This design comes from an exercise in tuning for small area, a short achievable clock period and few clock cycles on the open sky130 flow, not from production work. Not every run is shown, and edits may drop behaviour that the tests do not exercise. No run shown here included a check of the RTL's function; only the layout flow was run.

run_1/util_map.png
The die is cut into 27 by 27 equal tiles; dark blue is low, red is high, 0 to 100% covered.
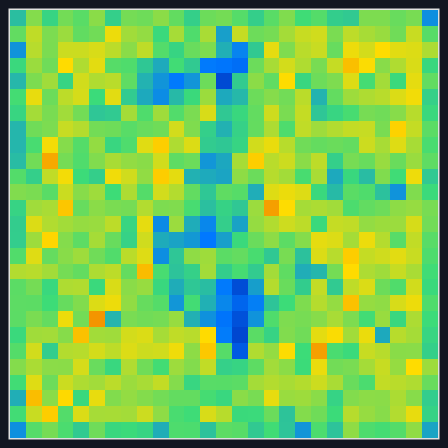
run_1/critical_path.png
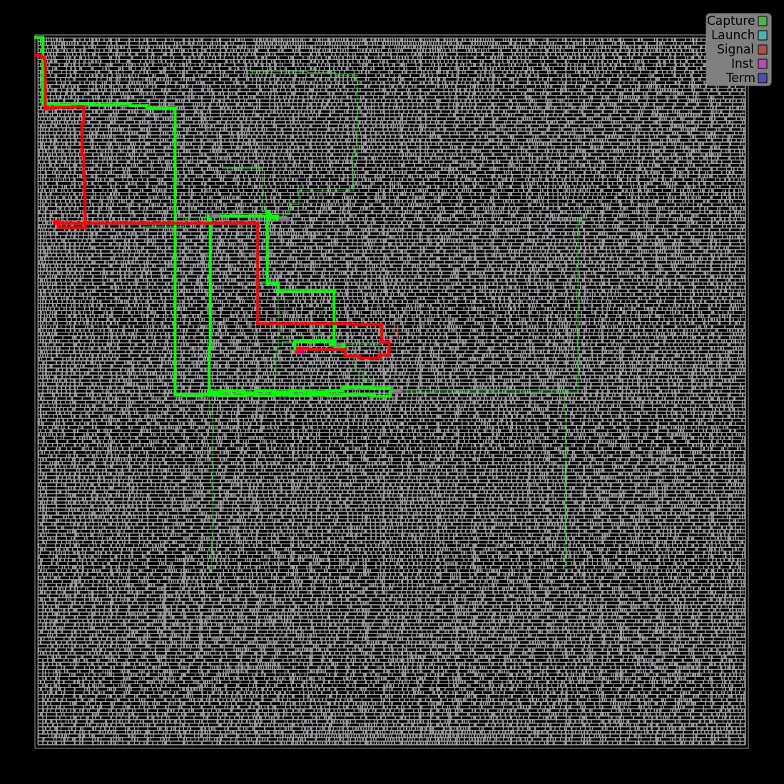
run_1/port_trees.png
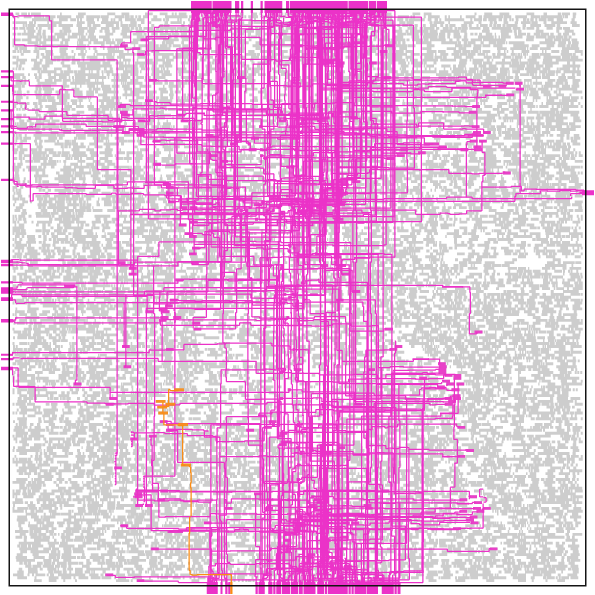
--- flow/design.v: outline only ---
// module mmm_q: 183 lines
// module mmm_inv: 139 lines
// module mmm_xb: 26 lines
// module mmm_dreg: 7 lines
// module mmm_fa: 10 lines
// module mmm_ha: 9 lines
// module mmm_r2mm_2n: 8616 lines
module mmm_r2mm_2n
#(
    parameter K = 256
)
(
    input   wire            clk     ,
    input   wire            rst_n   ,
    input   wire [K-1  :0]  x       ,
    input   wire [K-1  :0]  y       ,
    input   wire [K-1  :0]  m       ,
    input   wire            req     ,
    output  wire [K-1  :0]  res     ,
    output  reg             val     
);
  // ...
==> flow/flow/run.sh <==
#!/bin/bash
set -uo pipefail
bash standard.sh SETUP_SLACK_MARGIN=22.5 MATCH_CELL_FOOTPRINT=0 \
  'BUFFER_PORTS_ARGS=-buffer_cell sky130_fd_sc_hd__buf_2' finish > standard_flow.log 2>&1
==> flow/standard.sh <==
#!/bin/bash
# synth_recipe.tcl (not shown) runs the flow's synth.tcl, then flattens the netlist and writes it again
# the make line also repeats each setting of config.mk as NAME=value (left out here)
make -C /OpenROAD-flow-scripts/flow DESIGN_CONFIG=/design/flow/config.mk WORK_HOME=/design/flow/orfs CLKGATE_MAP_FILE= SYNTH_SCRIPT=/design/flow/synth_recipe.tcl "${@:-finish}"
==> flow/config.mk <==
export PLATFORM = sky130hd
export DESIGN_NAME = mmm_r2mm_2n
export DESIGN_NICKNAME = mmm_r2mm_2n
export VERILOG_FILES = /design/flow/design.v
export SDC_FILE = /design/flow/constraint.sdc
export NUM_CORES = 8
export LEC_CHECK = 0
export CAP_MARGIN = 20
export CORE_MARGIN = 2
export CORE_UTILIZATION = 55
export CTS_CLUSTER_DIAMETER = 100
export CTS_CLUSTER_SIZE = 30
export SETUP_SLACK_MARGIN = 2
export SLEW_MARGIN = 20
export SYNTH_HIERARCHICAL = 1
export SYNTH_MINIMUM_KEEP_SIZE = 0
export TNS_END_PERCENT = 5
==> flow/constraint.sdc <==
create_clock -name core_clock -period 30.0 [get_ports {clk}]
set_input_delay 6.0000 -clock core_clock [delete_from_list [all_inputs] [get_ports {clk}]]
set_output_delay 6.0000 -clock core_clock [all_outputs]
set_load 0.01 [all_outputs]
==> results.sh, run 1 <==
export IMPL_grt_max_degree=174
export IMPL_top_usage_layer="met2"
export IMPL_drt_total_wl_mm=693.7
export IMPL_first_pass_iters=9
export IMPL_finalSetupViolCount=0
export IMPL_drt_iter0_drc=15930
export IMPL_nets=19490
export IMPL_avgSynthCellArea_um2=10.50
export IMPL_met1_usage=0.5586
export IMPL_fmax_mhz=129.8
export IMPL_hold_violations=0
export IMPL_crit_slowest_cell="or4_1"
export IMPL_drive_gt1_frac=0.1399
export IMPL_cp_max_fo=4
export IMPL_drv_cap=0
export IMPL_drc=0
export IMPL_antenna_found_initial=167
export IMPL_synth_cells=15100
export IMPL_cts_buffers=104
export IMPL_path_clk_slew_ns=0.10
export IMPL_grt_usage=0.4672
export IMPL_rsz0062_at_grt="yes"
export IMPL_worstMarginPinSlew_ns=1.425
export IMPL_syn2layout_area_growth_pct=8.551
export IMPL_dr_total_vias=127200
export IMPL_grt_use_met2=0.6501
export IMPL_relSlewSlack=0.05016
export IMPL_ff2ff_setup_slack_ns=22.46
export IMPL_final_cell_mix="3281 x nand2_1, 3260 x fa_1, 1462 x dfxtp_1"
export IMPL_antenna_left=0
export IMPL_fp_dieW_um=540.9
export IMPL_clkSinkCount=1542
export IMPL_die_h_um=540.9
export IMPL_gr_total_overflow=0
export IMPL_wl_per_cell_um=36.32
export IMPL_cp_end_kind="flip-flop"
export IMPL_critical_path_class="input pin to flip-flop"
export IMPL_netlist_area_um2=158500
export IMPL_cts_buffer_depth=4
export IMPL_regArea_um2=31010
export IMPL_multi_input_area_um2=122600
export IMPL_slew_violations=0
export IMPL_n_fill_cell=24090
export IMPL_cts_root_buf="clkbuf_16"
export IMPL_syn_nets=19560
export IMPL_gp_congestion=1.098
export IMPL_preCtsSetupSlack_ns=19.66
export IMPL_min_path_cells=1
export IMPL_post_route_period_util=0.2567
export IMPL_crit_chain="buf_2 -> a22oi_1 -> nand4_1 -> or4_1"
export IMPL_dieArea_um2=292500
export IMPL_via_per_inst=6.660
export IMPL_crit_arrival_ns=8.46
export IMPL_layout_commonest_cell="nand2_1"
export IMPL_status="timing/DRC/antenna clean"
export IMPL_grt_pass1_wl_mm=970.9
export IMPL_row_count=197
export IMPL_clock_skew_final_ns=0.06613
export IMPL_slowest_delay_ns=0.94
export IMPL_htree_levels=3
export IMPL_cts_tree="built"
export IMPL_grt_util_met3=0.1818
export IMPL_clkLatencyLatePin_ns=0.96
export IMPL_critPathLaunchType="input pin"
export IMPL_rr_worst_depth=22
export IMPL_ys_warn_count=10
export IMPL_holdBufCountCts=0
export IMPL_hpwl_mm=511.0
export IMPL_critPathRequiredTime_ns=30.76
export IMPL_grt_pass1_vias=130700
export IMPL_hp_class="flip-flop to flip-flop"
About util_map.png:
tiles over 75% full: 3.0%
mean over tiles: 57%
fullest tile: 83%
initial core utilization: 0.5516
core region area: 287400 um^2

About critical_path.png:
Worst Setup Slack, final: 22.30 ns
Fin Setup TNS: 0 ns
Period minus WS final: 7.702 ns

About port_trees.png:
legend:
  orange:
    port: rst_n
    bits: 1
    direction: input
    edge: bottom
    end_cells: 7
    buffers: 1
    wire: 269 um
  magenta:
    port: m
    bits: 256
    direction: input
    edge: 130 top, 95 bottom, 28 left, 3 right
    end_cells: 384
    buffers: 256
    wire: 78.5 mm
# IOs: 1028
I/O Buffers: 1027

run 1: metrics by stage:
stage / std cells / util / hold slack [ns] / instance area (um^2)
after global placement: 18570 / 0.5715 / 0.4864 / 164200
after global routing: 18970 / 0.5977 / 0.5412 / 171800
after detailed placement: 18580 / 0.5718 / 0.5074 / 164300
final: 19100 / 0.5988 / 0.5245 / 172100
after floorplan: 15100 / - / 0.4548 / 158500
after CTS: 18810 / 0.5907 / 0.5231 / 169800
run 1: worst max-delay path, delay by kind of cell:
family,cells,cell delay (ns)
AND/OR/NAND/NOR,2,1.78
AO/OA/AOI/OAI,1,0.55
buffers and inverters,1,0.11
run 1: area by class of cell:
class,instances,share of cell area
Multi-Input combinational cell,11900,0.7125
Sequential cell,1542,0.1802
Timing Repair Buffer,1307,0.04884
Tap cell,3781,0.02749
Clock buffer,107,0.01544
Clock inverter,80,0.008420
Inverter,179,0.004159
Antenna cell,205,0.002981
run 1: what timing repair did:
item	in CTS	in global routing
resized for setup	212	203
cloned	26	24
endpoints found under the setup margin	892	839
setup buffers	19	42
pin swaps	13	48
run 1: metal layers:
metal | vias to the layer above | part of all wire
met3 | 2398 | 0.13
li1 | 49390 | -
met4 | 78 | 0.10
met1 | 65640 | 0.35
met5 | - | 0.00087
met2 | 9688 | 0.42
==> run 2: changes to the inputs <==
==> flow/flow/run.sh (replaced) <==
#!/bin/bash
set -uo pipefail
bash standard.sh SETUP_SLACK_MARGIN=22.7 MATCH_CELL_FOOTPRINT=0 \
  'BUFFER_PORTS_ARGS=-buffer_cell sky130_fd_sc_hd__buf_2' finish > standard_flow.log 2>&1
--- a/flow/config.mk
+++ b/flow/config.mk
@@ -8,10 +8,8 @@
 export CAP_MARGIN = 20
 export CORE_MARGIN = 2
 export CORE_UTILIZATION = 55
-export CTS_CLUSTER_DIAMETER = 100
-export CTS_CLUSTER_SIZE = 30
 export SETUP_SLACK_MARGIN = 2
 export SLEW_MARGIN = 20
 export SYNTH_HIERARCHICAL = 1
 export SYNTH_MINIMUM_KEEP_SIZE = 0
-export TNS_END_PERCENT = 5
+export TNS_END_PERCENT = 100
run_2/critical_path.png
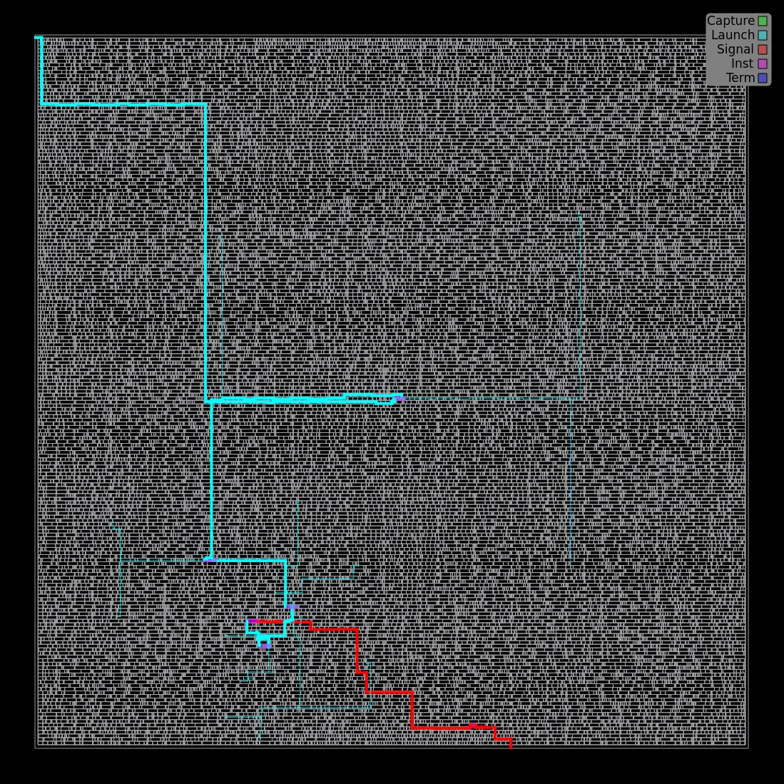
Util after Layout: 0.6317
Worst Setup Slack, final: 22.48 ns
Period minus WS final: 7.518 ns

run_2/util_map.png
The die is cut into 27 by 27 equal tiles; dark blue is low, red is high, 0 to 100% covered.
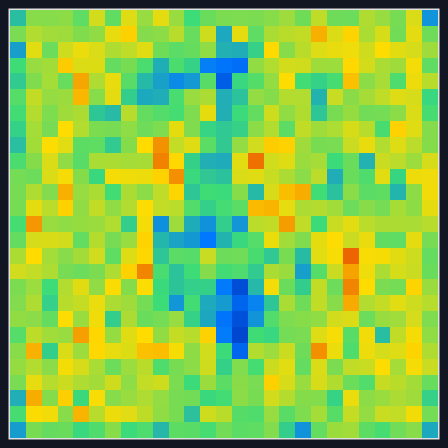
fullest tile: 89%
tiles over 75% full: 7.1%
mean over tiles: 60%

run_2/ff_map.png
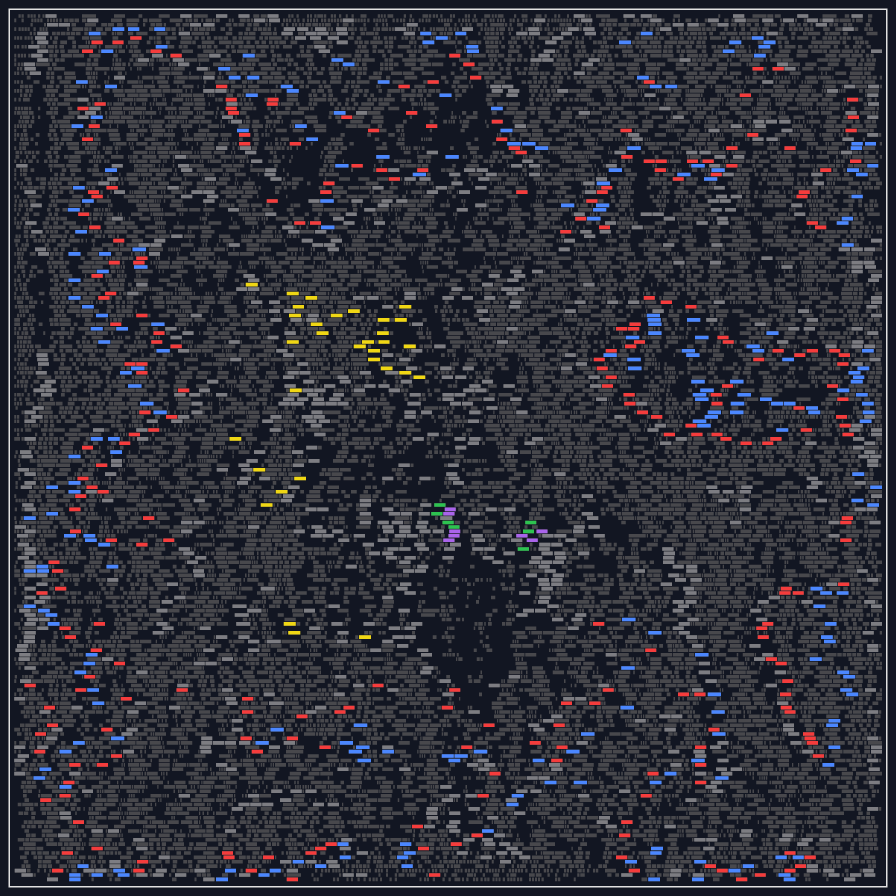
legend:
  blue:
    signal: Rr
    sequential_cells: 256
    where: spread over the die
  red:
    signal: Sr
    sequential_cells: 265
    where: spread over the die
  purple:
    signal: u_q1.Minv
    sequential_cells: 8
    where: middle
  green:
    signal: u_q1.Minv3
    sequential_cells: 7
    where: middle
  yellow:
    signal: sel
    sequential_cells: 32
not coloured: 974
FF+latch area: 31440 um^2
sequential share of cell area: 0.1731

==> results.sh, run 2 <==
export IMPL_row_count=197
export IMPL_syn_nets=19560
export IMPL_antenna_left=0
export IMPL_nets=19750
export IMPL_rr_worst_depth=24
export IMPL_cpLargestDelayFamily="flip-flops"
export IMPL_slew_violations=0
export IMPL_netlist_area_um2=158500
export IMPL_crit_slowest_cell="dfxtp_4"
export IMPL_ys_warn_count=10
export IMPL_stdcell_area_um2=181600
export IMPL_avgSynthCellArea_um2=10.50
export IMPL_die_h_um=540.9
export IMPL_clkSinkCount=1542
export IMPL_synth_cells=15100
export IMPL_cp_depth=1
export IMPL_io_pins=1028
export IMPL_hold_violations=0
export IMPL_slowest_delay_ns=0.44
export IMPL_numPlacedInstances=18580
export IMPL_hpwl_mm=511.0
export IMPL_cts_tree="built"
export IMPL_io_buffers=1027
export IMPL_cts_root_buf="clkbuf_16"
export IMPL_core_area_um2=287400
export IMPL_fin_cells=19430
export IMPL_grt_max_degree=174
export IMPL_grt_usage=0.4806
export IMPL_wl_per_cell_um=37.24
export IMPL_fmax_mhz=133.0
export IMPL_start_util=0.5516
export IMPL_crit_chain="buf_6"
export IMPL_critPathLaunchType="flip-flop"
export IMPL_layout_commonest_cell="nand2_1"
export IMPL_crit_arrival_ns=1.52
export IMPL_gr_total_overflow=0
export IMPL_ff2ff_setup_slack_ns=22.71
export IMPL_rsz0062_at_grt="yes"
export IMPL_grt_pass1_wl_mm=995.3
export IMPL_hp_class="flip-flop to flip-flop"
export IMPL_htree_levels=4
export IMPL_placed_area_um2=164300
export IMPL_cts_buffers=194
export IMPL_worstMarginPinSlew_ns=1.342
export IMPL_drc=0
export IMPL_clock_skew_final_ns=0.06329
export IMPL_drt_iter0_drc=16170
export IMPL_critical_path_class="flip-flop to output port"
export IMPL_cts_buffer_depth=4
export IMPL_cp_end_kind="output port"
export IMPL_status="timing/DRC/antenna clean"
export IMPL_dieArea_um2=292500
export IMPL_post_route_period_util=0.2506
export IMPL_critPathRequiredTime_ns=24.00
export IMPL_cp_max_fo=2
export IMPL_via_per_inst=6.705
export IMPL_path_buf_inv=1
export IMPL_first_pass_iters=8
export IMPL_fp_dieW_um=540.9
export IMPL_antenna_found_initial=158
export IMPL_drive_gt1_frac=0.2075
export IMPL_final_cell_mix="3260 x nand2_1, 2868 x fa_1, 1271 x dfxtp_1"
export IMPL_clkLatencyLatePin_ns=0.93
export IMPL_relSlewSlack=0.1052
export IMPL_whs_ns=0.5180
export IMPL_finalSetupViolCount=0
export IMPL_drv_cap=0
export IMPL_drt_total_wl_mm=723.6
export IMPL_syn2layout_area_growth_pct=14.53
export IMPL_fin_tns_setup_ns=0
export IMPL_path_clk_slew_ns=0.07
export IMPL_grt_pass1_vias=133100
export IMPL_min_path_cells=1
export IMPL_gp_congestion=1.098
export IMPL_dr_total_vias=130300
==> run 2: cell count changes in the layout (fill, tap and decap cells not counted), moves of 52 or more <==
cell	previous run	this run
a22oi_1	1195	1071
a22oi_2	20	144
buf_12	30	96
buf_2	1023	799
buf_4	163	215
buf_6	47	272
clkbuf_16	127	235
dfxtp_1	1462	1271
dfxtp_2	67	184
dfxtp_4	6	80
fa_1	3260	2868
fa_2	53	445
==> run 2: metal layers <==
metal | GRT usage | vias up | part of all wire | wire length, um
met5 | 0.01151 | - | 0.0010 | 744
met4 | 0.4512 | 54 | 0.11 | 81540
met3 | 0.1959 | 2921 | 0.14 | 98950
met2 | 0.6588 | 10650 | 0.41 | 297700
met1 | 0.5687 | 66630 | 0.34 | 244700
li1 | - | 50040 | - | -
==> run 2: cell type report <==
class                      instances  area, um^2
multi-input combinational      11910      125000
fill                           22980      105800
sequential                      1542       31440
timing repair buffer            1456       12240
clock buffer                     249        5406
tap                             3781        4731
clock inverter                   108        1515
inverter                         179       759.5
antenna                          203       508.0
timing repair inverter             1       8.758
==> run 2: worst reg2reg max path: cells and delay by family, from the launching register on <==
kind / cells / cell delay (ns)
adder cells (fa/ha/maj): 10 / 4.19
buffers and inverters: 4 / 0.66
AO/OA/AOI/OAI: 3 / 0.66
multiplexers: 1 / 0.48
AND/OR/NAND/NOR: 4 / 0.45
flip-flops: 1 / 0.37
XOR/XNOR: 2 / 0.28
==> run 2: timing repair <==
| action | in CTS | in global routing |
|---|---|---|
| cloned | 53 | 43 |
| gates resized for setup | 777 | 854 |
| hold buffers | 0 | 0 |
| buffers inserted | 56 | 130 |
| endpoints found under the setup margin | 1072 | 1056 |
| pin swaps | 41 | 356 |
==> run 2: through the flow <==
| stage | setup WS, ns | util |
|---|---|---|
| after global placement | 19.95 | 0.5715 |
| after global routing | 22.51 | 0.6306 |
| after CTS | 22.46 | 0.6114 |
| final | 22.48 | 0.6317 |
| after detailed placement | 19.66 | 0.5718 |
| after floorplan | 22.84 | - |
==> run 3: changes to the inputs <==
--- a/flow/design.v
+++ b/flow/design.v
@@ -320,32 +320,6 @@
     endcase
 end
 endmodule
-module mmm_xb (
-    input  wire       clk,
-    input  wire       clr,
-    input  wire [7:0] xn,
-    input  wire [7:0] mn,
-    input  wire       x255,
-    output wire [3:0] one,
-    output wire [3:0] two,
-    output wire [3:0] neg
-);
-reg [7:0] xd, md;
-reg       s255, bor, ptop;
-wire [8:0] d = {1'b0, xd} - {1'b0, md & {8{s255}}} - {8'd0, bor};
-wire [8:0] e = {d[7:0], ptop};
-genvar g;
-generate for (g = 0; g < 4; g = g + 1) begin : g_b
-    assign one[g] = e[2*g+1] ^ e[2*g];
-    assign two[g] = (e[2*g+2] & ~e[2*g+1] & ~e[2*g]) | (~e[2*g+2] & e[2*g+1] & e[2*g]);
-    assign neg[g] = e[2*g+2];
-end endgenerate
-always @(posedge clk) begin
-    xd <= xn; md <= mn; s255 <= x255;
-    if (clr) begin bor <= 1'b0; ptop <= 1'b0; end
-    else begin bor <= d[8]; ptop <= d[7]; end
-end
-endmodule
 module mmm_dreg #(parameter W = 8) (
     input  wire         clk,
     input  wire [W-1:0] d,
@@ -413,28 +387,41 @@
 wire [KD-1:0] q_3;
 mmm_q u_q3 (.clk(clk), .clr(clr), .ns(ns[KD-1:0]), .nc(nc[KD-1:0]), .ncin(ncin), .inv(inv_t), .inv3(inv3_t), .q(q_3));
 integer i;
-reg [KD-1:0] xn;
-always @* begin
-    xn = {KD{1'b0}};
-    for (i = 0; i < 32; i = i + 1) xn = xn | ({KD{sel[i]}} & x[i*KD +: KD]);
-end
-reg [KD-1:0] mn;
+reg [KD-1:0] xn, mn;
 always @* begin
-    mn = {KD{1'b0}};
-    for (i = 0; i < 32; i = i + 1) mn = mn | ({KD{sel[i]}} & m[i*KD +: KD]);
+    xn = {KD{1'b0}}; mn = {KD{1'b0}};
+    for (i = 1; i < 32; i = i + 1) begin
+        xn = xn | ({KD{sel[i]}} & x[i*KD +: KD]);
+        mn = mn | ({KD{sel[i]}} & m[i*KD +: KD]);
+    end
 end
+reg [KD-1:0] xd, md;
+reg          s255, bor, ptop;
+always @(posedge clk) begin xd <= xn; md <= mn; s255 <= x[255]; end
+wire [KD:0] dp = {1'b0, xd} - {1'b0, md & {KD{s255}}} - {{KD{1'b0}}, bor};
+wire [KD:0] d0 = {1'b0, x[KD-1:0]} - {1'b0, m[KD-1:0] & {KD{x[255]}}};
+wire [KD:0] dd = idle ? d0 : dp;
+wire [KD:0] be = {dd[KD-1:0], ~idle & ptop};
+always @(posedge clk) begin bor <= dd[KD]; ptop <= dd[KD-1]; end
+wire [3:0] b_one, b_two, b_neg;
+genvar gb;
+generate for (gb = 0; gb < 4; gb = gb + 1) begin : g_booth
+    assign b_one[gb] = be[2*gb+1] ^ be[2*gb];
+    assign b_two[gb] = (be[2*gb+2] & ~be[2*gb+1] & ~be[2*gb]) | (~be[2*gb+2] & be[2*gb+1] & be[2*gb]);
+    assign b_neg[gb] = be[2*gb+2];
+end endgenerate
 wire [3:0] bo_0, bt_0, bn_0;
-mmm_xb u_xb0 (.clk(clk), .clr(clr), .xn(xn), .mn(mn), .x255(x[255]), .one(bo_0), .two(bt_0), .neg(bn_0));
+mmm_dreg #(.W(12)) u_bd0 (.clk(clk), .d({b_neg, b_two, b_one}), .q({bn_0, bt_0, bo_0}));
 wire [3:0] bo_1, bt_1, bn_1;
-mmm_xb u_xb1 (.clk(clk), .clr(clr), .xn(xn), .mn(mn), .x255(x[255]), .one(bo_1), .two(bt_1), .neg(bn_1));
+mmm_dreg #(.W(12)) u_bd1 (.clk(clk), .d({b_neg, b_two, b_one}), .q({bn_1, bt_1, bo_1}));
 wire [3:0] bo_2, bt_2, bn_2;
-mmm_xb u_xb2 (.clk(clk), .clr(clr), .xn(xn), .mn(mn), .x255(x[255]), .one(bo_2), .two(bt_2), .neg(bn_2));
+mmm_dreg #(.W(12)) u_bd2 (.clk(clk), .d({b_neg, b_two, b_one}), .q({bn_2, bt_2, bo_2}));
 wire [3:0] bo_3, bt_3, bn_3;
-mmm_xb u_xb3 (.clk(clk), .clr(clr), .xn(xn), .mn(mn), .x255(x[255]), .one(bo_3), .two(bt_3), .neg(bn_3));
+mmm_dreg #(.W(12)) u_bd3 (.clk(clk), .d({b_neg, b_two, b_one}), .q({bn_3, bt_3, bo_3}));
 always @(posedge clk) begin
-    if (start) sel <= {{30{1'b0}}, 2'b10};
+    if (start) sel <= {{29{1'b0}}, 3'b100};
     else if (it) sel <= {sel[30:0], 1'b0};
-    else sel <= {{31{1'b0}}, 1'b1};
+    else sel <= {{30{1'b0}}, 2'b10};
 end
 wire [2047:0] pq;
 genvar gj;
==> flow/flow/run.sh (replaced) <==
#!/bin/bash
set -uo pipefail
bash standard.sh SETUP_SLACK_MARGIN=22.5 MATCH_CELL_FOOTPRINT=0 \
  'BUFFER_PORTS_ARGS=-buffer_cell sky130_fd_sc_hd__buf_2' finish > standard_flow.log 2>&1
--- a/flow/config.mk
+++ b/flow/config.mk
@@ -12,4 +12,4 @@
 export SLEW_MARGIN = 20
 export SYNTH_HIERARCHICAL = 1
 export SYNTH_MINIMUM_KEEP_SIZE = 0
-export TNS_END_PERCENT = 100
+export TNS_END_PERCENT = 5
==> results.sh, run 3 <==
export IMPL_holdBufCountCts=0
export IMPL_fp_dieW_um=536.8
export IMPL_htree_levels=4
export IMPL_cts_buffers=193
export IMPL_start_util=0.5532
export IMPL_grt_max_degree=174
export IMPL_preCtsSetupSlack_ns=19.46
export IMPL_io_pins=1028
export IMPL_die_h_um=536.8
export IMPL_error="[ERROR DRT-1231] Pin _18150_/B does not have access point"
export IMPL_numPlacedInstances=18210
export IMPL_hpwl_mm=517.1
export IMPL_cts_buffer_depth=4
export IMPL_syn_nets=19200
export IMPL_avgSynthCellArea_um2=10.57
export IMPL_cts_setup_buffers=9
export IMPL_row_count=195
export IMPL_io_buffers=1027
export IMPL_worst_path_end_type="sequential cell input"
export IMPL_netlist_area_um2=156200
export IMPL_ys_warn_count=10
export IMPL_synth_cells=14770
export IMPL_haltStage="5_2_route"
export IMPL_status="did not finish"
export IMPL_gp_congestion=1.069
export IMPL_cts_root_buf="clkbuf_16"
export IMPL_clkSinkCount=1532
export IMPL_cts_resized=68
-- run 3: stage by stage --
| step | area (um^2) |
|---|---|
| after floorplan | 156200 |
| after global placement | 161600 |
| after detailed placement | 161600 |
| after CTS | 169000 |
==> run 4: changes to the inputs <==
--- a/flow/design.v
+++ b/flow/design.v
@@ -362,7 +362,7 @@
 );
 localparam KD = 8;
 localparam SW = 265;
-reg  [255:0]  Yr, Mr, Rr;
+reg  [255:0]  Yr, Mr;
 reg  [SW-1:0] Sr, Cr;
 reg           cinr;
 reg  [31:0]   sel;
@@ -375,7 +375,7 @@
 wire f1    = (cnt == 6'd34);
 wire f2    = (cnt == 6'd35);
 wire clr   = idle | f2;
-always @(posedge clk) begin Yr <= y; Mr <= m; end
+always @(posedge clk) begin Mr <= m; end
 wire [KD-1:0] inv_t, inv3_t;
 mmm_inv u_inv (.a(Mr[KD-1:1]), .inv(inv_t), .inv3(inv3_t));
 wire [KD-1:0] q_0;
@@ -8962,8 +8962,8 @@
         Sr <= ns; Cr <= nc; cinr <= ncin;
     end
 end
-always @(posedge clk) Rr <= (~Sr[257] | cpa[257]) ? ~cpa[255:0] : ~Sr[255:0];
-assign res = Rr;
+always @(posedge clk) Yr <= f2 ? ((~Sr[257] | cpa[257]) ? ~cpa[255:0] : ~Sr[255:0]) : y;
+assign res = Yr;
 always @(posedge clk or negedge rst_n) begin
     if (!rst_n) begin
         cnt <= 6'd0; val <= 1'b0;
--- a/flow/config.mk
+++ b/flow/config.mk
@@ -6,6 +6,7 @@
 export NUM_CORES = 8
 export LEC_CHECK = 0
 export CAP_MARGIN = 20
+export CELL_PAD_IN_SITES_DETAIL_PLACEMENT = 1
 export CORE_MARGIN = 2
 export CORE_UTILIZATION = 55
 export SETUP_SLACK_MARGIN = 2
run_4/port_trees.png
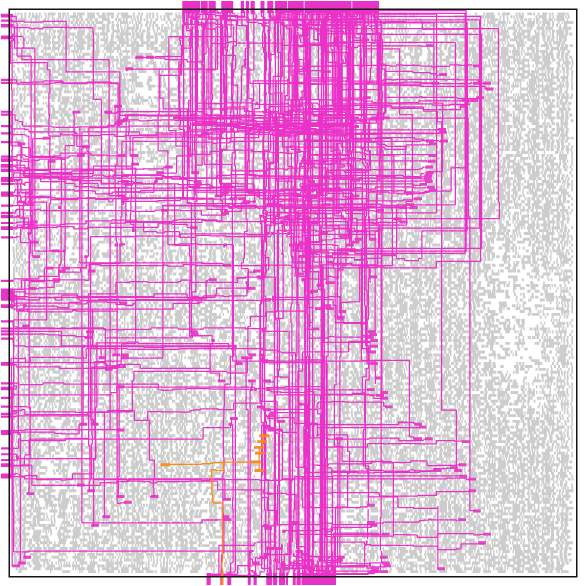

run_4/ff_map.png
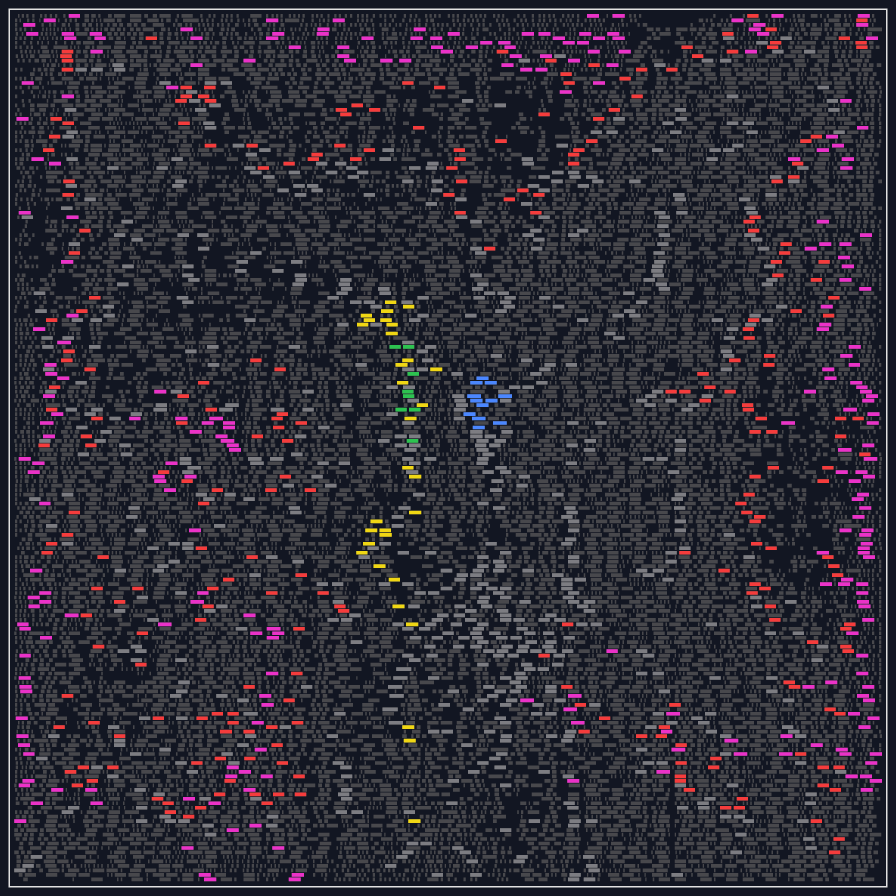
legend:
  red:
    signal: Sr
    sequential_cells: 265
    where: spread over the die
  blue:
    signal: u_bd1.q
    sequential_cells: 12
    where: middle
  yellow:
    signal: sel
    sequential_cells: 31
    where: middle
  green:
    signal: xd
    sequential_cells: 8
    where: middle
  magenta:
    signal: Yr
    sequential_cells: 256
    where: spread over the die
not coloured: 704
FF+latch area: 26040 um^2
Util after Layout: 0.6016
sequential share of cell area: 0.1554

==> results.sh, run 4 <==
export IMPL_ff2ff_setup_slack_ns=22.42
export IMPL_cts_root_buf="clkbuf_16"
export IMPL_via_per_inst=7.083
export IMPL_critPathRequiredTime_ns=30.74
export IMPL_drt_iter0_drc=18280
export IMPL_grt_max_degree=157
export IMPL_drv_cap=0
export IMPL_start_util=0.5516
export IMPL_first_pass_iters=11
export IMPL_drt_total_wl_mm=777.6
export IMPL_clock_skew_final_ns=0.04394
export IMPL_post_route_period_util=0.2686
export IMPL_drive_gt1_frac=0.1465
export IMPL_crit_chain="buf_2 -> a22o_1 -> a221oi_1 -> nand3_1 -> or4_1"
export IMPL_fp_dieW_um=532.6
export IMPL_io_pins=1028
export IMPL_critPathLaunchType="input pin"
export IMPL_gp_congestion=1.070
export IMPL_synth_cells=15360
export IMPL_cts_tree="built"
export IMPL_clkSinkCount=1276
export IMPL_fmax_mhz=124.1
export IMPL_crit_arrival_ns=8.79
export IMPL_hpwl_mm=573.1
export IMPL_netlist_area_um2=153700
export IMPL_cp_max_fo=2
export IMPL_rr_worst_depth=20
export IMPL_nets=19690
export IMPL_grt_pass1_vias=144400
export IMPL_layout_commonest_cell="nand2_1"
export IMPL_clkLatencyLatePin_ns=0.93
export IMPL_dr_total_vias=137200
export IMPL_status="timing/DRC/antenna clean"
export IMPL_critical_path_class="input pin to flip-flop"
export IMPL_min_path_cells=1
export IMPL_hold_violations=0
export IMPL_grt_pass1_wl_mm=1092
export IMPL_cp_depth=5
export IMPL_row_count=194
export IMPL_cts_buffer_depth=4
export IMPL_dieArea_um2=283700
export IMPL_path_clk_slew_ns=0.07
export IMPL_drc=0
export IMPL_finalSetupViolCount=0
export IMPL_syn2layout_area_growth_pct=9.066
export IMPL_slowest_delay_ns=1.07
export IMPL_ys_warn_count=10
export IMPL_holdBufCountCts=0
export IMPL_antenna_left=0
export IMPL_wl_per_cell_um=40.14
export IMPL_core_area_um2=278700
export IMPL_cp_end_kind="flip-flop"
export IMPL_relSlewSlack=0.04981
export IMPL_slew_violations=0
export IMPL_crit_slowest_cell="a221oi_1"
export IMPL_rsz0062_at_grt="yes"
export IMPL_hp_class="flip-flop to flip-flop"
export IMPL_final_cell_mix="3379 x nand2_1, 3303 x fa_1, 1177 x a22oi_1"
export IMPL_cpLargestDelayFamily="compound AO/OA/AOI/OAI gates"
run_4/critical_path.png
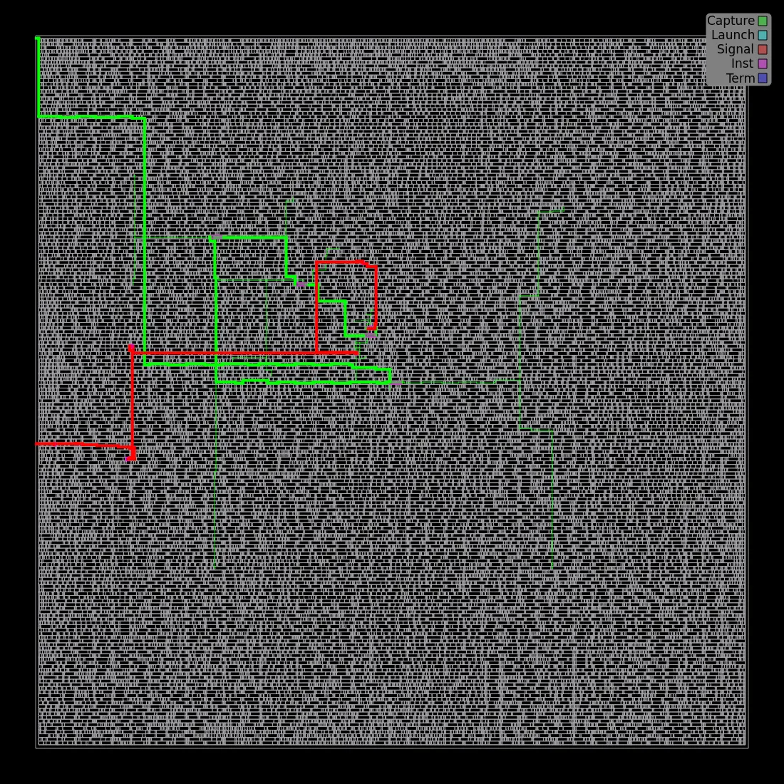
Non-Filler Instances: 19.37k
Worst Setup Slack, final: 21.94 ns
Period minus WS final: 8.058 ns

run 4: per-stage QoR:
stage	std cells	instance area, um^2	setup WS [ns]
2_1_floorplan	15360	153800	22.03
3_3_place_gp	18730	159000	18.02
3_5_place_dp	18730	159000	17.51
4_1_cts	19090	166400	22.33
5_1_grt	19250	167300	22.12
6_report	19370	167600	21.94
run 4: timing repair:
| action | 4_1_cts | 5_1_grt |
|---|---|---|
| resized for setup | 394 | 47 |
| pin swaps | 21 | 14 |
| setup endpoints to repair | 820 | 922 |
| cloned | 17 | 8 |
| setup buffers | 29 | 22 |
run 4: worst register-to-register path: stages (launching register included):
cell	delay [ns]
dfxtp_1	0.61
mux2_2	0.39
nand2_1	0.06
o21ai_0	0.13
fa_1	0.46
fa_1	0.42
fa_1	0.51
fa_1	0.44
ha_1	0.38
a21oi_1	0.18
o21ai_0	0.13
a41oi_2	0.24
xnor2_2	0.14
clkbuf_8	0.52
nand2_1	0.30
fa_1	0.49
fa_1	0.48
fa_1	0.58
fa_1	0.44
nand2_1	0.07
nand3_1	0.30
run 4: metal layers:
| layer | wire length, um | up-vias | global-route usage |
|---|---|---|---|
| met5 | 982 | - | 0.01586 |
| met4 | 86010 | 86 | 0.4826 |
| met3 | 112400 | 3795 | 0.2567 |
| met2 | 328400 | 12590 | 0.7672 |
| met1 | 249800 | 70540 | 0.6102 |
| li1 | - | 50210 | - |
run 4: layout make-up:
type / instances / area, um^2
diodes: 246 / 615.6
clock buffers: 226 / 4896
clock inverters: 82 / 991.0
fillers: 30000 / 111000
inverters: 106 / 410.4
multi-input cells: 12430 / 122200
flip-flops and latches: 1276 / 26040
well taps: 3724 / 4659
repair buffers: 1284 / 7806
==> run 5: changes to the inputs <==
--- a/flow/design.v
+++ b/flow/design.v
@@ -362,7 +362,7 @@
 );
 localparam KD = 8;
 localparam SW = 265;
-reg  [255:0]  Yr, Mr;
+reg  [255:0]  Yr, Mr, Rr;
 reg  [SW-1:0] Sr, Cr;
 reg           cinr;
 reg  [31:0]   sel;
@@ -375,7 +375,7 @@
 wire f1    = (cnt == 6'd34);
 wire f2    = (cnt == 6'd35);
 wire clr   = idle | f2;
-always @(posedge clk) begin Mr <= m; end
+always @(posedge clk) begin Yr <= y; Mr <= m; end
 wire [KD-1:0] inv_t, inv3_t;
 mmm_inv u_inv (.a(Mr[KD-1:1]), .inv(inv_t), .inv3(inv3_t));
 wire [KD-1:0] q_0;
@@ -386,19 +386,19 @@
 mmm_q u_q2 (.clk(clk), .clr(clr), .ns(ns[KD-1:0]), .nc(nc[KD-1:0]), .ncin(ncin), .inv(inv_t), .inv3(inv3_t), .q(q_2));
 wire [KD-1:0] q_3;
 mmm_q u_q3 (.clk(clk), .clr(clr), .ns(ns[KD-1:0]), .nc(nc[KD-1:0]), .ncin(ncin), .inv(inv_t), .inv3(inv3_t), .q(q_3));
+reg  [255:0] Xr;
+always @(posedge clk) Xr <= x;
 integer i;
 reg [KD-1:0] xn, mn;
 always @* begin
     xn = {KD{1'b0}}; mn = {KD{1'b0}};
     for (i = 1; i < 32; i = i + 1) begin
-        xn = xn | ({KD{sel[i]}} & x[i*KD +: KD]);
-        mn = mn | ({KD{sel[i]}} & m[i*KD +: KD]);
+        xn = xn | ({KD{sel[i]}} & Xr[i*KD +: KD]);
+        mn = mn | ({KD{sel[i]}} & Mr[i*KD +: KD]);
     end
 end
-reg [KD-1:0] xd, md;
-reg          s255, bor, ptop;
-always @(posedge clk) begin xd <= xn; md <= mn; s255 <= x[255]; end
-wire [KD:0] dp = {1'b0, xd} - {1'b0, md & {KD{s255}}} - {{KD{1'b0}}, bor};
+reg          bor, ptop;
+wire [KD:0] dp = {1'b0, xn} - {1'b0, mn & {KD{Xr[255]}}} - {{KD{1'b0}}, bor};
 wire [KD:0] d0 = {1'b0, x[KD-1:0]} - {1'b0, m[KD-1:0] & {KD{x[255]}}};
 wire [KD:0] dd = idle ? d0 : dp;
 wire [KD:0] be = {dd[KD-1:0], ~idle & ptop};
@@ -419,9 +419,9 @@
 wire [3:0] bo_3, bt_3, bn_3;
 mmm_dreg #(.W(12)) u_bd3 (.clk(clk), .d({b_neg, b_two, b_one}), .q({bn_3, bt_3, bo_3}));
 always @(posedge clk) begin
-    if (start) sel <= {{29{1'b0}}, 3'b100};
+    if (start) sel <= {{30{1'b0}}, 2'b10};
     else if (it) sel <= {sel[30:0], 1'b0};
-    else sel <= {{30{1'b0}}, 2'b10};
+    else sel <= {32{1'b0}};
 end
 wire [2047:0] pq;
 genvar gj;
@@ -8962,8 +8962,8 @@
         Sr <= ns; Cr <= nc; cinr <= ncin;
     end
 end
-always @(posedge clk) Yr <= f2 ? ((~Sr[257] | cpa[257]) ? ~cpa[255:0] : ~Sr[255:0]) : y;
-assign res = Yr;
+always @(posedge clk) Rr <= (~Sr[257] | cpa[257]) ? ~cpa[255:0] : ~Sr[255:0];
+assign res = Rr;
 always @(posedge clk or negedge rst_n) begin
     if (!rst_n) begin
         cnt <= 6'd0; val <= 1'b0;
--- a/flow/config.mk
+++ b/flow/config.mk
@@ -6,7 +6,6 @@
 export NUM_CORES = 8
 export LEC_CHECK = 0
 export CAP_MARGIN = 20
-export CELL_PAD_IN_SITES_DETAIL_PLACEMENT = 1
 export CORE_MARGIN = 2
 export CORE_UTILIZATION = 55
 export SETUP_SLACK_MARGIN = 2
run_5/util_map.png
The die is cut into 27 by 27 equal tiles; dark blue is low, red is high, 0 to 100% covered.
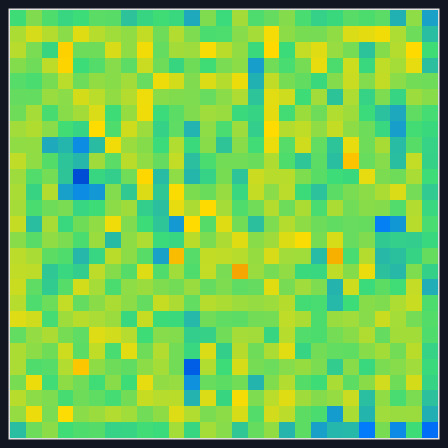
Util after Layout: 0.6019
core region area: 290800 um^2

run_5/ff_map.png
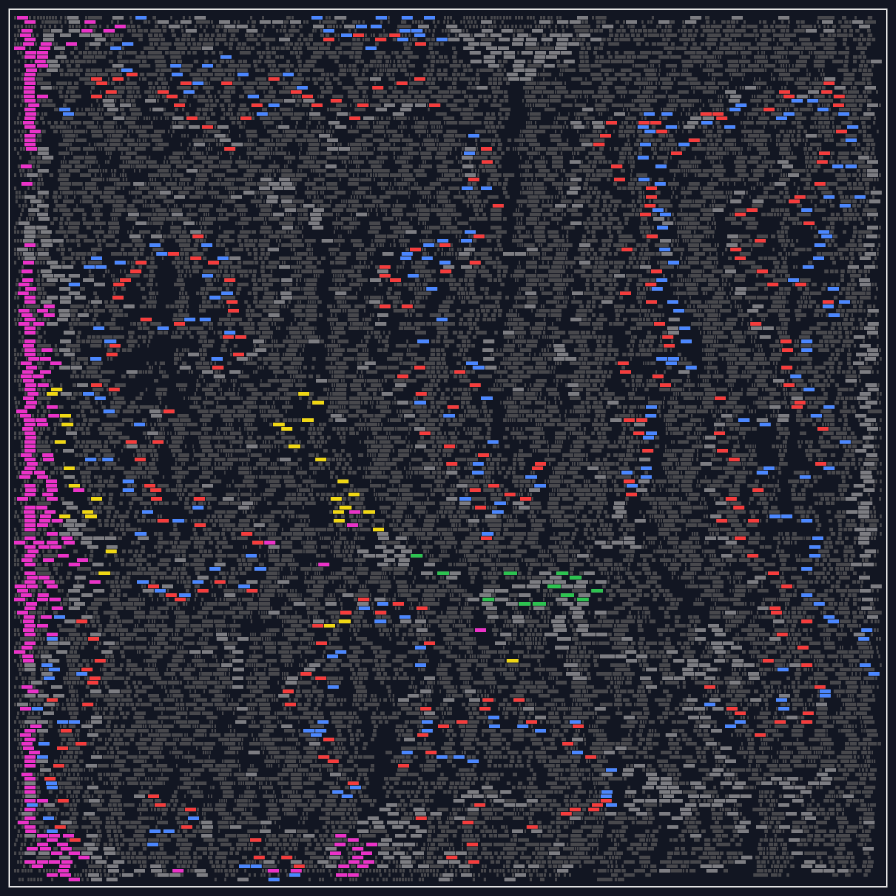
legend:
  magenta:
    signal: Xr
    sequential_cells: 248
    where: a vertical strip on the left
  blue:
    signal: Rr
    sequential_cells: 256
    where: spread over the die
  red:
    signal: Sr
    sequential_cells: 265
    where: spread over the die
  green:
    signal: u_bd1.q
    sequential_cells: 12
  yellow:
    signal: sel
    sequential_cells: 31
not coloured: 951
sequential share of cell area: 0.2026
FF+latch area: 35470 um^2

==> results.sh, run 5 <==
export IMPL_min_path_cells=0
export IMPL_cts_buffers=212
export IMPL_start_util=0.5528
export IMPL_grt_pass1_vias=131400
export IMPL_drt_iter0_drc=13820
export IMPL_via_per_inst=6.502
export IMPL_fmax_mhz=130.2
export IMPL_gp_congestion=1.064
export IMPL_fp_dieW_um=544.7
export IMPL_htree_levels=4
export IMPL_crit_slowest_cell="dfxtp_2"
export IMPL_row_count=198
export IMPL_worstMarginPinSlew_ns=1.375
export IMPL_crit_chain="buf_2"
export IMPL_final_cell_mix="3302 x fa_1, 3228 x nand2_1, 1667 x dfxtp_1"
export IMPL_wl_per_cell_um=34.53
export IMPL_path_buf_inv=1
export IMPL_ff2ff_setup_slack_ns=22.62
export IMPL_rsz0062_at_grt="yes"
export IMPL_clock_skew_final_ns=0.07749
export IMPL_dieArea_um2=296700
export IMPL_slowest_delay_ns=0.51
export IMPL_antenna_found_initial=90
export IMPL_crit_arrival_ns=1.68
export IMPL_grt_usage=0.4446
export IMPL_relSlewSlack=0.08301
export IMPL_critical_path_class="flip-flop to output port"
export IMPL_fin_tns_setup_ns=0
export IMPL_drv_cap=0
export IMPL_placed_area_um2=166600
export IMPL_critPathRequiredTime_ns=24.00
export IMPL_cts_tree="built"
export IMPL_syn2layout_area_growth_pct=8.866
export IMPL_nets=19360
export IMPL_cp_max_fo=2
export IMPL_stdcell_area_um2=175000
export IMPL_io_pins=1028
export IMPL_grt_pass1_wl_mm=944.1
export IMPL_min_period_ns=7.681
export IMPL_finalSetupViolCount=0
export IMPL_status="timing/DRC/antenna clean"
export IMPL_avgSynthCellArea_um2=10.75
export IMPL_grt_max_degree=168
export IMPL_gr_total_overflow=0
export IMPL_hpwl_mm=495.2
export IMPL_cts_root_buf="clkbuf_16"
export IMPL_critPathLaunchType="flip-flop"
export IMPL_hp_class="flip-flop to flip-flop"
export IMPL_numPlacedInstances=18580
export IMPL_synth_cells=14960
export IMPL_drive_gt1_frac=0.1374
export IMPL_clkLatencyLatePin_ns=0.96
export IMPL_syn_nets=19380
export IMPL_cp_depth=1
export IMPL_ys_warn_count=10
export IMPL_rr_worst_depth=26
export IMPL_drc=0
export IMPL_cp_end_kind="output port"
export IMPL_io_buffers=1027
export IMPL_path_clk_slew_ns=0.07
export IMPL_die_h_um=544.7
export IMPL_first_pass_iters=9
export IMPL_antenna_left=0
export IMPL_slew_violations=0
export IMPL_drt_total_wl_mm=658.3
export IMPL_hold_violations=0
export IMPL_clkSinkCount=1763
export IMPL_dr_total_vias=124000
export IMPL_cpLargestDelayFamily="flip-flops"
export IMPL_cts_buffer_depth=4
export IMPL_post_route_period_util=0.2560
export IMPL_netlist_area_um2=160800
export IMPL_layout_commonest_cell="fa_1"
run_5/critical_path.png
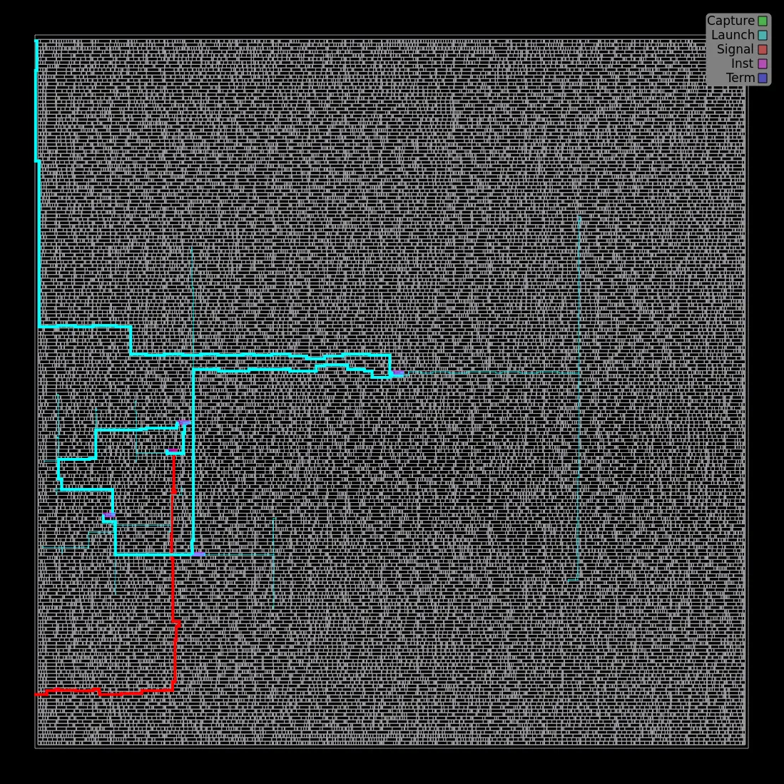
Non-Filler Instances: 19.07k
Worst Setup Slack, final: 22.32 ns

[run 5: cell count changes in the layout (fill, tap and decap cells not counted), moves of 128 or more]
cell / before / now
a21oi_1: 257 / 129
dfxtp_1: 968 / 1667
dfxtp_2: 267 / 77
diode_2: 246 / 52
mux2i_1: 3 / 133
nand2_1: 3379 / 3228
nor2_1: 568 / 58
xnor2_1: 652 / 400
xor2_1: 783 / 1042
[run 5: per-layer routing]
metal  share of wire  wire length, um  vias up  GRT usage
met3            0.13            85370     1974     0.1679
met4           0.088            58120       80     0.3318
met1            0.36           236600    64000     0.5480
li1                -                -    48900          -
met5         0.00085              560        -          0
met2            0.42           277600     9004     0.6354
[run 5: per-stage QoR]
step,setup slack (ns),hold WS [ns]
floorplan,22.10,0.4680
global placement,19.88,0.4415
detailed placement,19.55,0.4452
CTS,22.33,0.4614
global route,22.36,0.4804
finish,22.32,0.4558
[run 5: cell type report]
| class | count | area [um^2] |
|---|---|---|
| multi-input combinational | 11610 | 119600 |
| fill | 24250 | 115800 |
| sequential | 1763 | 35470 |
| timing repair buffer | 1247 | 7254 |
| clock buffer | 263 | 5829 |
| tap | 3900 | 4880 |
| clock inverter | 130 | 1562 |
| inverter | 97 | 369.1 |
| antenna | 52 | 130.1 |
[run 5: timing repair]
action | CTS | global route
setup buffers | 9 | 12
hold buffers | 0 | 0
cloned | 14 | 1
setup endpoints to repair | 720 | 721
pin swaps | 6 | 5
resized for setup | 61 | 49
==> run 6: changes to the inputs <==
--- a/flow/design.v
+++ b/flow/design.v
@@ -320,6 +320,22 @@
     endcase
 end
 endmodule
+module mmm_bd (
+    input  wire       clk,
+    input  wire [8:0] d,
+    output wire [3:0] one,
+    output wire [3:0] two,
+    output wire [3:0] neg
+);
+reg [8:0] e;
+always @(posedge clk) e <= d;
+genvar g;
+generate for (g = 0; g < 4; g = g + 1) begin : g_b
+    assign one[g] = e[2*g+1] ^ e[2*g];
+    assign two[g] = (e[2*g+2] & ~e[2*g+1] & ~e[2*g]) | (~e[2*g+2] & e[2*g+1] & e[2*g]);
+    assign neg[g] = e[2*g+2];
+end endgenerate
+endmodule
 module mmm_dreg #(parameter W = 8) (
     input  wire         clk,
     input  wire [W-1:0] d,
@@ -362,11 +378,12 @@
 );
 localparam KD = 8;
 localparam SW = 265;
-reg  [255:0]  Yr, Mr, Rr;
+reg  [255:0]  Yr, Mr;
 reg  [SW-1:0] Sr, Cr;
 reg           cinr;
 reg  [31:0]   sel;
 reg  [5:0]    cnt;
+reg           s32;
 wire [SW-1:0] ns, nc;
 wire ncin;
 wire idle  = (cnt == 6'd0);
@@ -375,7 +392,7 @@
 wire f1    = (cnt == 6'd34);
 wire f2    = (cnt == 6'd35);
 wire clr   = idle | f2;
-always @(posedge clk) begin Yr <= y; Mr <= m; end
+always @(posedge clk) begin Mr <= m; end
 wire [KD-1:0] inv_t, inv3_t;
 mmm_inv u_inv (.a(Mr[KD-1:1]), .inv(inv_t), .inv3(inv3_t));
 wire [KD-1:0] q_0;
@@ -386,42 +403,37 @@
 mmm_q u_q2 (.clk(clk), .clr(clr), .ns(ns[KD-1:0]), .nc(nc[KD-1:0]), .ncin(ncin), .inv(inv_t), .inv3(inv3_t), .q(q_2));
 wire [KD-1:0] q_3;
 mmm_q u_q3 (.clk(clk), .clr(clr), .ns(ns[KD-1:0]), .nc(nc[KD-1:0]), .ncin(ncin), .inv(inv_t), .inv3(inv3_t), .q(q_3));
-reg  [255:0] Xr;
-always @(posedge clk) Xr <= x;
 integer i;
 reg [KD-1:0] xn, mn;
 always @* begin
     xn = {KD{1'b0}}; mn = {KD{1'b0}};
     for (i = 1; i < 32; i = i + 1) begin
-        xn = xn | ({KD{sel[i]}} & Xr[i*KD +: KD]);
-        mn = mn | ({KD{sel[i]}} & Mr[i*KD +: KD]);
+        xn = xn | ({KD{sel[i]}} & x[i*KD +: KD]);
+        if (i < 31) mn = mn | ({KD{sel[i+1]}} & Mr[i*KD +: KD]);
+        else mn = mn | ({KD{s32}} & Mr[i*KD +: KD]);
     end
 end
-reg          bor, ptop;
-wire [KD:0] dp = {1'b0, xn} - {1'b0, mn & {KD{Xr[255]}}} - {{KD{1'b0}}, bor};
+always @(posedge clk) s32 <= it & sel[31];
+reg [KD-1:0] xd;
+reg          s255, bor, ptop;
+always @(posedge clk) begin xd <= xn; s255 <= x[255]; end
+wire [KD:0] dp = {1'b0, xd} - {1'b0, mn & {KD{s255}}} - {{KD{1'b0}}, bor};
 wire [KD:0] d0 = {1'b0, x[KD-1:0]} - {1'b0, m[KD-1:0] & {KD{x[255]}}};
 wire [KD:0] dd = idle ? d0 : dp;
 wire [KD:0] be = {dd[KD-1:0], ~idle & ptop};
 always @(posedge clk) begin bor <= dd[KD]; ptop <= dd[KD-1]; end
-wire [3:0] b_one, b_two, b_neg;
-genvar gb;
-generate for (gb = 0; gb < 4; gb = gb + 1) begin : g_booth
-    assign b_one[gb] = be[2*gb+1] ^ be[2*gb];
-    assign b_two[gb] = (be[2*gb+2] & ~be[2*gb+1] & ~be[2*gb]) | (~be[2*gb+2] & be[2*gb+1] & be[2*gb]);
-    assign b_neg[gb] = be[2*gb+2];
-end endgenerate
 wire [3:0] bo_0, bt_0, bn_0;
-mmm_dreg #(.W(12)) u_bd0 (.clk(clk), .d({b_neg, b_two, b_one}), .q({bn_0, bt_0, bo_0}));
+mmm_bd u_bd0 (.clk(clk), .d(be), .one(bo_0), .two(bt_0), .neg(bn_0));
 wire [3:0] bo_1, bt_1, bn_1;
-mmm_dreg #(.W(12)) u_bd1 (.clk(clk), .d({b_neg, b_two, b_one}), .q({bn_1, bt_1, bo_1}));
+mmm_bd u_bd1 (.clk(clk), .d(be), .one(bo_1), .two(bt_1), .neg(bn_1));
 wire [3:0] bo_2, bt_2, bn_2;
-mmm_dreg #(.W(12)) u_bd2 (.clk(clk), .d({b_neg, b_two, b_one}), .q({bn_2, bt_2, bo_2}));
+mmm_bd u_bd2 (.clk(clk), .d(be), .one(bo_2), .two(bt_2), .neg(bn_2));
 wire [3:0] bo_3, bt_3, bn_3;
-mmm_dreg #(.W(12)) u_bd3 (.clk(clk), .d({b_neg, b_two, b_one}), .q({bn_3, bt_3, bo_3}));
+mmm_bd u_bd3 (.clk(clk), .d(be), .one(bo_3), .two(bt_3), .neg(bn_3));
 always @(posedge clk) begin
-    if (start) sel <= {{30{1'b0}}, 2'b10};
+    if (start) sel <= {{29{1'b0}}, 3'b100};
     else if (it) sel <= {sel[30:0], 1'b0};
-    else sel <= {32{1'b0}};
+    else sel <= {{30{1'b0}}, 2'b10};
 end
 wire [2047:0] pq;
 genvar gj;
@@ -8962,8 +8974,8 @@
         Sr <= ns; Cr <= nc; cinr <= ncin;
     end
 end
-always @(posedge clk) Rr <= (~Sr[257] | cpa[257]) ? ~cpa[255:0] : ~Sr[255:0];
-assign res = Rr;
+always @(posedge clk) Yr <= f2 ? ((~Sr[257] | cpa[257]) ? ~cpa[255:0] : ~Sr[255:0]) : y;
+assign res = Yr;
 always @(posedge clk or negedge rst_n) begin
     if (!rst_n) begin
         cnt <= 6'd0; val <= 1'b0;
--- a/flow/config.mk
+++ b/flow/config.mk
@@ -6,6 +6,7 @@
 export NUM_CORES = 8
 export LEC_CHECK = 0
 export CAP_MARGIN = 20
+export CELL_PAD_IN_SITES_DETAIL_PLACEMENT = 1
 export CORE_MARGIN = 2
 export CORE_UTILIZATION = 55
 export SETUP_SLACK_MARGIN = 2
==> results.sh, run 6 <==
export IMPL_status="failed layout checks"
export IMPL_violations="max-slew violations"
export IMPL_drc=0
export IMPL_hp_class="flip-flop to flip-flop"
export IMPL_critPathRequiredTime_ns=30.70
export IMPL_syn_nets=19860
export IMPL_final_cell_mix="3385 x nand2_1, 3301 x fa_1, 1138 x a22oi_1"
export IMPL_io_buffers=1027
export IMPL_holdBufCountCts=0
export IMPL_clkLatencyLatePin_ns=0.91
export IMPL_grt_max_degree=197
export IMPL_drt_total_wl_mm=738.4
export IMPL_wl_met1_mm=252.3
export IMPL_dieArea_um2=284100
export IMPL_drv_cap=0
export IMPL_drt_iter0_drc=16710
export IMPL_drive_gt1_frac=0.1455
export IMPL_row_count=194
export IMPL_antenna_left=0
export IMPL_ys_warn_count=10
export IMPL_gr_total_overflow=0
export IMPL_layout_commonest_cell="nand2_1"
export IMPL_critPathLaunchType="input pin"
export IMPL_hold_violations=0
export IMPL_dr_total_vias=134300
export IMPL_cts_buffers=166
export IMPL_nets=19760
export IMPL_worstMarginPinSlew_ns=1.599
export IMPL_grt_usage=0.5093
export IMPL_first_pass_iters=8
export IMPL_fp_dieW_um=533
export IMPL_rsz0062_at_grt="yes"
export IMPL_multi_input_area_um2=123000
export IMPL_finalSetupViolCount=0
export IMPL_wl_met2_mm=312.9
export IMPL_critical_path_class="input pin to flip-flop"
export IMPL_min_path_cells=1
export IMPL_netlist_area_um2=153900
export IMPL_hpwl_mm=541.0
export IMPL_grt_pass1_wl_mm=1042
export IMPL_path_clk_slew_ns=0.06
export IMPL_fmax_mhz=127.7
export IMPL_grt_pass1_vias=145700
export IMPL_clock_skew_final_ns=0.05673
export IMPL_die_h_um=533
export IMPL_cts_tree="built"
export IMPL_n_fill_cell=30040
export IMPL_clkSinkCount=1257
export IMPL_gp_congestion=1.050
export IMPL_antenna_found_initial=97
export IMPL_via_per_inst=6.964
export IMPL_wl_met3_mm=102.6
export IMPL_slew_violations=63
export IMPL_rr_worst_depth=16
export IMPL_post_route_period_util=0.2610
export IMPL_routed_top_layer="met5"
export IMPL_avgSynthCellArea_um2=9.974
export IMPL_cp_end_kind="flip-flop"
export IMPL_cp_max_fo=1
==> run 6: changes by cell type in the layout (fill, tap and decap cells not counted), moves of 129 or more <==
cell	delta
xnor2_1	+253
xor2_1	-257
mux2i_1	-129
o21ai_0	+142
dfxtp_2	+172
dfxtp_1	-697
a21oi_1	+154
nand2_1	+157
nor2_1	+521
==> run 6: cell type report <==
class / count / area share
multi-input combinational: 12500 / 0.7339
tap: 3724 / 0.02779
timing repair buffer: 1308 / 0.04777
sequential: 1257 / 0.1528
antenna: 98 / 0.001463
clock buffer: 219 / 0.02846
clock inverter: 77 / 0.005231
inverter: 112 / 0.002560
==> run 6: timing repair <==
item,CTS,global route
pin swaps,9,15
setup buffers,23,17
gates resized for setup,197,229
gates cloned,8,13
endpoints found under the setup margin,1034,1039
==> run 6: worst max-delay path: stages <==
cell      delay (ns)
buf_2           0.10
a22o_1          0.44
a221oi_1        1.12
nand3_1         0.15
or4_1           0.71
==> run 6: metal layers <==
layer / up-vias / GRT usage
li1: 50260 / -
met1: 69680 / 0.6044
met2: 11230 / 0.7314
met3: 3120 / 0.2123
met4: 60 / 0.3938
met5: - / 0.009327
==> run 6: metrics by stage <==
| stage | std cells | hold slack, ns | setup slack (ns) | area, um^2 | utilization |
|---|---|---|---|---|---|
| after detailed placement | 18830 | 0.4932 | 18.17 | 159900 | 0.5733 |
| after floorplan | 15430 | 0.4511 | 22.27 | 153900 | - |
| after global routing | 19210 | 0.5874 | 22.33 | 167500 | 0.6005 |
| after global placement | 18830 | 0.4833 | 18.72 | 159800 | 0.5731 |
| after CTS | 19160 | 0.5576 | 22.23 | 166400 | 0.5968 |
| final | 19290 | 0.5586 | 22.17 | 167700 | 0.6012 |
run_6/util_map.png
The die is cut into 27 by 27 equal tiles; dark blue is low, red is high, 0 to 100% covered.
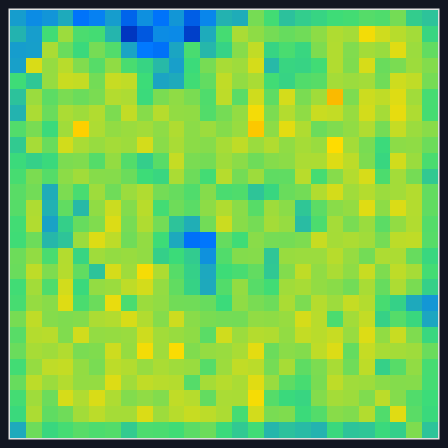
fullest tile: 79%
tiles over 75% full: 0.50%
mean over tiles: 57%
initial core utilization: 0.5519
core region area: 278900 um^2
Util after Layout: 0.6012

run_6/ff_map.png
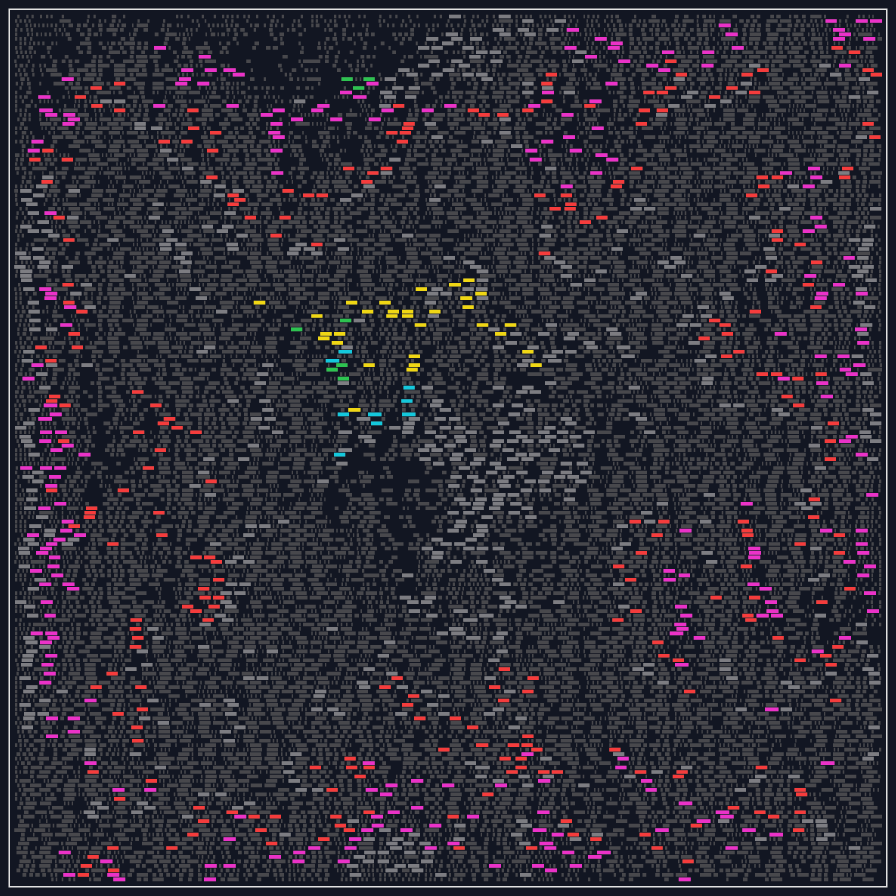
legend:
  magenta:
    signal: Yr
    sequential_cells: 256
    where: spread over the die
  yellow:
    signal: sel
    sequential_cells: 31
  green:
    signal: xd
    sequential_cells: 8
  cyan:
    signal: u_bd2.e
    sequential_cells: 9
    where: middle
  red:
    signal: Sr
    sequential_cells: 265
    where: spread over the die
sequential share of cell area: 0.1528
FF+latch area: 25630 um^2

run_6/critical_path.png
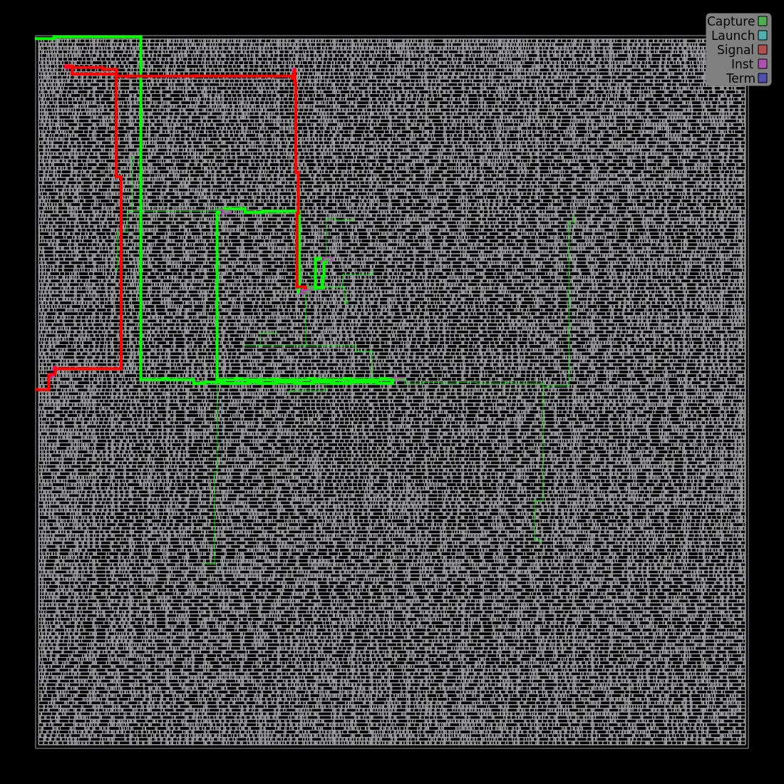
Non-Filler Instances: 19.29k
Worst Setup Slack, final: 22.17 ns
Period minus WS final: 7.829 ns

==> run 7: changes to the inputs <==
--- a/flow/design.v
+++ b/flow/design.v
@@ -399,10 +399,6 @@
 mmm_q u_q0 (.clk(clk), .clr(clr), .ns(ns[KD-1:0]), .nc(nc[KD-1:0]), .ncin(ncin), .inv(inv_t), .inv3(inv3_t), .q(q_0));
 wire [KD-1:0] q_1;
 mmm_q u_q1 (.clk(clk), .clr(clr), .ns(ns[KD-1:0]), .nc(nc[KD-1:0]), .ncin(ncin), .inv(inv_t), .inv3(inv3_t), .q(q_1));
-wire [KD-1:0] q_2;
-mmm_q u_q2 (.clk(clk), .clr(clr), .ns(ns[KD-1:0]), .nc(nc[KD-1:0]), .ncin(ncin), .inv(inv_t), .inv3(inv3_t), .q(q_2));
-wire [KD-1:0] q_3;
-mmm_q u_q3 (.clk(clk), .clr(clr), .ns(ns[KD-1:0]), .nc(nc[KD-1:0]), .ncin(ncin), .inv(inv_t), .inv3(inv3_t), .q(q_3));
 integer i;
 reg [KD-1:0] xn, mn;
 always @* begin
@@ -438,10 +434,8 @@
 wire [2047:0] pq;
 genvar gj;
 generate for (gj = 0; gj < KD; gj = gj + 1) begin : g_pp
-    assign pq[gj*256+0 +: 64] = ~({64{q_0[gj]}} & Mr[63:0]);
-    assign pq[gj*256+64 +: 64] = ~({64{q_1[gj]}} & Mr[127:64]);
-    assign pq[gj*256+128 +: 64] = ~({64{q_2[gj]}} & Mr[191:128]);
-    assign pq[gj*256+192 +: 64] = ~({64{q_3[gj]}} & Mr[255:192]);
+    assign pq[gj*256+0 +: 128] = ~({128{q_0[gj]}} & Mr[127:0]);
+    assign pq[gj*256+128 +: 128] = ~({128{q_1[gj]}} & Mr[255:128]);
 end endgenerate
 wire [1027:0] px;
 wire [3:0] pxn, pxs;
@@ -566,11 +560,11 @@
 wire t_s39, t_c39;
 mmm_fa u_t_s39 (.a(t_c29), .b(t_s38), .c(t_c30), .s(t_s39), .co(t_c39));
 wire t_s40, t_c40;
-mmm_fa u_t_s40 (.a(pq[9]), .b(pq[264]), .c(pq[519]), .s(t_s40), .co(t_c40));
+mmm_fa u_t_s40 (.a(t_s39), .b(pq[9]), .c(pq[264]), .s(t_s40), .co(t_c40));
 wire t_s41, t_c41;
-mmm_fa u_t_s41 (.a(pq[774]), .b(pq[1029]), .c(pq[1284]), .s(t_s41), .co(t_c41));
+mmm_fa u_t_s41 (.a(pq[519]), .b(pq[774]), .c(pq[1029]), .s(t_s41), .co(t_c41));
 wire t_s42, t_c42;
-mmm_fa u_t_s42 (.a(pq[1539]), .b(pq[1794]), .c(t_s39), .s(t_s42), .co(t_c42));
+mmm_fa u_t_s42 (.a(pq[1284]), .b(pq[1539]), .c(pq[1794]), .s(t_s42), .co(t_c42));
 wire t_s43, t_c43;
 mmm_fa u_t_s43 (.a(t_c31), .b(t_c32), .c(t_c33), .s(t_s43), .co(t_c43));
 wire t_s44, t_c44;
@@ -584,21 +578,21 @@
 wire t_s48, t_c48;
 mmm_fa u_t_s48 (.a(px[257]), .b(pxn[1]), .c(t_c38), .s(t_s48), .co(t_c48));
 wire t_s49, t_c49;
-mmm_fa u_t_s49 (.a(t_s47), .b(t_s48), .c(pq[10]), .s(t_s49), .co(t_c49));
+mmm_fa u_t_s49 (.a(t_s47), .b(t_s48), .c(t_c39), .s(t_s49), .co(t_c49));
 wire t_s50, t_c50;
-mmm_fa u_t_s50 (.a(pq[265]), .b(pq[520]), .c(pq[775]), .s(t_s50), .co(t_c50));
+mmm_fa u_t_s50 (.a(pq[10]), .b(pq[265]), .c(pq[520]), .s(t_s50), .co(t_c50));
 wire t_s51, t_c51;
-mmm_fa u_t_s51 (.a(pq[1030]), .b(pq[1285]), .c(pq[1540]), .s(t_s51), .co(t_c51));
+mmm_fa u_t_s51 (.a(pq[775]), .b(pq[1030]), .c(pq[1285]), .s(t_s51), .co(t_c51));
 wire t_s52, t_c52;
-mmm_fa u_t_s52 (.a(pq[1795]), .b(t_c39), .c(t_c40), .s(t_s52), .co(t_c52));
+mmm_fa u_t_s52 (.a(pq[1540]), .b(pq[1795]), .c(t_s49), .s(t_s52), .co(t_c52));
 wire t_s53, t_c53;
-mmm_fa u_t_s53 (.a(t_c41), .b(t_s49), .c(t_s50), .s(t_s53), .co(t_c53));
+mmm_fa u_t_s53 (.a(t_c40), .b(t_c41), .c(t_c42), .s(t_s53), .co(t_c53));
 wire t_s54, t_c54;
-mmm_fa u_t_s54 (.a(t_s51), .b(t_c42), .c(t_c43), .s(t_s54), .co(t_c54));
+mmm_fa u_t_s54 (.a(t_s50), .b(t_s51), .c(t_s52), .s(t_s54), .co(t_c54));
 wire t_s55, t_c55;
-mmm_fa u_t_s55 (.a(t_s52), .b(t_s53), .c(t_c44), .s(t_s55), .co(t_c55));
+mmm_fa u_t_s55 (.a(t_c43), .b(t_c44), .c(t_s53), .s(t_s55), .co(t_c55));
 wire t_s56, t_c56;
-mmm_fa u_t_s56 (.a(t_c45), .b(t_s54), .c(t_s55), .s(t_s56), .co(t_c56));
+mmm_fa u_t_s56 (.a(t_s54), .b(t_c45), .c(t_s55), .s(t_s56), .co(t_c56));
 wire t_s57, t_c57;
 mmm_fa u_t_s57 (.a(Sr[11]), .b(Cr[11]), .c(px[3]), .s(t_s57), .co(t_c57));
 wire t_s58, t_c58;
@@ -618,7 +612,7 @@
 wire t_s65, t_c65;
 mmm_fa u_t_s65 (.a(t_s62), .b(t_s63), .c(t_c54), .s(t_s65), .co(t_c65));
 wire t_s66, t_c66;
-mmm_fa u_t_s66 (.a(t_s64), .b(t_c55), .c(t_s65), .s(t_s66), .co(t_c66));
+mmm_fa u_t_s66 (.a(t_c55), .b(t_s64), .c(t_s65), .s(t_s66), .co(t_c66));
 wire t_s67, t_c67;
 mmm_fa u_t_s67 (.a(Sr[12]), .b(Cr[12]), .c(px[4]), .s(t_s67), .co(t_c67));
 wire t_s68, t_c68;
--- a/flow/config.mk
+++ b/flow/config.mk
@@ -13,4 +13,4 @@
 export SLEW_MARGIN = 20
 export SYNTH_HIERARCHICAL = 1
 export SYNTH_MINIMUM_KEEP_SIZE = 0
-export TNS_END_PERCENT = 5
+export TNS_END_PERCENT = 25
==> results.sh, run 7 <==
export IMPL_status="timing/DRC/antenna clean"
export IMPL_antenna_found_initial=147
export IMPL_crit_arrival_ns=8.52
export IMPL_cp_end_kind="flip-flop"
export IMPL_io_pins=1028
export IMPL_io_buffers=1027
export IMPL_critical_path_class="input pin to flip-flop"
export IMPL_grt_pass1_wl_mm=1044
export IMPL_regArea_um2=24270
export IMPL_dr_total_vias=132200
export IMPL_row_count=190
export IMPL_gp_congestion=1.044
export IMPL_nets=19200
export IMPL_first_pass_iters=8
export IMPL_placed_area_um2=154500
export IMPL_cp_max_fo=1
export IMPL_stdcell_area_um2=162800
export IMPL_antenna_left=0
export IMPL_syn2layout_area_growth_pct=9.422
export IMPL_drv_cap=0
export IMPL_multi_input_area_um2=119600
export IMPL_drive_gt1_frac=0.1410
export IMPL_drt_iter0_drc=16560
export IMPL_fp_dieW_um=524.1
export IMPL_avgSynthCellArea_um2=9.980
export IMPL_fmax_mhz=128.0
export IMPL_relSlewSlack=0.08509
export IMPL_layout_commonest_cell="nand2_1"
export IMPL_critPathRequiredTime_ns=30.71
export IMPL_fin_tns_setup_ns=0
export IMPL_post_route_period_util=0.2604
export IMPL_grt_pass1_vias=141700
export IMPL_cts_tree="built"
export IMPL_clkLatencyLatePin_ns=0.92
export IMPL_cts_buffer_depth=4
export IMPL_hpwl_mm=536.0
export IMPL_hp_class="flip-flop to flip-flop"
export IMPL_drt_total_wl_mm=746.4
export IMPL_drc=0
export IMPL_rsz0062_at_grt="yes"
export IMPL_netlist_area_um2=148800
export IMPL_finalSetupViolCount=0
export IMPL_clock_skew_final_ns=0.06840
export IMPL_path_clk_slew_ns=0.06
export IMPL_grt_usage=0.5387
export IMPL_htree_levels=4
export IMPL_grt_max_degree=165
export IMPL_synth_cells=14910
export IMPL_ys_warn_count=10
export IMPL_slew_violations=0
export IMPL_wl_per_cell_um=40.03
export IMPL_critPathLaunchType="input pin"
export IMPL_dieArea_um2=274700
export IMPL_rr_worst_depth=17
export IMPL_gr_total_overflow=0
export IMPL_syn_nets=19260
export IMPL_cts_root_buf="clkbuf_16"
export IMPL_clkSinkCount=1193
export IMPL_die_h_um=524.1
export IMPL_worstMarginPinSlew_ns=1.370
export IMPL_via_per_inst=7.088
export IMPL_ff2ff_setup_slack_ns=22.51
export IMPL_numPlacedInstances=18150
export IMPL_min_path_cells=1
export IMPL_holdBufCountCts=0
export IMPL_final_cell_mix="3327 x nand2_1, 3247 x fa_1, 1133 x a22oi_1"
==> run 7: changes by cell type in the layout (fill, tap and decap cells not counted), sizes merged, moves of 20 or more <==
cell	delta
mux2	-78
fa	-52
dfxtp	-64
inv	-27
o21ai	-35
ha	-22
nand2	-58
a21oi	-22
a22o	-56
diode	+20
or2	-33
a21o	+50
==> run 7: per-stage QoR <==
| step | setup slack, ns | util | hold slack [ns] |
|---|---|---|---|
| 6_report | 22.19 | 0.6065 | 0.5740 |
| 5_1_grt | 22.26 | 0.6057 | 0.6035 |
| 4_1_cts | 22.29 | 0.6017 | 0.5619 |
| 3_5_place_dp | 18.04 | 0.5757 | 0.5038 |
| 3_3_place_gp | 18.12 | 0.5756 | 0.4873 |
| 2_1_floorplan | 22.27 | - | 0.4511 |
==> run 7: area by class of cell <==
class                           count  share of cell area
Antenna cell                      118            0.001814
Sequential cell                  1193              0.1491
Clock inverter                     78            0.007264
Tap cell                         3552             0.02730
Clock buffer                      211             0.02815
Inverter                           85            0.002014
Multi-Input combinational cell  12110              0.7344
Timing Repair Buffer             1307             0.04995
==> run 7: critical path: stages <==
cell,delay [ns]
buf_2,0.10
a22oi_1,0.69
nand3_2,0.74
or4_1,0.96
==> run 7: timing repair <==
action	4_1_cts	5_1_grt
cloned	18	14
gates resized for setup	279	114
buffers inserted	24	29
pin swaps	11	26
endpoints found under the setup margin	922	971
==> run 7: metal layers <==
layer	vias up	GRT usage	share of wire	wire length (um)
li1	48570	-	-	-
met1	68230	0.6050	0.32	241700
met2	11670	0.7544	0.42	312700
met3	3606	0.2527	0.14	106100
met4	110	0.4963	0.11	84640
met5	-	0.01750	0.0018	1323
run_7/port_trees.png
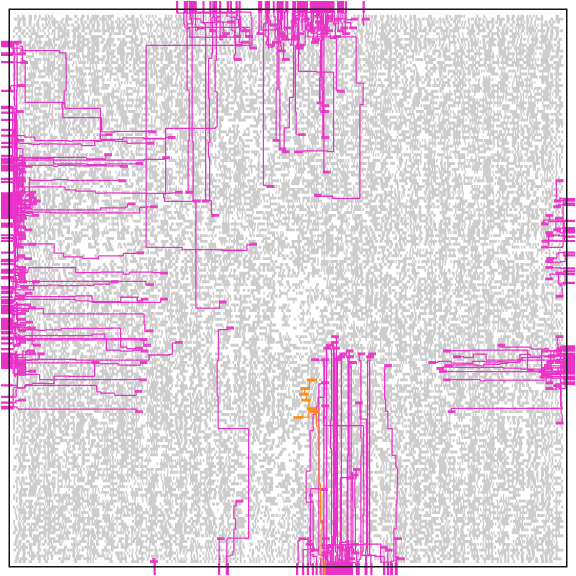
legend:
  magenta:
    port: m
    bits: 256
    direction: input
    edge: 104 left, 67 top, 44 bottom, 41 right
    end_cells: 264
    buffers: 256
    wire: 19200 um
  orange:
    port: rst_n
    bits: 1
    direction: input
    edge: bottom
    end_cells: 7
    buffers: 1
    wire: 209 um

run_7/critical_path.png
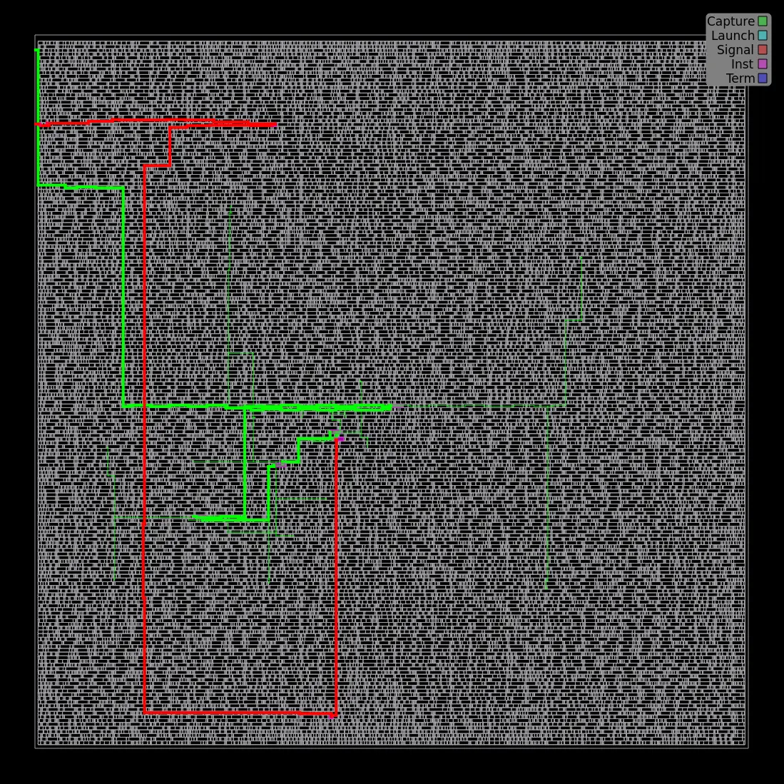
Period minus WS final: 7.812 ns
Worst Setup Slack, final: 22.19 ns
Non-Filler Instances: 18.65k
Util after Layout: 0.6065

run_7/util_map.png
The die is cut into 26 by 26 equal tiles; dark blue is low, red is high, 0 to 100% covered.
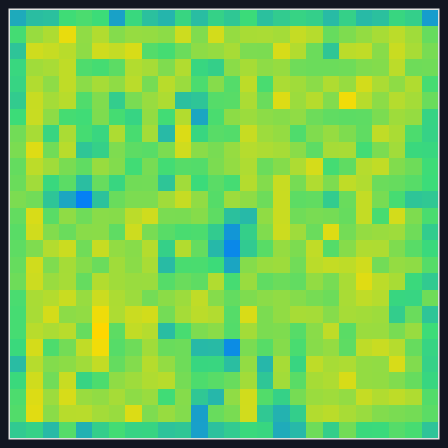
mean over tiles: 57%
fullest tile: 76%
tiles over 75% full: 0.10%
initial core utilization: 0.5543
core region area: 268400 um^2

==> run 8: changes to the inputs <==
--- a/flow/config.mk
+++ b/flow/config.mk
@@ -8,7 +8,7 @@
 export CAP_MARGIN = 20
 export CELL_PAD_IN_SITES_DETAIL_PLACEMENT = 1
 export CORE_MARGIN = 2
-export CORE_UTILIZATION = 55
+export CORE_UTILIZATION = 62
 export SETUP_SLACK_MARGIN = 2
 export SLEW_MARGIN = 20
 export SYNTH_HIERARCHICAL = 1
==> results.sh, run 8 <==
export IMPL_ys_warn_count=10
export IMPL_die_h_um=493.8
export IMPL_avgSynthCellArea_um2=9.980
export IMPL_htree_levels=4
export IMPL_start_util=0.6243
export IMPL_syn_nets=19260
export IMPL_status="did not finish"
export IMPL_row_count=179
export IMPL_cts_buffers=149
export IMPL_cts_root_buf="clkbuf_16"
export IMPL_haltStage="5_1_grt"
export IMPL_synth_cells=14910
export IMPL_cts_buffer_depth=3
export IMPL_netlist_area_um2=148800
export IMPL_preCtsSetupSlack_ns=18.83
export IMPL_grt_max_degree=197
export IMPL_fp_dieW_um=493.8
export IMPL_hpwl_mm=563.4
export IMPL_clkSinkCount=1193
export IMPL_gp_congestion=1.068
export IMPL_error="[ERROR GRT-0116] Global routing finished with congestion. Check the congestion regions in the DRC Viewer."
export IMPL_io_buffers=1027
export IMPL_placed_area_um2=153900
export IMPL_io_pins=1028
==> run 8: repair_timing <==
| item | in CTS |
|---|---|
| hold buffers | 0 |
| resized for setup | 216 |
| gates cloned | 20 |
| endpoints found under the setup margin | 920 |
| pin swaps | 12 |
| hold endpoints to repair | 0 |
| setup buffers | 29 |
==> run 8: through the flow <==
step / instances
floorplan: 14910
CTS: 18080
detailed placement: 17760
global placement: 17750
==> run 9: changes to the inputs <==
--- a/flow/design.v
+++ b/flow/design.v
@@ -320,22 +320,6 @@
     endcase
 end
 endmodule
-module mmm_bd (
-    input  wire       clk,
-    input  wire [8:0] d,
-    output wire [3:0] one,
-    output wire [3:0] two,
-    output wire [3:0] neg
-);
-reg [8:0] e;
-always @(posedge clk) e <= d;
-genvar g;
-generate for (g = 0; g < 4; g = g + 1) begin : g_b
-    assign one[g] = e[2*g+1] ^ e[2*g];
-    assign two[g] = (e[2*g+2] & ~e[2*g+1] & ~e[2*g]) | (~e[2*g+2] & e[2*g+1] & e[2*g]);
-    assign neg[g] = e[2*g+2];
-end endgenerate
-endmodule
 module mmm_dreg #(parameter W = 8) (
     input  wire         clk,
     input  wire [W-1:0] d,
@@ -383,7 +367,6 @@
 reg           cinr;
 reg  [31:0]   sel;
 reg  [5:0]    cnt;
-reg           s32;
 wire [SW-1:0] ns, nc;
 wire ncin;
 wire idle  = (cnt == 6'd0);
@@ -405,27 +388,28 @@
     xn = {KD{1'b0}}; mn = {KD{1'b0}};
     for (i = 1; i < 32; i = i + 1) begin
         xn = xn | ({KD{sel[i]}} & x[i*KD +: KD]);
-        if (i < 31) mn = mn | ({KD{sel[i+1]}} & Mr[i*KD +: KD]);
-        else mn = mn | ({KD{s32}} & Mr[i*KD +: KD]);
+        mn = mn | ({KD{sel[i]}} & m[i*KD +: KD]);
     end
 end
-always @(posedge clk) s32 <= it & sel[31];
-reg [KD-1:0] xd;
+reg [KD-1:0] xd, md;
 reg          s255, bor, ptop;
-always @(posedge clk) begin xd <= xn; s255 <= x[255]; end
-wire [KD:0] dp = {1'b0, xd} - {1'b0, mn & {KD{s255}}} - {{KD{1'b0}}, bor};
+always @(posedge clk) begin xd <= xn; md <= mn; s255 <= x[255]; end
+wire [KD:0] dp = {1'b0, xd} - {1'b0, md & {KD{s255}}} - {{KD{1'b0}}, bor};
 wire [KD:0] d0 = {1'b0, x[KD-1:0]} - {1'b0, m[KD-1:0] & {KD{x[255]}}};
 wire [KD:0] dd = idle ? d0 : dp;
 wire [KD:0] be = {dd[KD-1:0], ~idle & ptop};
 always @(posedge clk) begin bor <= dd[KD]; ptop <= dd[KD-1]; end
+wire [3:0] b_one, b_two, b_neg;
+genvar gb;
+generate for (gb = 0; gb < 4; gb = gb + 1) begin : g_booth
+    assign b_one[gb] = be[2*gb+1] ^ be[2*gb];
+    assign b_two[gb] = (be[2*gb+2] & ~be[2*gb+1] & ~be[2*gb]) | (~be[2*gb+2] & be[2*gb+1] & be[2*gb]);
+    assign b_neg[gb] = be[2*gb+2];
+end endgenerate
 wire [3:0] bo_0, bt_0, bn_0;
-mmm_bd u_bd0 (.clk(clk), .d(be), .one(bo_0), .two(bt_0), .neg(bn_0));
+mmm_dreg #(.W(12)) u_bd0 (.clk(clk), .d({b_neg, b_two, b_one}), .q({bn_0, bt_0, bo_0}));
 wire [3:0] bo_1, bt_1, bn_1;
-mmm_bd u_bd1 (.clk(clk), .d(be), .one(bo_1), .two(bt_1), .neg(bn_1));
-wire [3:0] bo_2, bt_2, bn_2;
-mmm_bd u_bd2 (.clk(clk), .d(be), .one(bo_2), .two(bt_2), .neg(bn_2));
-wire [3:0] bo_3, bt_3, bn_3;
-mmm_bd u_bd3 (.clk(clk), .d(be), .one(bo_3), .two(bt_3), .neg(bn_3));
+mmm_dreg #(.W(12)) u_bd1 (.clk(clk), .d({b_neg, b_two, b_one}), .q({bn_1, bt_1, bo_1}));
 always @(posedge clk) begin
     if (start) sel <= {{29{1'b0}}, 3'b100};
     else if (it) sel <= {sel[30:0], 1'b0};
@@ -441,30 +425,22 @@
 wire [3:0] pxn, pxs;
 wire [256:0] y1 = {1'b0, Yr};
 wire [256:0] y2 = {Yr, 1'b0};
-assign px[63:0] = ~(({64{bo_0[0]}} & y1[63:0]) | ({64{bt_0[0]}} & y2[63:0])) ^ {64{bn_0[0]}};
-assign px[320:257] = ~(({64{bo_0[1]}} & y1[63:0]) | ({64{bt_0[1]}} & y2[63:0])) ^ {64{bn_0[1]}};
-assign px[577:514] = ~(({64{bo_0[2]}} & y1[63:0]) | ({64{bt_0[2]}} & y2[63:0])) ^ {64{bn_0[2]}};
-assign px[834:771] = ~(({64{bo_0[3]}} & y1[63:0]) | ({64{bt_0[3]}} & y2[63:0])) ^ {64{bn_0[3]}};
-assign px[127:64] = ~(({64{bo_1[0]}} & y1[127:64]) | ({64{bt_1[0]}} & y2[127:64])) ^ {64{bn_1[0]}};
-assign px[384:321] = ~(({64{bo_1[1]}} & y1[127:64]) | ({64{bt_1[1]}} & y2[127:64])) ^ {64{bn_1[1]}};
-assign px[641:578] = ~(({64{bo_1[2]}} & y1[127:64]) | ({64{bt_1[2]}} & y2[127:64])) ^ {64{bn_1[2]}};
-assign px[898:835] = ~(({64{bo_1[3]}} & y1[127:64]) | ({64{bt_1[3]}} & y2[127:64])) ^ {64{bn_1[3]}};
-assign px[191:128] = ~(({64{bo_2[0]}} & y1[191:128]) | ({64{bt_2[0]}} & y2[191:128])) ^ {64{bn_2[0]}};
-assign px[448:385] = ~(({64{bo_2[1]}} & y1[191:128]) | ({64{bt_2[1]}} & y2[191:128])) ^ {64{bn_2[1]}};
-assign px[705:642] = ~(({64{bo_2[2]}} & y1[191:128]) | ({64{bt_2[2]}} & y2[191:128])) ^ {64{bn_2[2]}};
-assign px[962:899] = ~(({64{bo_2[3]}} & y1[191:128]) | ({64{bt_2[3]}} & y2[191:128])) ^ {64{bn_2[3]}};
-assign px[256:192] = ~(({65{bo_3[0]}} & y1[256:192]) | ({65{bt_3[0]}} & y2[256:192])) ^ {65{bn_3[0]}};
-assign px[513:449] = ~(({65{bo_3[1]}} & y1[256:192]) | ({65{bt_3[1]}} & y2[256:192])) ^ {65{bn_3[1]}};
-assign px[770:706] = ~(({65{bo_3[2]}} & y1[256:192]) | ({65{bt_3[2]}} & y2[256:192])) ^ {65{bn_3[2]}};
-assign px[1027:963] = ~(({65{bo_3[3]}} & y1[256:192]) | ({65{bt_3[3]}} & y2[256:192])) ^ {65{bn_3[3]}};
+assign px[127:0] = ~(({128{bo_0[0]}} & y1[127:0]) | ({128{bt_0[0]}} & y2[127:0])) ^ {128{bn_0[0]}};
+assign px[384:257] = ~(({128{bo_0[1]}} & y1[127:0]) | ({128{bt_0[1]}} & y2[127:0])) ^ {128{bn_0[1]}};
+assign px[641:514] = ~(({128{bo_0[2]}} & y1[127:0]) | ({128{bt_0[2]}} & y2[127:0])) ^ {128{bn_0[2]}};
+assign px[898:771] = ~(({128{bo_0[3]}} & y1[127:0]) | ({128{bt_0[3]}} & y2[127:0])) ^ {128{bn_0[3]}};
+assign px[256:128] = ~(({129{bo_1[0]}} & y1[256:128]) | ({129{bt_1[0]}} & y2[256:128])) ^ {129{bn_1[0]}};
+assign px[513:385] = ~(({129{bo_1[1]}} & y1[256:128]) | ({129{bt_1[1]}} & y2[256:128])) ^ {129{bn_1[1]}};
+assign px[770:642] = ~(({129{bo_1[2]}} & y1[256:128]) | ({129{bt_1[2]}} & y2[256:128])) ^ {129{bn_1[2]}};
+assign px[1027:899] = ~(({129{bo_1[3]}} & y1[256:128]) | ({129{bt_1[3]}} & y2[256:128])) ^ {129{bn_1[3]}};
 assign pxn[0] = ~bn_0[0];
-assign pxs[0] = bn_3[0];
+assign pxs[0] = bn_1[0];
 assign pxn[1] = ~bn_0[1];
-assign pxs[1] = bn_3[1];
+assign pxs[1] = bn_1[1];
 assign pxn[2] = ~bn_0[2];
-assign pxs[2] = bn_3[2];
+assign pxs[2] = bn_1[2];
 assign pxn[3] = ~bn_0[3];
-assign pxs[3] = bn_3[3];
+assign pxs[3] = bn_1[3];
 wire t_s0, t_c0;
 mmm_fa u_t_s0 (.a(Sr[0]), .b(Cr[0]), .c(cinr), .s(t_s0), .co(t_c0));
 wire t_s1, t_c1;
@@ -560,11 +536,11 @@
 wire t_s39, t_c39;
 mmm_fa u_t_s39 (.a(t_c29), .b(t_s38), .c(t_c30), .s(t_s39), .co(t_c39));
 wire t_s40, t_c40;
-mmm_fa u_t_s40 (.a(t_s39), .b(pq[9]), .c(pq[264]), .s(t_s40), .co(t_c40));
+mmm_fa u_t_s40 (.a(pq[9]), .b(pq[264]), .c(pq[519]), .s(t_s40), .co(t_c40));
 wire t_s41, t_c41;
-mmm_fa u_t_s41 (.a(pq[519]), .b(pq[774]), .c(pq[1029]), .s(t_s41), .co(t_c41));
+mmm_fa u_t_s41 (.a(pq[774]), .b(pq[1029]), .c(pq[1284]), .s(t_s41), .co(t_c41));
 wire t_s42, t_c42;
-mmm_fa u_t_s42 (.a(pq[1284]), .b(pq[1539]), .c(pq[1794]), .s(t_s42), .co(t_c42));
+mmm_fa u_t_s42 (.a(pq[1539]), .b(pq[1794]), .c(t_s39), .s(t_s42), .co(t_c42));
 wire t_s43, t_c43;
 mmm_fa u_t_s43 (.a(t_c31), .b(t_c32), .c(t_c33), .s(t_s43), .co(t_c43));
 wire t_s44, t_c44;
@@ -578,21 +554,21 @@
 wire t_s48, t_c48;
 mmm_fa u_t_s48 (.a(px[257]), .b(pxn[1]), .c(t_c38), .s(t_s48), .co(t_c48));
 wire t_s49, t_c49;
-mmm_fa u_t_s49 (.a(t_s47), .b(t_s48), .c(t_c39), .s(t_s49), .co(t_c49));
+mmm_fa u_t_s49 (.a(t_s47), .b(t_s48), .c(pq[10]), .s(t_s49), .co(t_c49));
 wire t_s50, t_c50;
-mmm_fa u_t_s50 (.a(pq[10]), .b(pq[265]), .c(pq[520]), .s(t_s50), .co(t_c50));
+mmm_fa u_t_s50 (.a(pq[265]), .b(pq[520]), .c(pq[775]), .s(t_s50), .co(t_c50));
 wire t_s51, t_c51;
-mmm_fa u_t_s51 (.a(pq[775]), .b(pq[1030]), .c(pq[1285]), .s(t_s51), .co(t_c51));
+mmm_fa u_t_s51 (.a(pq[1030]), .b(pq[1285]), .c(pq[1540]), .s(t_s51), .co(t_c51));
 wire t_s52, t_c52;
-mmm_fa u_t_s52 (.a(pq[1540]), .b(pq[1795]), .c(t_s49), .s(t_s52), .co(t_c52));
+mmm_fa u_t_s52 (.a(pq[1795]), .b(t_c39), .c(t_c40), .s(t_s52), .co(t_c52));
 wire t_s53, t_c53;
-mmm_fa u_t_s53 (.a(t_c40), .b(t_c41), .c(t_c42), .s(t_s53), .co(t_c53));
+mmm_fa u_t_s53 (.a(t_c41), .b(t_s49), .c(t_s50), .s(t_s53), .co(t_c53));
 wire t_s54, t_c54;
-mmm_fa u_t_s54 (.a(t_s50), .b(t_s51), .c(t_s52), .s(t_s54), .co(t_c54));
+mmm_fa u_t_s54 (.a(t_s51), .b(t_c42), .c(t_c43), .s(t_s54), .co(t_c54));
 wire t_s55, t_c55;
-mmm_fa u_t_s55 (.a(t_c43), .b(t_c44), .c(t_s53), .s(t_s55), .co(t_c55));
+mmm_fa u_t_s55 (.a(t_s52), .b(t_s53), .c(t_c44), .s(t_s55), .co(t_c55));
 wire t_s56, t_c56;
-mmm_fa u_t_s56 (.a(t_s54), .b(t_c45), .c(t_s55), .s(t_s56), .co(t_c56));
+mmm_fa u_t_s56 (.a(t_c45), .b(t_s54), .c(t_s55), .s(t_s56), .co(t_c56));
 wire t_s57, t_c57;
 mmm_fa u_t_s57 (.a(Sr[11]), .b(Cr[11]), .c(px[3]), .s(t_s57), .co(t_c57));
 wire t_s58, t_c58;
@@ -612,7 +588,7 @@
 wire t_s65, t_c65;
 mmm_fa u_t_s65 (.a(t_s62), .b(t_s63), .c(t_c54), .s(t_s65), .co(t_c65));
 wire t_s66, t_c66;
-mmm_fa u_t_s66 (.a(t_c55), .b(t_s64), .c(t_s65), .s(t_s66), .co(t_c66));
+mmm_fa u_t_s66 (.a(t_s64), .b(t_c55), .c(t_s65), .s(t_s66), .co(t_c66));
 wire t_s67, t_c67;
 mmm_fa u_t_s67 (.a(Sr[12]), .b(Cr[12]), .c(px[4]), .s(t_s67), .co(t_c67));
 wire t_s68, t_c68;
--- a/flow/config.mk
+++ b/flow/config.mk
@@ -8,9 +8,9 @@
 export CAP_MARGIN = 20
 export CELL_PAD_IN_SITES_DETAIL_PLACEMENT = 1
 export CORE_MARGIN = 2
-export CORE_UTILIZATION = 62
+export CORE_UTILIZATION = 55
 export SETUP_SLACK_MARGIN = 2
 export SLEW_MARGIN = 20
 export SYNTH_HIERARCHICAL = 1
 export SYNTH_MINIMUM_KEEP_SIZE = 0
-export TNS_END_PERCENT = 25
+export TNS_END_PERCENT = 5
run_9/ff_map.png
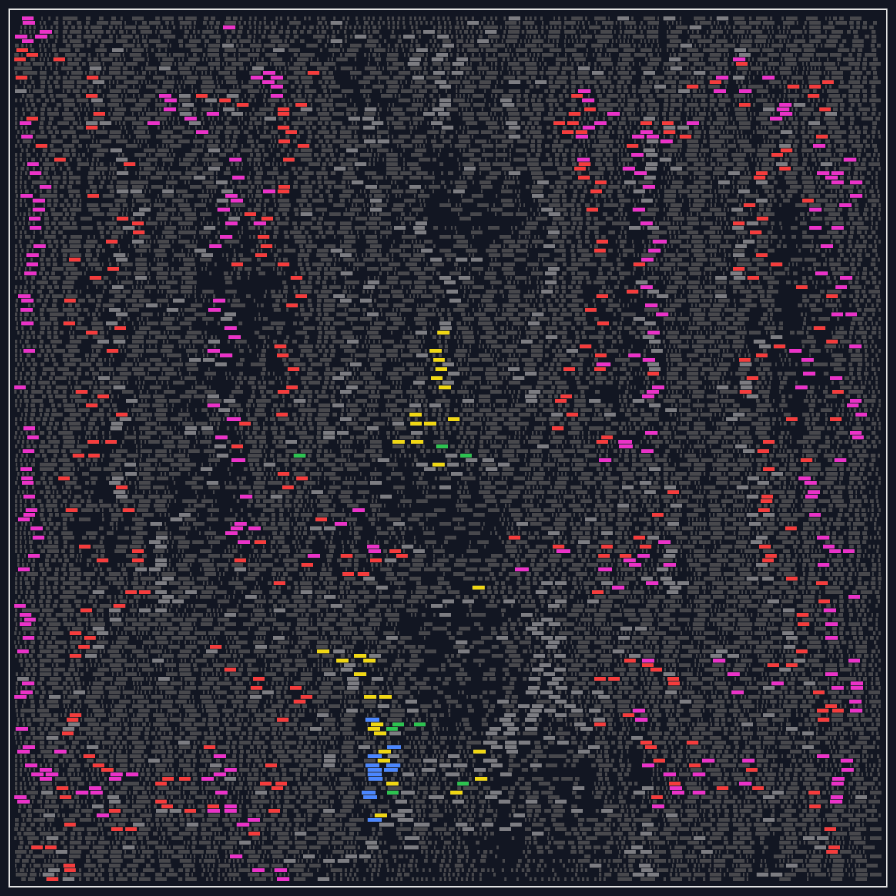
FF+latch area: 24220 um^2
Util after Layout: 0.6051
sequential share of cell area: 0.1494

run_9/critical_path.png
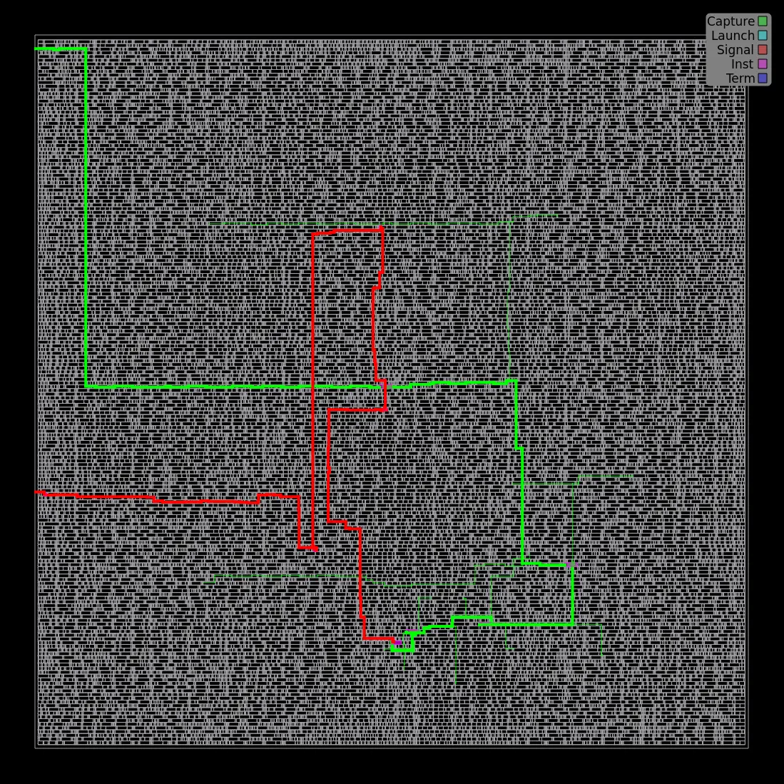
Period minus WS final: 7.953 ns
Worst Setup Slack, final: 22.05 ns
Non-Filler Instances: 18.75k

run_9/util_map.png
The die is cut into 26 by 26 equal tiles; dark blue is low, red is high, 0 to 100% covered.
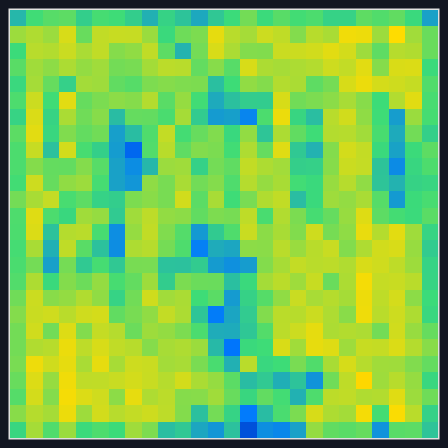
tiles over 75% full: 0.10%
fullest tile: 76%
mean over tiles: 57%
initial core utilization: 0.5532
core region area: 267900 um^2

==> results.sh, run 9 <==
export IMPL_cts_tree="built"
export IMPL_drive_gt1_frac=0.1406
export IMPL_min_path_cells=1
export IMPL_wl_met2_mm=313.5
export IMPL_via_per_inst=7.128
export IMPL_grt_max_degree=155
export IMPL_grt_pass1_wl_mm=1062
export IMPL_fp_dieW_um=523.1
export IMPL_htree_levels=4
export IMPL_fin_tns_setup_ns=0
export IMPL_drv_cap=0
export IMPL_gr_total_overflow=0
export IMPL_final_cell_mix="3355 x nand2_1, 3251 x fa_1, 1172 x a22oi_1"
export IMPL_row_count=190
export IMPL_wl_per_cell_um=40.34
export IMPL_hp_class="flip-flop to flip-flop"
export IMPL_fmax_mhz=125.7
export IMPL_cp_end_kind="flip-flop"
export IMPL_worstMarginPinSlew_ns=1.400
export IMPL_clock_skew_final_ns=0.06998
export IMPL_post_route_period_util=0.2651
export IMPL_netlist_area_um2=148200
export IMPL_avgSynthCellArea_um2=9.955
export IMPL_crit_slowest_cell="a22oi_1"
export IMPL_cts_root_buf="clkbuf_16"
export IMPL_ff2ff_setup_slack_ns=22.20
export IMPL_routed_top_layer="met5"
export IMPL_slowest_delay_ns=0.98
export IMPL_cts_buffers=162
export IMPL_cp_max_fo=3
export IMPL_clkSinkCount=1188
export IMPL_die_h_um=523.1
export IMPL_status="timing/DRC/antenna clean"
export IMPL_crit_arrival_ns=8.63
export IMPL_layout_commonest_cell="nand2_1"
export IMPL_rsz0062_at_grt="yes"
export IMPL_slew_violations=0
export IMPL_clkLatencyLatePin_ns=0.95
export IMPL_syn2layout_area_growth_pct=9.370
export IMPL_hpwl_mm=554.2
export IMPL_ys_warn_count=10
export IMPL_critPathLaunchType="input pin"
export IMPL_dr_total_vias=133600
export IMPL_synth_cells=14890
export IMPL_antenna_left=0
export IMPL_cts_buffer_depth=4
export IMPL_antenna_found_initial=183
export IMPL_first_pass_iters=10
export IMPL_rr_worst_depth=16
export IMPL_n_fill_cell=28830
export IMPL_hold_violations=0
export IMPL_gp_congestion=1.079
export IMPL_drt_iter0_drc=18100
export IMPL_dieArea_um2=273700
export IMPL_drt_total_wl_mm=756.3
export IMPL_crit_chain="buf_2 -> a22oi_1 -> nand3_1 -> or4_1"
export IMPL_wl_met3_mm=112.7
export IMPL_holdBufCountCts=0
export IMPL_critical_path_class="input pin to flip-flop"
export IMPL_io_buffers=1027
export IMPL_critPathRequiredTime_ns=30.68
export IMPL_syn_nets=19240
export IMPL_grt_pass1_vias=141000
export IMPL_io_pins=1028
export IMPL_drc=0
export IMPL_wl_met1_mm=245.5
export IMPL_nets=19180
export IMPL_relSlewSlack=0.06656
export IMPL_finalSetupViolCount=0
export IMPL_path_clk_slew_ns=0.06
export IMPL_grt_usage=0.5497
## run 9: through the flow
step / setup slack (ns) / util / area, um^2 / hold slack, ns / cells
floorplan: 22.08 / - / 148300 / 0.4674 / 14890
global placement: 17.55 / 0.5732 / 153600 / 0.4885 / 18120
detailed placement: 16.87 / 0.5732 / 153600 / 0.5036 / 18120
CTS: 22.31 / 0.5999 / 160700 / 0.5306 / 18470
global route: 22.21 / 0.6038 / 161800 / 0.5513 / 18620
finish: 22.05 / 0.6051 / 162100 / 0.5371 / 18750
## run 9: timing repair
item                                    4_1_cts  5_1_grt
pin swaps                                    16       28
gates resized for setup                     314       72
setup buffers                                30       23
hold endpoints to repair                      0        0
gates cloned                                 30        7
endpoints found under the setup margin      857      958
## run 9: cell type report
cell class	count	area (um^2)	share of cell area
Clock buffer	214	4617	0.02848
Timing Repair Buffer	1291	8078	0.04983
Sequential cell	1188	24220	0.1494
Clock inverter	76	1069	0.006591
Antenna cell	238	595.6	0.003674
Inverter	105	416.7	0.002570
Multi-Input combinational cell	12090	118700	0.7320
Tap cell	3552	4444	0.02742
## run 9: critical path: cells and delay by family
kind / cells / cell delay [ns]
buffers and inverters: 1 / 0.20
AO/OA/AOI/OAI: 1 / 0.98
AND/OR/NAND/NOR: 2 / 1.44
## run 9: layer usage
layer	vias to the layer above	GRT usage
met3	3975	0.2677
met2	12660	0.7595
li1	48640	-
met4	64	0.4879
met5	-	0.01594
met1	68300	0.6278
run_9/port_trees.png
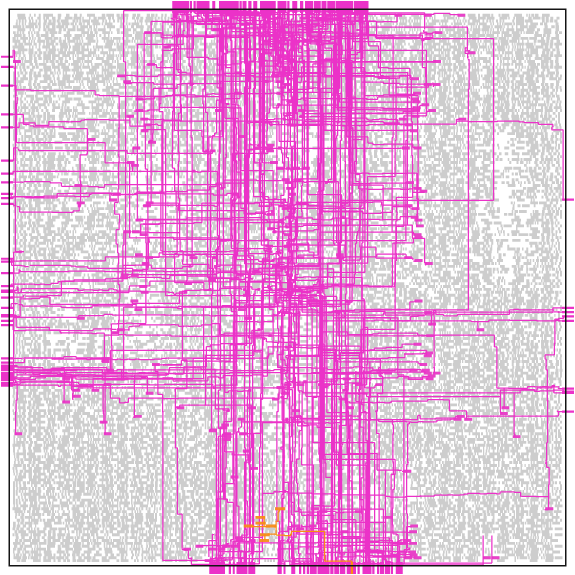

==> run 10: changes to the inputs <==
--- a/flow/config.mk
+++ b/flow/config.mk
@@ -13,4 +13,4 @@
 export SLEW_MARGIN = 20
 export SYNTH_HIERARCHICAL = 1
 export SYNTH_MINIMUM_KEEP_SIZE = 0
-export TNS_END_PERCENT = 5
+export TNS_END_PERCENT = 25
run_10/port_trees.png
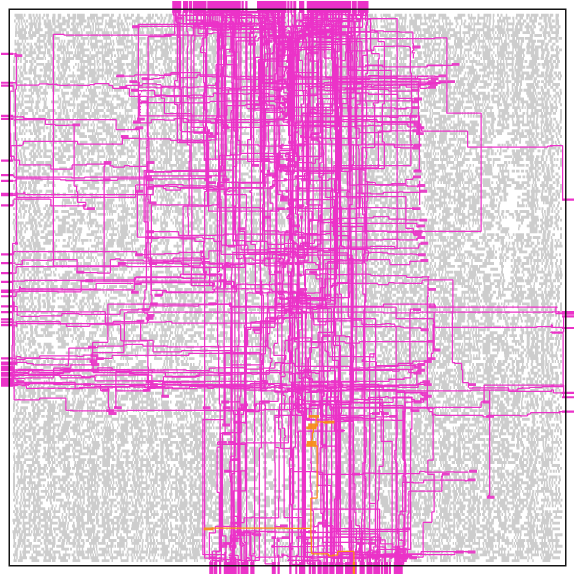
legend:
  magenta:
    port: m
    bits: 256
    direction: input
    edge: 128 top, 82 bottom, 38 left, 8 right
    end_cells: 384
    buffers: 256
    wire: 74.3 mm
  orange:
    port: rst_n
    bits: 1
    direction: input
    edge: bottom
    end_cells: 7
    buffers: 1
    wire: 307 um

run_10/ff_map.png
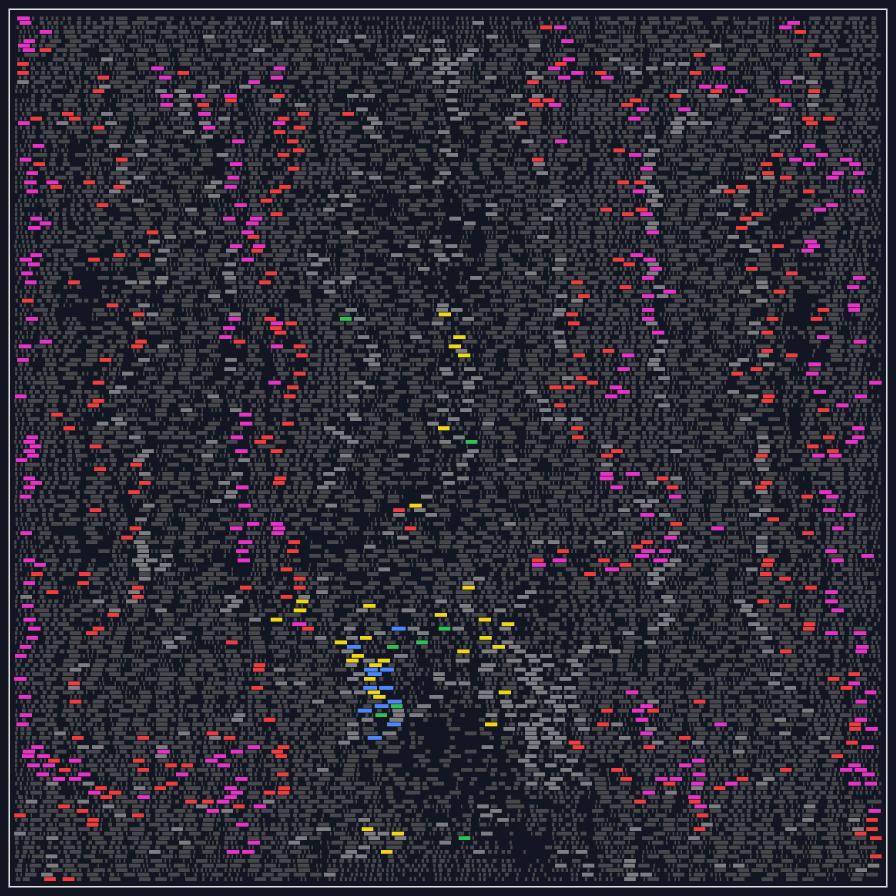
legend:
  green:
    signal: xd
    sequential_cells: 8
  magenta:
    signal: Yr
    sequential_cells: 256
    where: spread over the die
  yellow:
    signal: sel
    sequential_cells: 31
  red:
    signal: Sr
    sequential_cells: 265
    where: spread over the die
  blue:
    signal: u_bd1.q
    sequential_cells: 12
    where: bottom middle
not coloured: 616
Util after Layout: 0.6059
FF+latch area: 24220 um^2

==> results.sh, run 10 <==
export IMPL_status="timing/DRC/antenna clean"
export IMPL_final_cell_mix="3353 x nand2_1, 3252 x fa_1, 1176 x a22oi_1"
export IMPL_stdcell_area_um2=162300
export IMPL_min_path_cells=1
export IMPL_placed_area_um2=153500
export IMPL_dieArea_um2=273700
export IMPL_layout_commonest_cell="nand2_1"
export IMPL_grt_usage=0.5368
export IMPL_core_area_um2=267900
export IMPL_grt_max_degree=165
export IMPL_preCtsSetupSlack_ns=17.74
export IMPL_cts_tree="built"
export IMPL_holdBufCountCts=0
export IMPL_worstMarginPinSlew_ns=1.414
export IMPL_io_buffers=1027
export IMPL_post_route_period_util=0.2617
export IMPL_syn2layout_area_growth_pct=9.517
export IMPL_drt_iter0_drc=17470
export IMPL_gp_congestion=1.078
export IMPL_drv_cap=0
export IMPL_clock_skew_final_ns=0.06376
export IMPL_n_fill_cell=29030
export IMPL_fmax_mhz=127.4
export IMPL_io_pins=1028
export IMPL_relSlewSlack=0.05726
export IMPL_ys_warn_count=10
export IMPL_clkSinkCount=1188
export IMPL_grt_use_met2=0.7462
export IMPL_finalSetupViolCount=0
export IMPL_rr_worst_depth=31
export IMPL_synth_cells=14890
export IMPL_critPathRequiredTime_ns=30.73
export IMPL_hpwl_mm=547.8
export IMPL_rsz0062_at_grt="yes"
export IMPL_die_h_um=523.1
export IMPL_cts_root_buf="clkbuf_16"
export IMPL_netlist_area_um2=148200
export IMPL_drc=0
export IMPL_cts_buffer_depth=4
export IMPL_crit_arrival_ns=8.58
export IMPL_critical_path_class="input pin to flip-flop"
export IMPL_gr_total_overflow=0
export IMPL_cts_buffers=164
export IMPL_antenna_left=0
export IMPL_via_per_inst=7.030
export IMPL_clkLatencyLatePin_ns=0.93
export IMPL_drt_total_wl_mm=742.8
export IMPL_cp_end_kind="flip-flop"
export IMPL_dr_total_vias=131800
export IMPL_htree_levels=4
export IMPL_grt_pass1_wl_mm=1038
export IMPL_numPlacedInstances=18120
export IMPL_cp_max_fo=2
export IMPL_critPathLaunchType="input pin"
export IMPL_grt_util_met3=0.2508
export IMPL_hp_class="flip-flop to flip-flop"
export IMPL_avgSynthCellArea_um2=9.955
export IMPL_row_count=190
export IMPL_wl_per_cell_um=39.61
export IMPL_path_clk_slew_ns=0.07
export IMPL_first_pass_iters=7
export IMPL_drive_gt1_frac=0.1403
export IMPL_fin_tns_setup_ns=0
export IMPL_syn_nets=19240
export IMPL_start_util=0.5532
export IMPL_hold_violations=0
export IMPL_met1_usage=0.6256
export IMPL_antenna_found_initial=192
export IMPL_top_usage_layer="met2"
export IMPL_fp_dieW_um=523.1
export IMPL_grt_pass1_vias=138200
export IMPL_nets=19190
export IMPL_ff2ff_setup_slack_ns=22.37
export IMPL_min_period_ns=7.850
export IMPL_slew_violations=0
run_10/critical_path.png
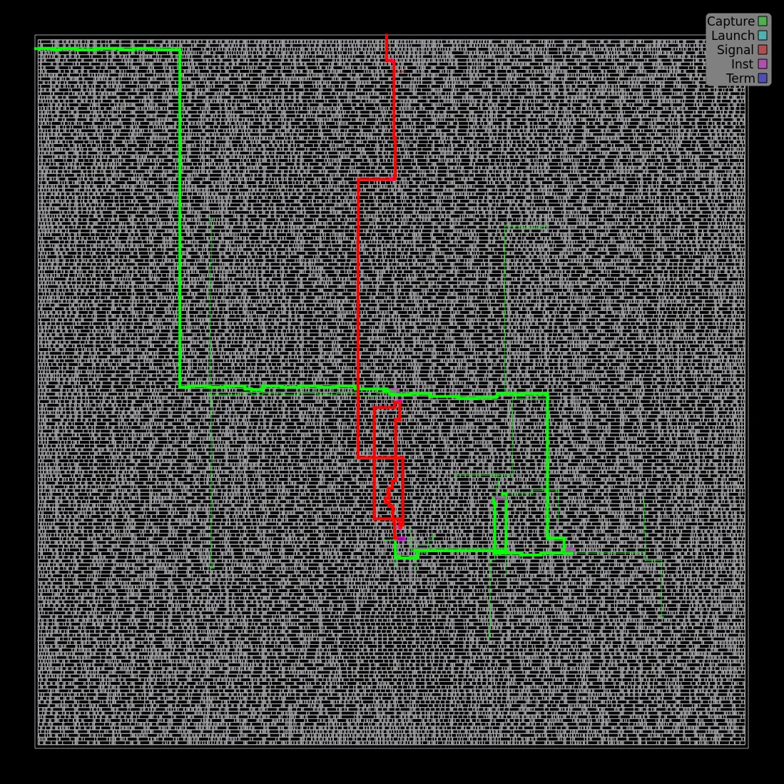
Worst Setup Slack, final: 22.15 ns
Non-Filler Instances: 18.75k

## run 10: cell count changes in the layout (fill, tap and decap cells not counted), sizes merged
cell / change
buf: +1
bufinv: -1
clkbuf: +1
clkinv: +6
clkinvlp: +4
diode: -6
inv: -2
nand2: -1
xor2: -1
## run 10: worst max-delay path, cell delays in order
cell and delay (ns):
buf_2 0.14, a22oi_1 1.08, nand4_1 0.61, or4_1 0.74
## run 10: layout make-up
class / instances / area (um^2) / share of cell area
multi-input cells: 12080 / 118700 / 0.7313
flip-flops and latches: 1188 / 24220 / 0.1492
repair buffers: 1295 / 8315 / 0.05123
clock buffers: 212 / 4571 / 0.02816
well taps: 3552 / 4444 / 0.02738
clock inverters: 83 / 1075 / 0.006621
diodes: 232 / 580.6 / 0.003576
inverters: 105 / 416.7 / 0.002567
## run 10: repair_timing
item / CTS / global route
pin swaps: 10 / 24
endpoints found under the setup margin: 983 / 987
setup buffers: 26 / 24
gates cloned: 25 / 17
gates resized for setup: 335 / 93
## run 10: routing by layer
| metal | share of wire | wire length (um) |
|---|---|---|
| met1 | 0.33 | 246000 |
| met2 | 0.42 | 310000 |
| met3 | 0.15 | 108200 |
| met4 | 0.11 | 78110 |
| met5 | 0.00077 | 574 |
## run 10: per-stage QoR
step | hold slack [ns] | utilization
6_report | 0.5235 | 0.6059
3_5_place_dp | 0.4872 | 0.5730
2_1_floorplan | 0.4674 | -
3_3_place_gp | 0.4836 | 0.5729
5_1_grt | 0.5385 | 0.6049
4_1_cts | 0.5096 | 0.5996

==> what the ideal ports hide <==
No port has a modelled driver above. Below, the same layouts with a new extraction and two added sets of constraints. Step 1 sets driving cells, clkbuf_16 on the clock port and buf_2 on the other inputs (assumed; they add their load-dependent delay and slew). Step 2 also shifts input and output timing later by t, the mid clock arrival at the registers, as if the neighbouring blocks saw the same clock. Slacks: ideal / step 1 / step 2; pairs: ideal / step 1.
run | t (ns) | setup WS [ns] | hold WS [ns] | slew at the worst register clock pin (ns)
run 1 | 1.047 | 22.298 / 22.304 / 21.352 | 0.524 / 0.524 / 0.524 | 0.12 / 0.12
run 2 | 1.031 | 22.482 / 22.354 / 21.523 | 0.518 / 0.518 / 0.518 | 0.07 / 0.07
run 4 | 1.031 | 21.942 / 22.042 / 21.011 | 0.490 / 0.490 / 0.490 | 0.07 / 0.07
run 5 | 1.049 | 22.319 / 22.196 / 21.478 | 0.456 / 0.456 / 0.456 | 0.07 / 0.07
run 6 | 0.998 | 22.171 / 22.193 / 21.260 | 0.559 / 0.559 / 0.559 | 0.07 / 0.07
run 7 | 1.020 | 22.188 / 22.083 / 21.201 | 0.574 / 0.574 / 0.574 | 0.07 / 0.07
run 9 | 1.037 | 22.047 / 22.116 / 21.107 | 0.537 / 0.537 / 0.537 | 0.08 / 0.08
run 10 | 1.023 | 22.150 / 22.140 / 21.217 | 0.524 / 0.524 / 0.524 | 0.07 / 0.07
The setup slack of run 7, which loses most, moves by -0.105 ns with the drivers and by -0.987 ns with both steps.
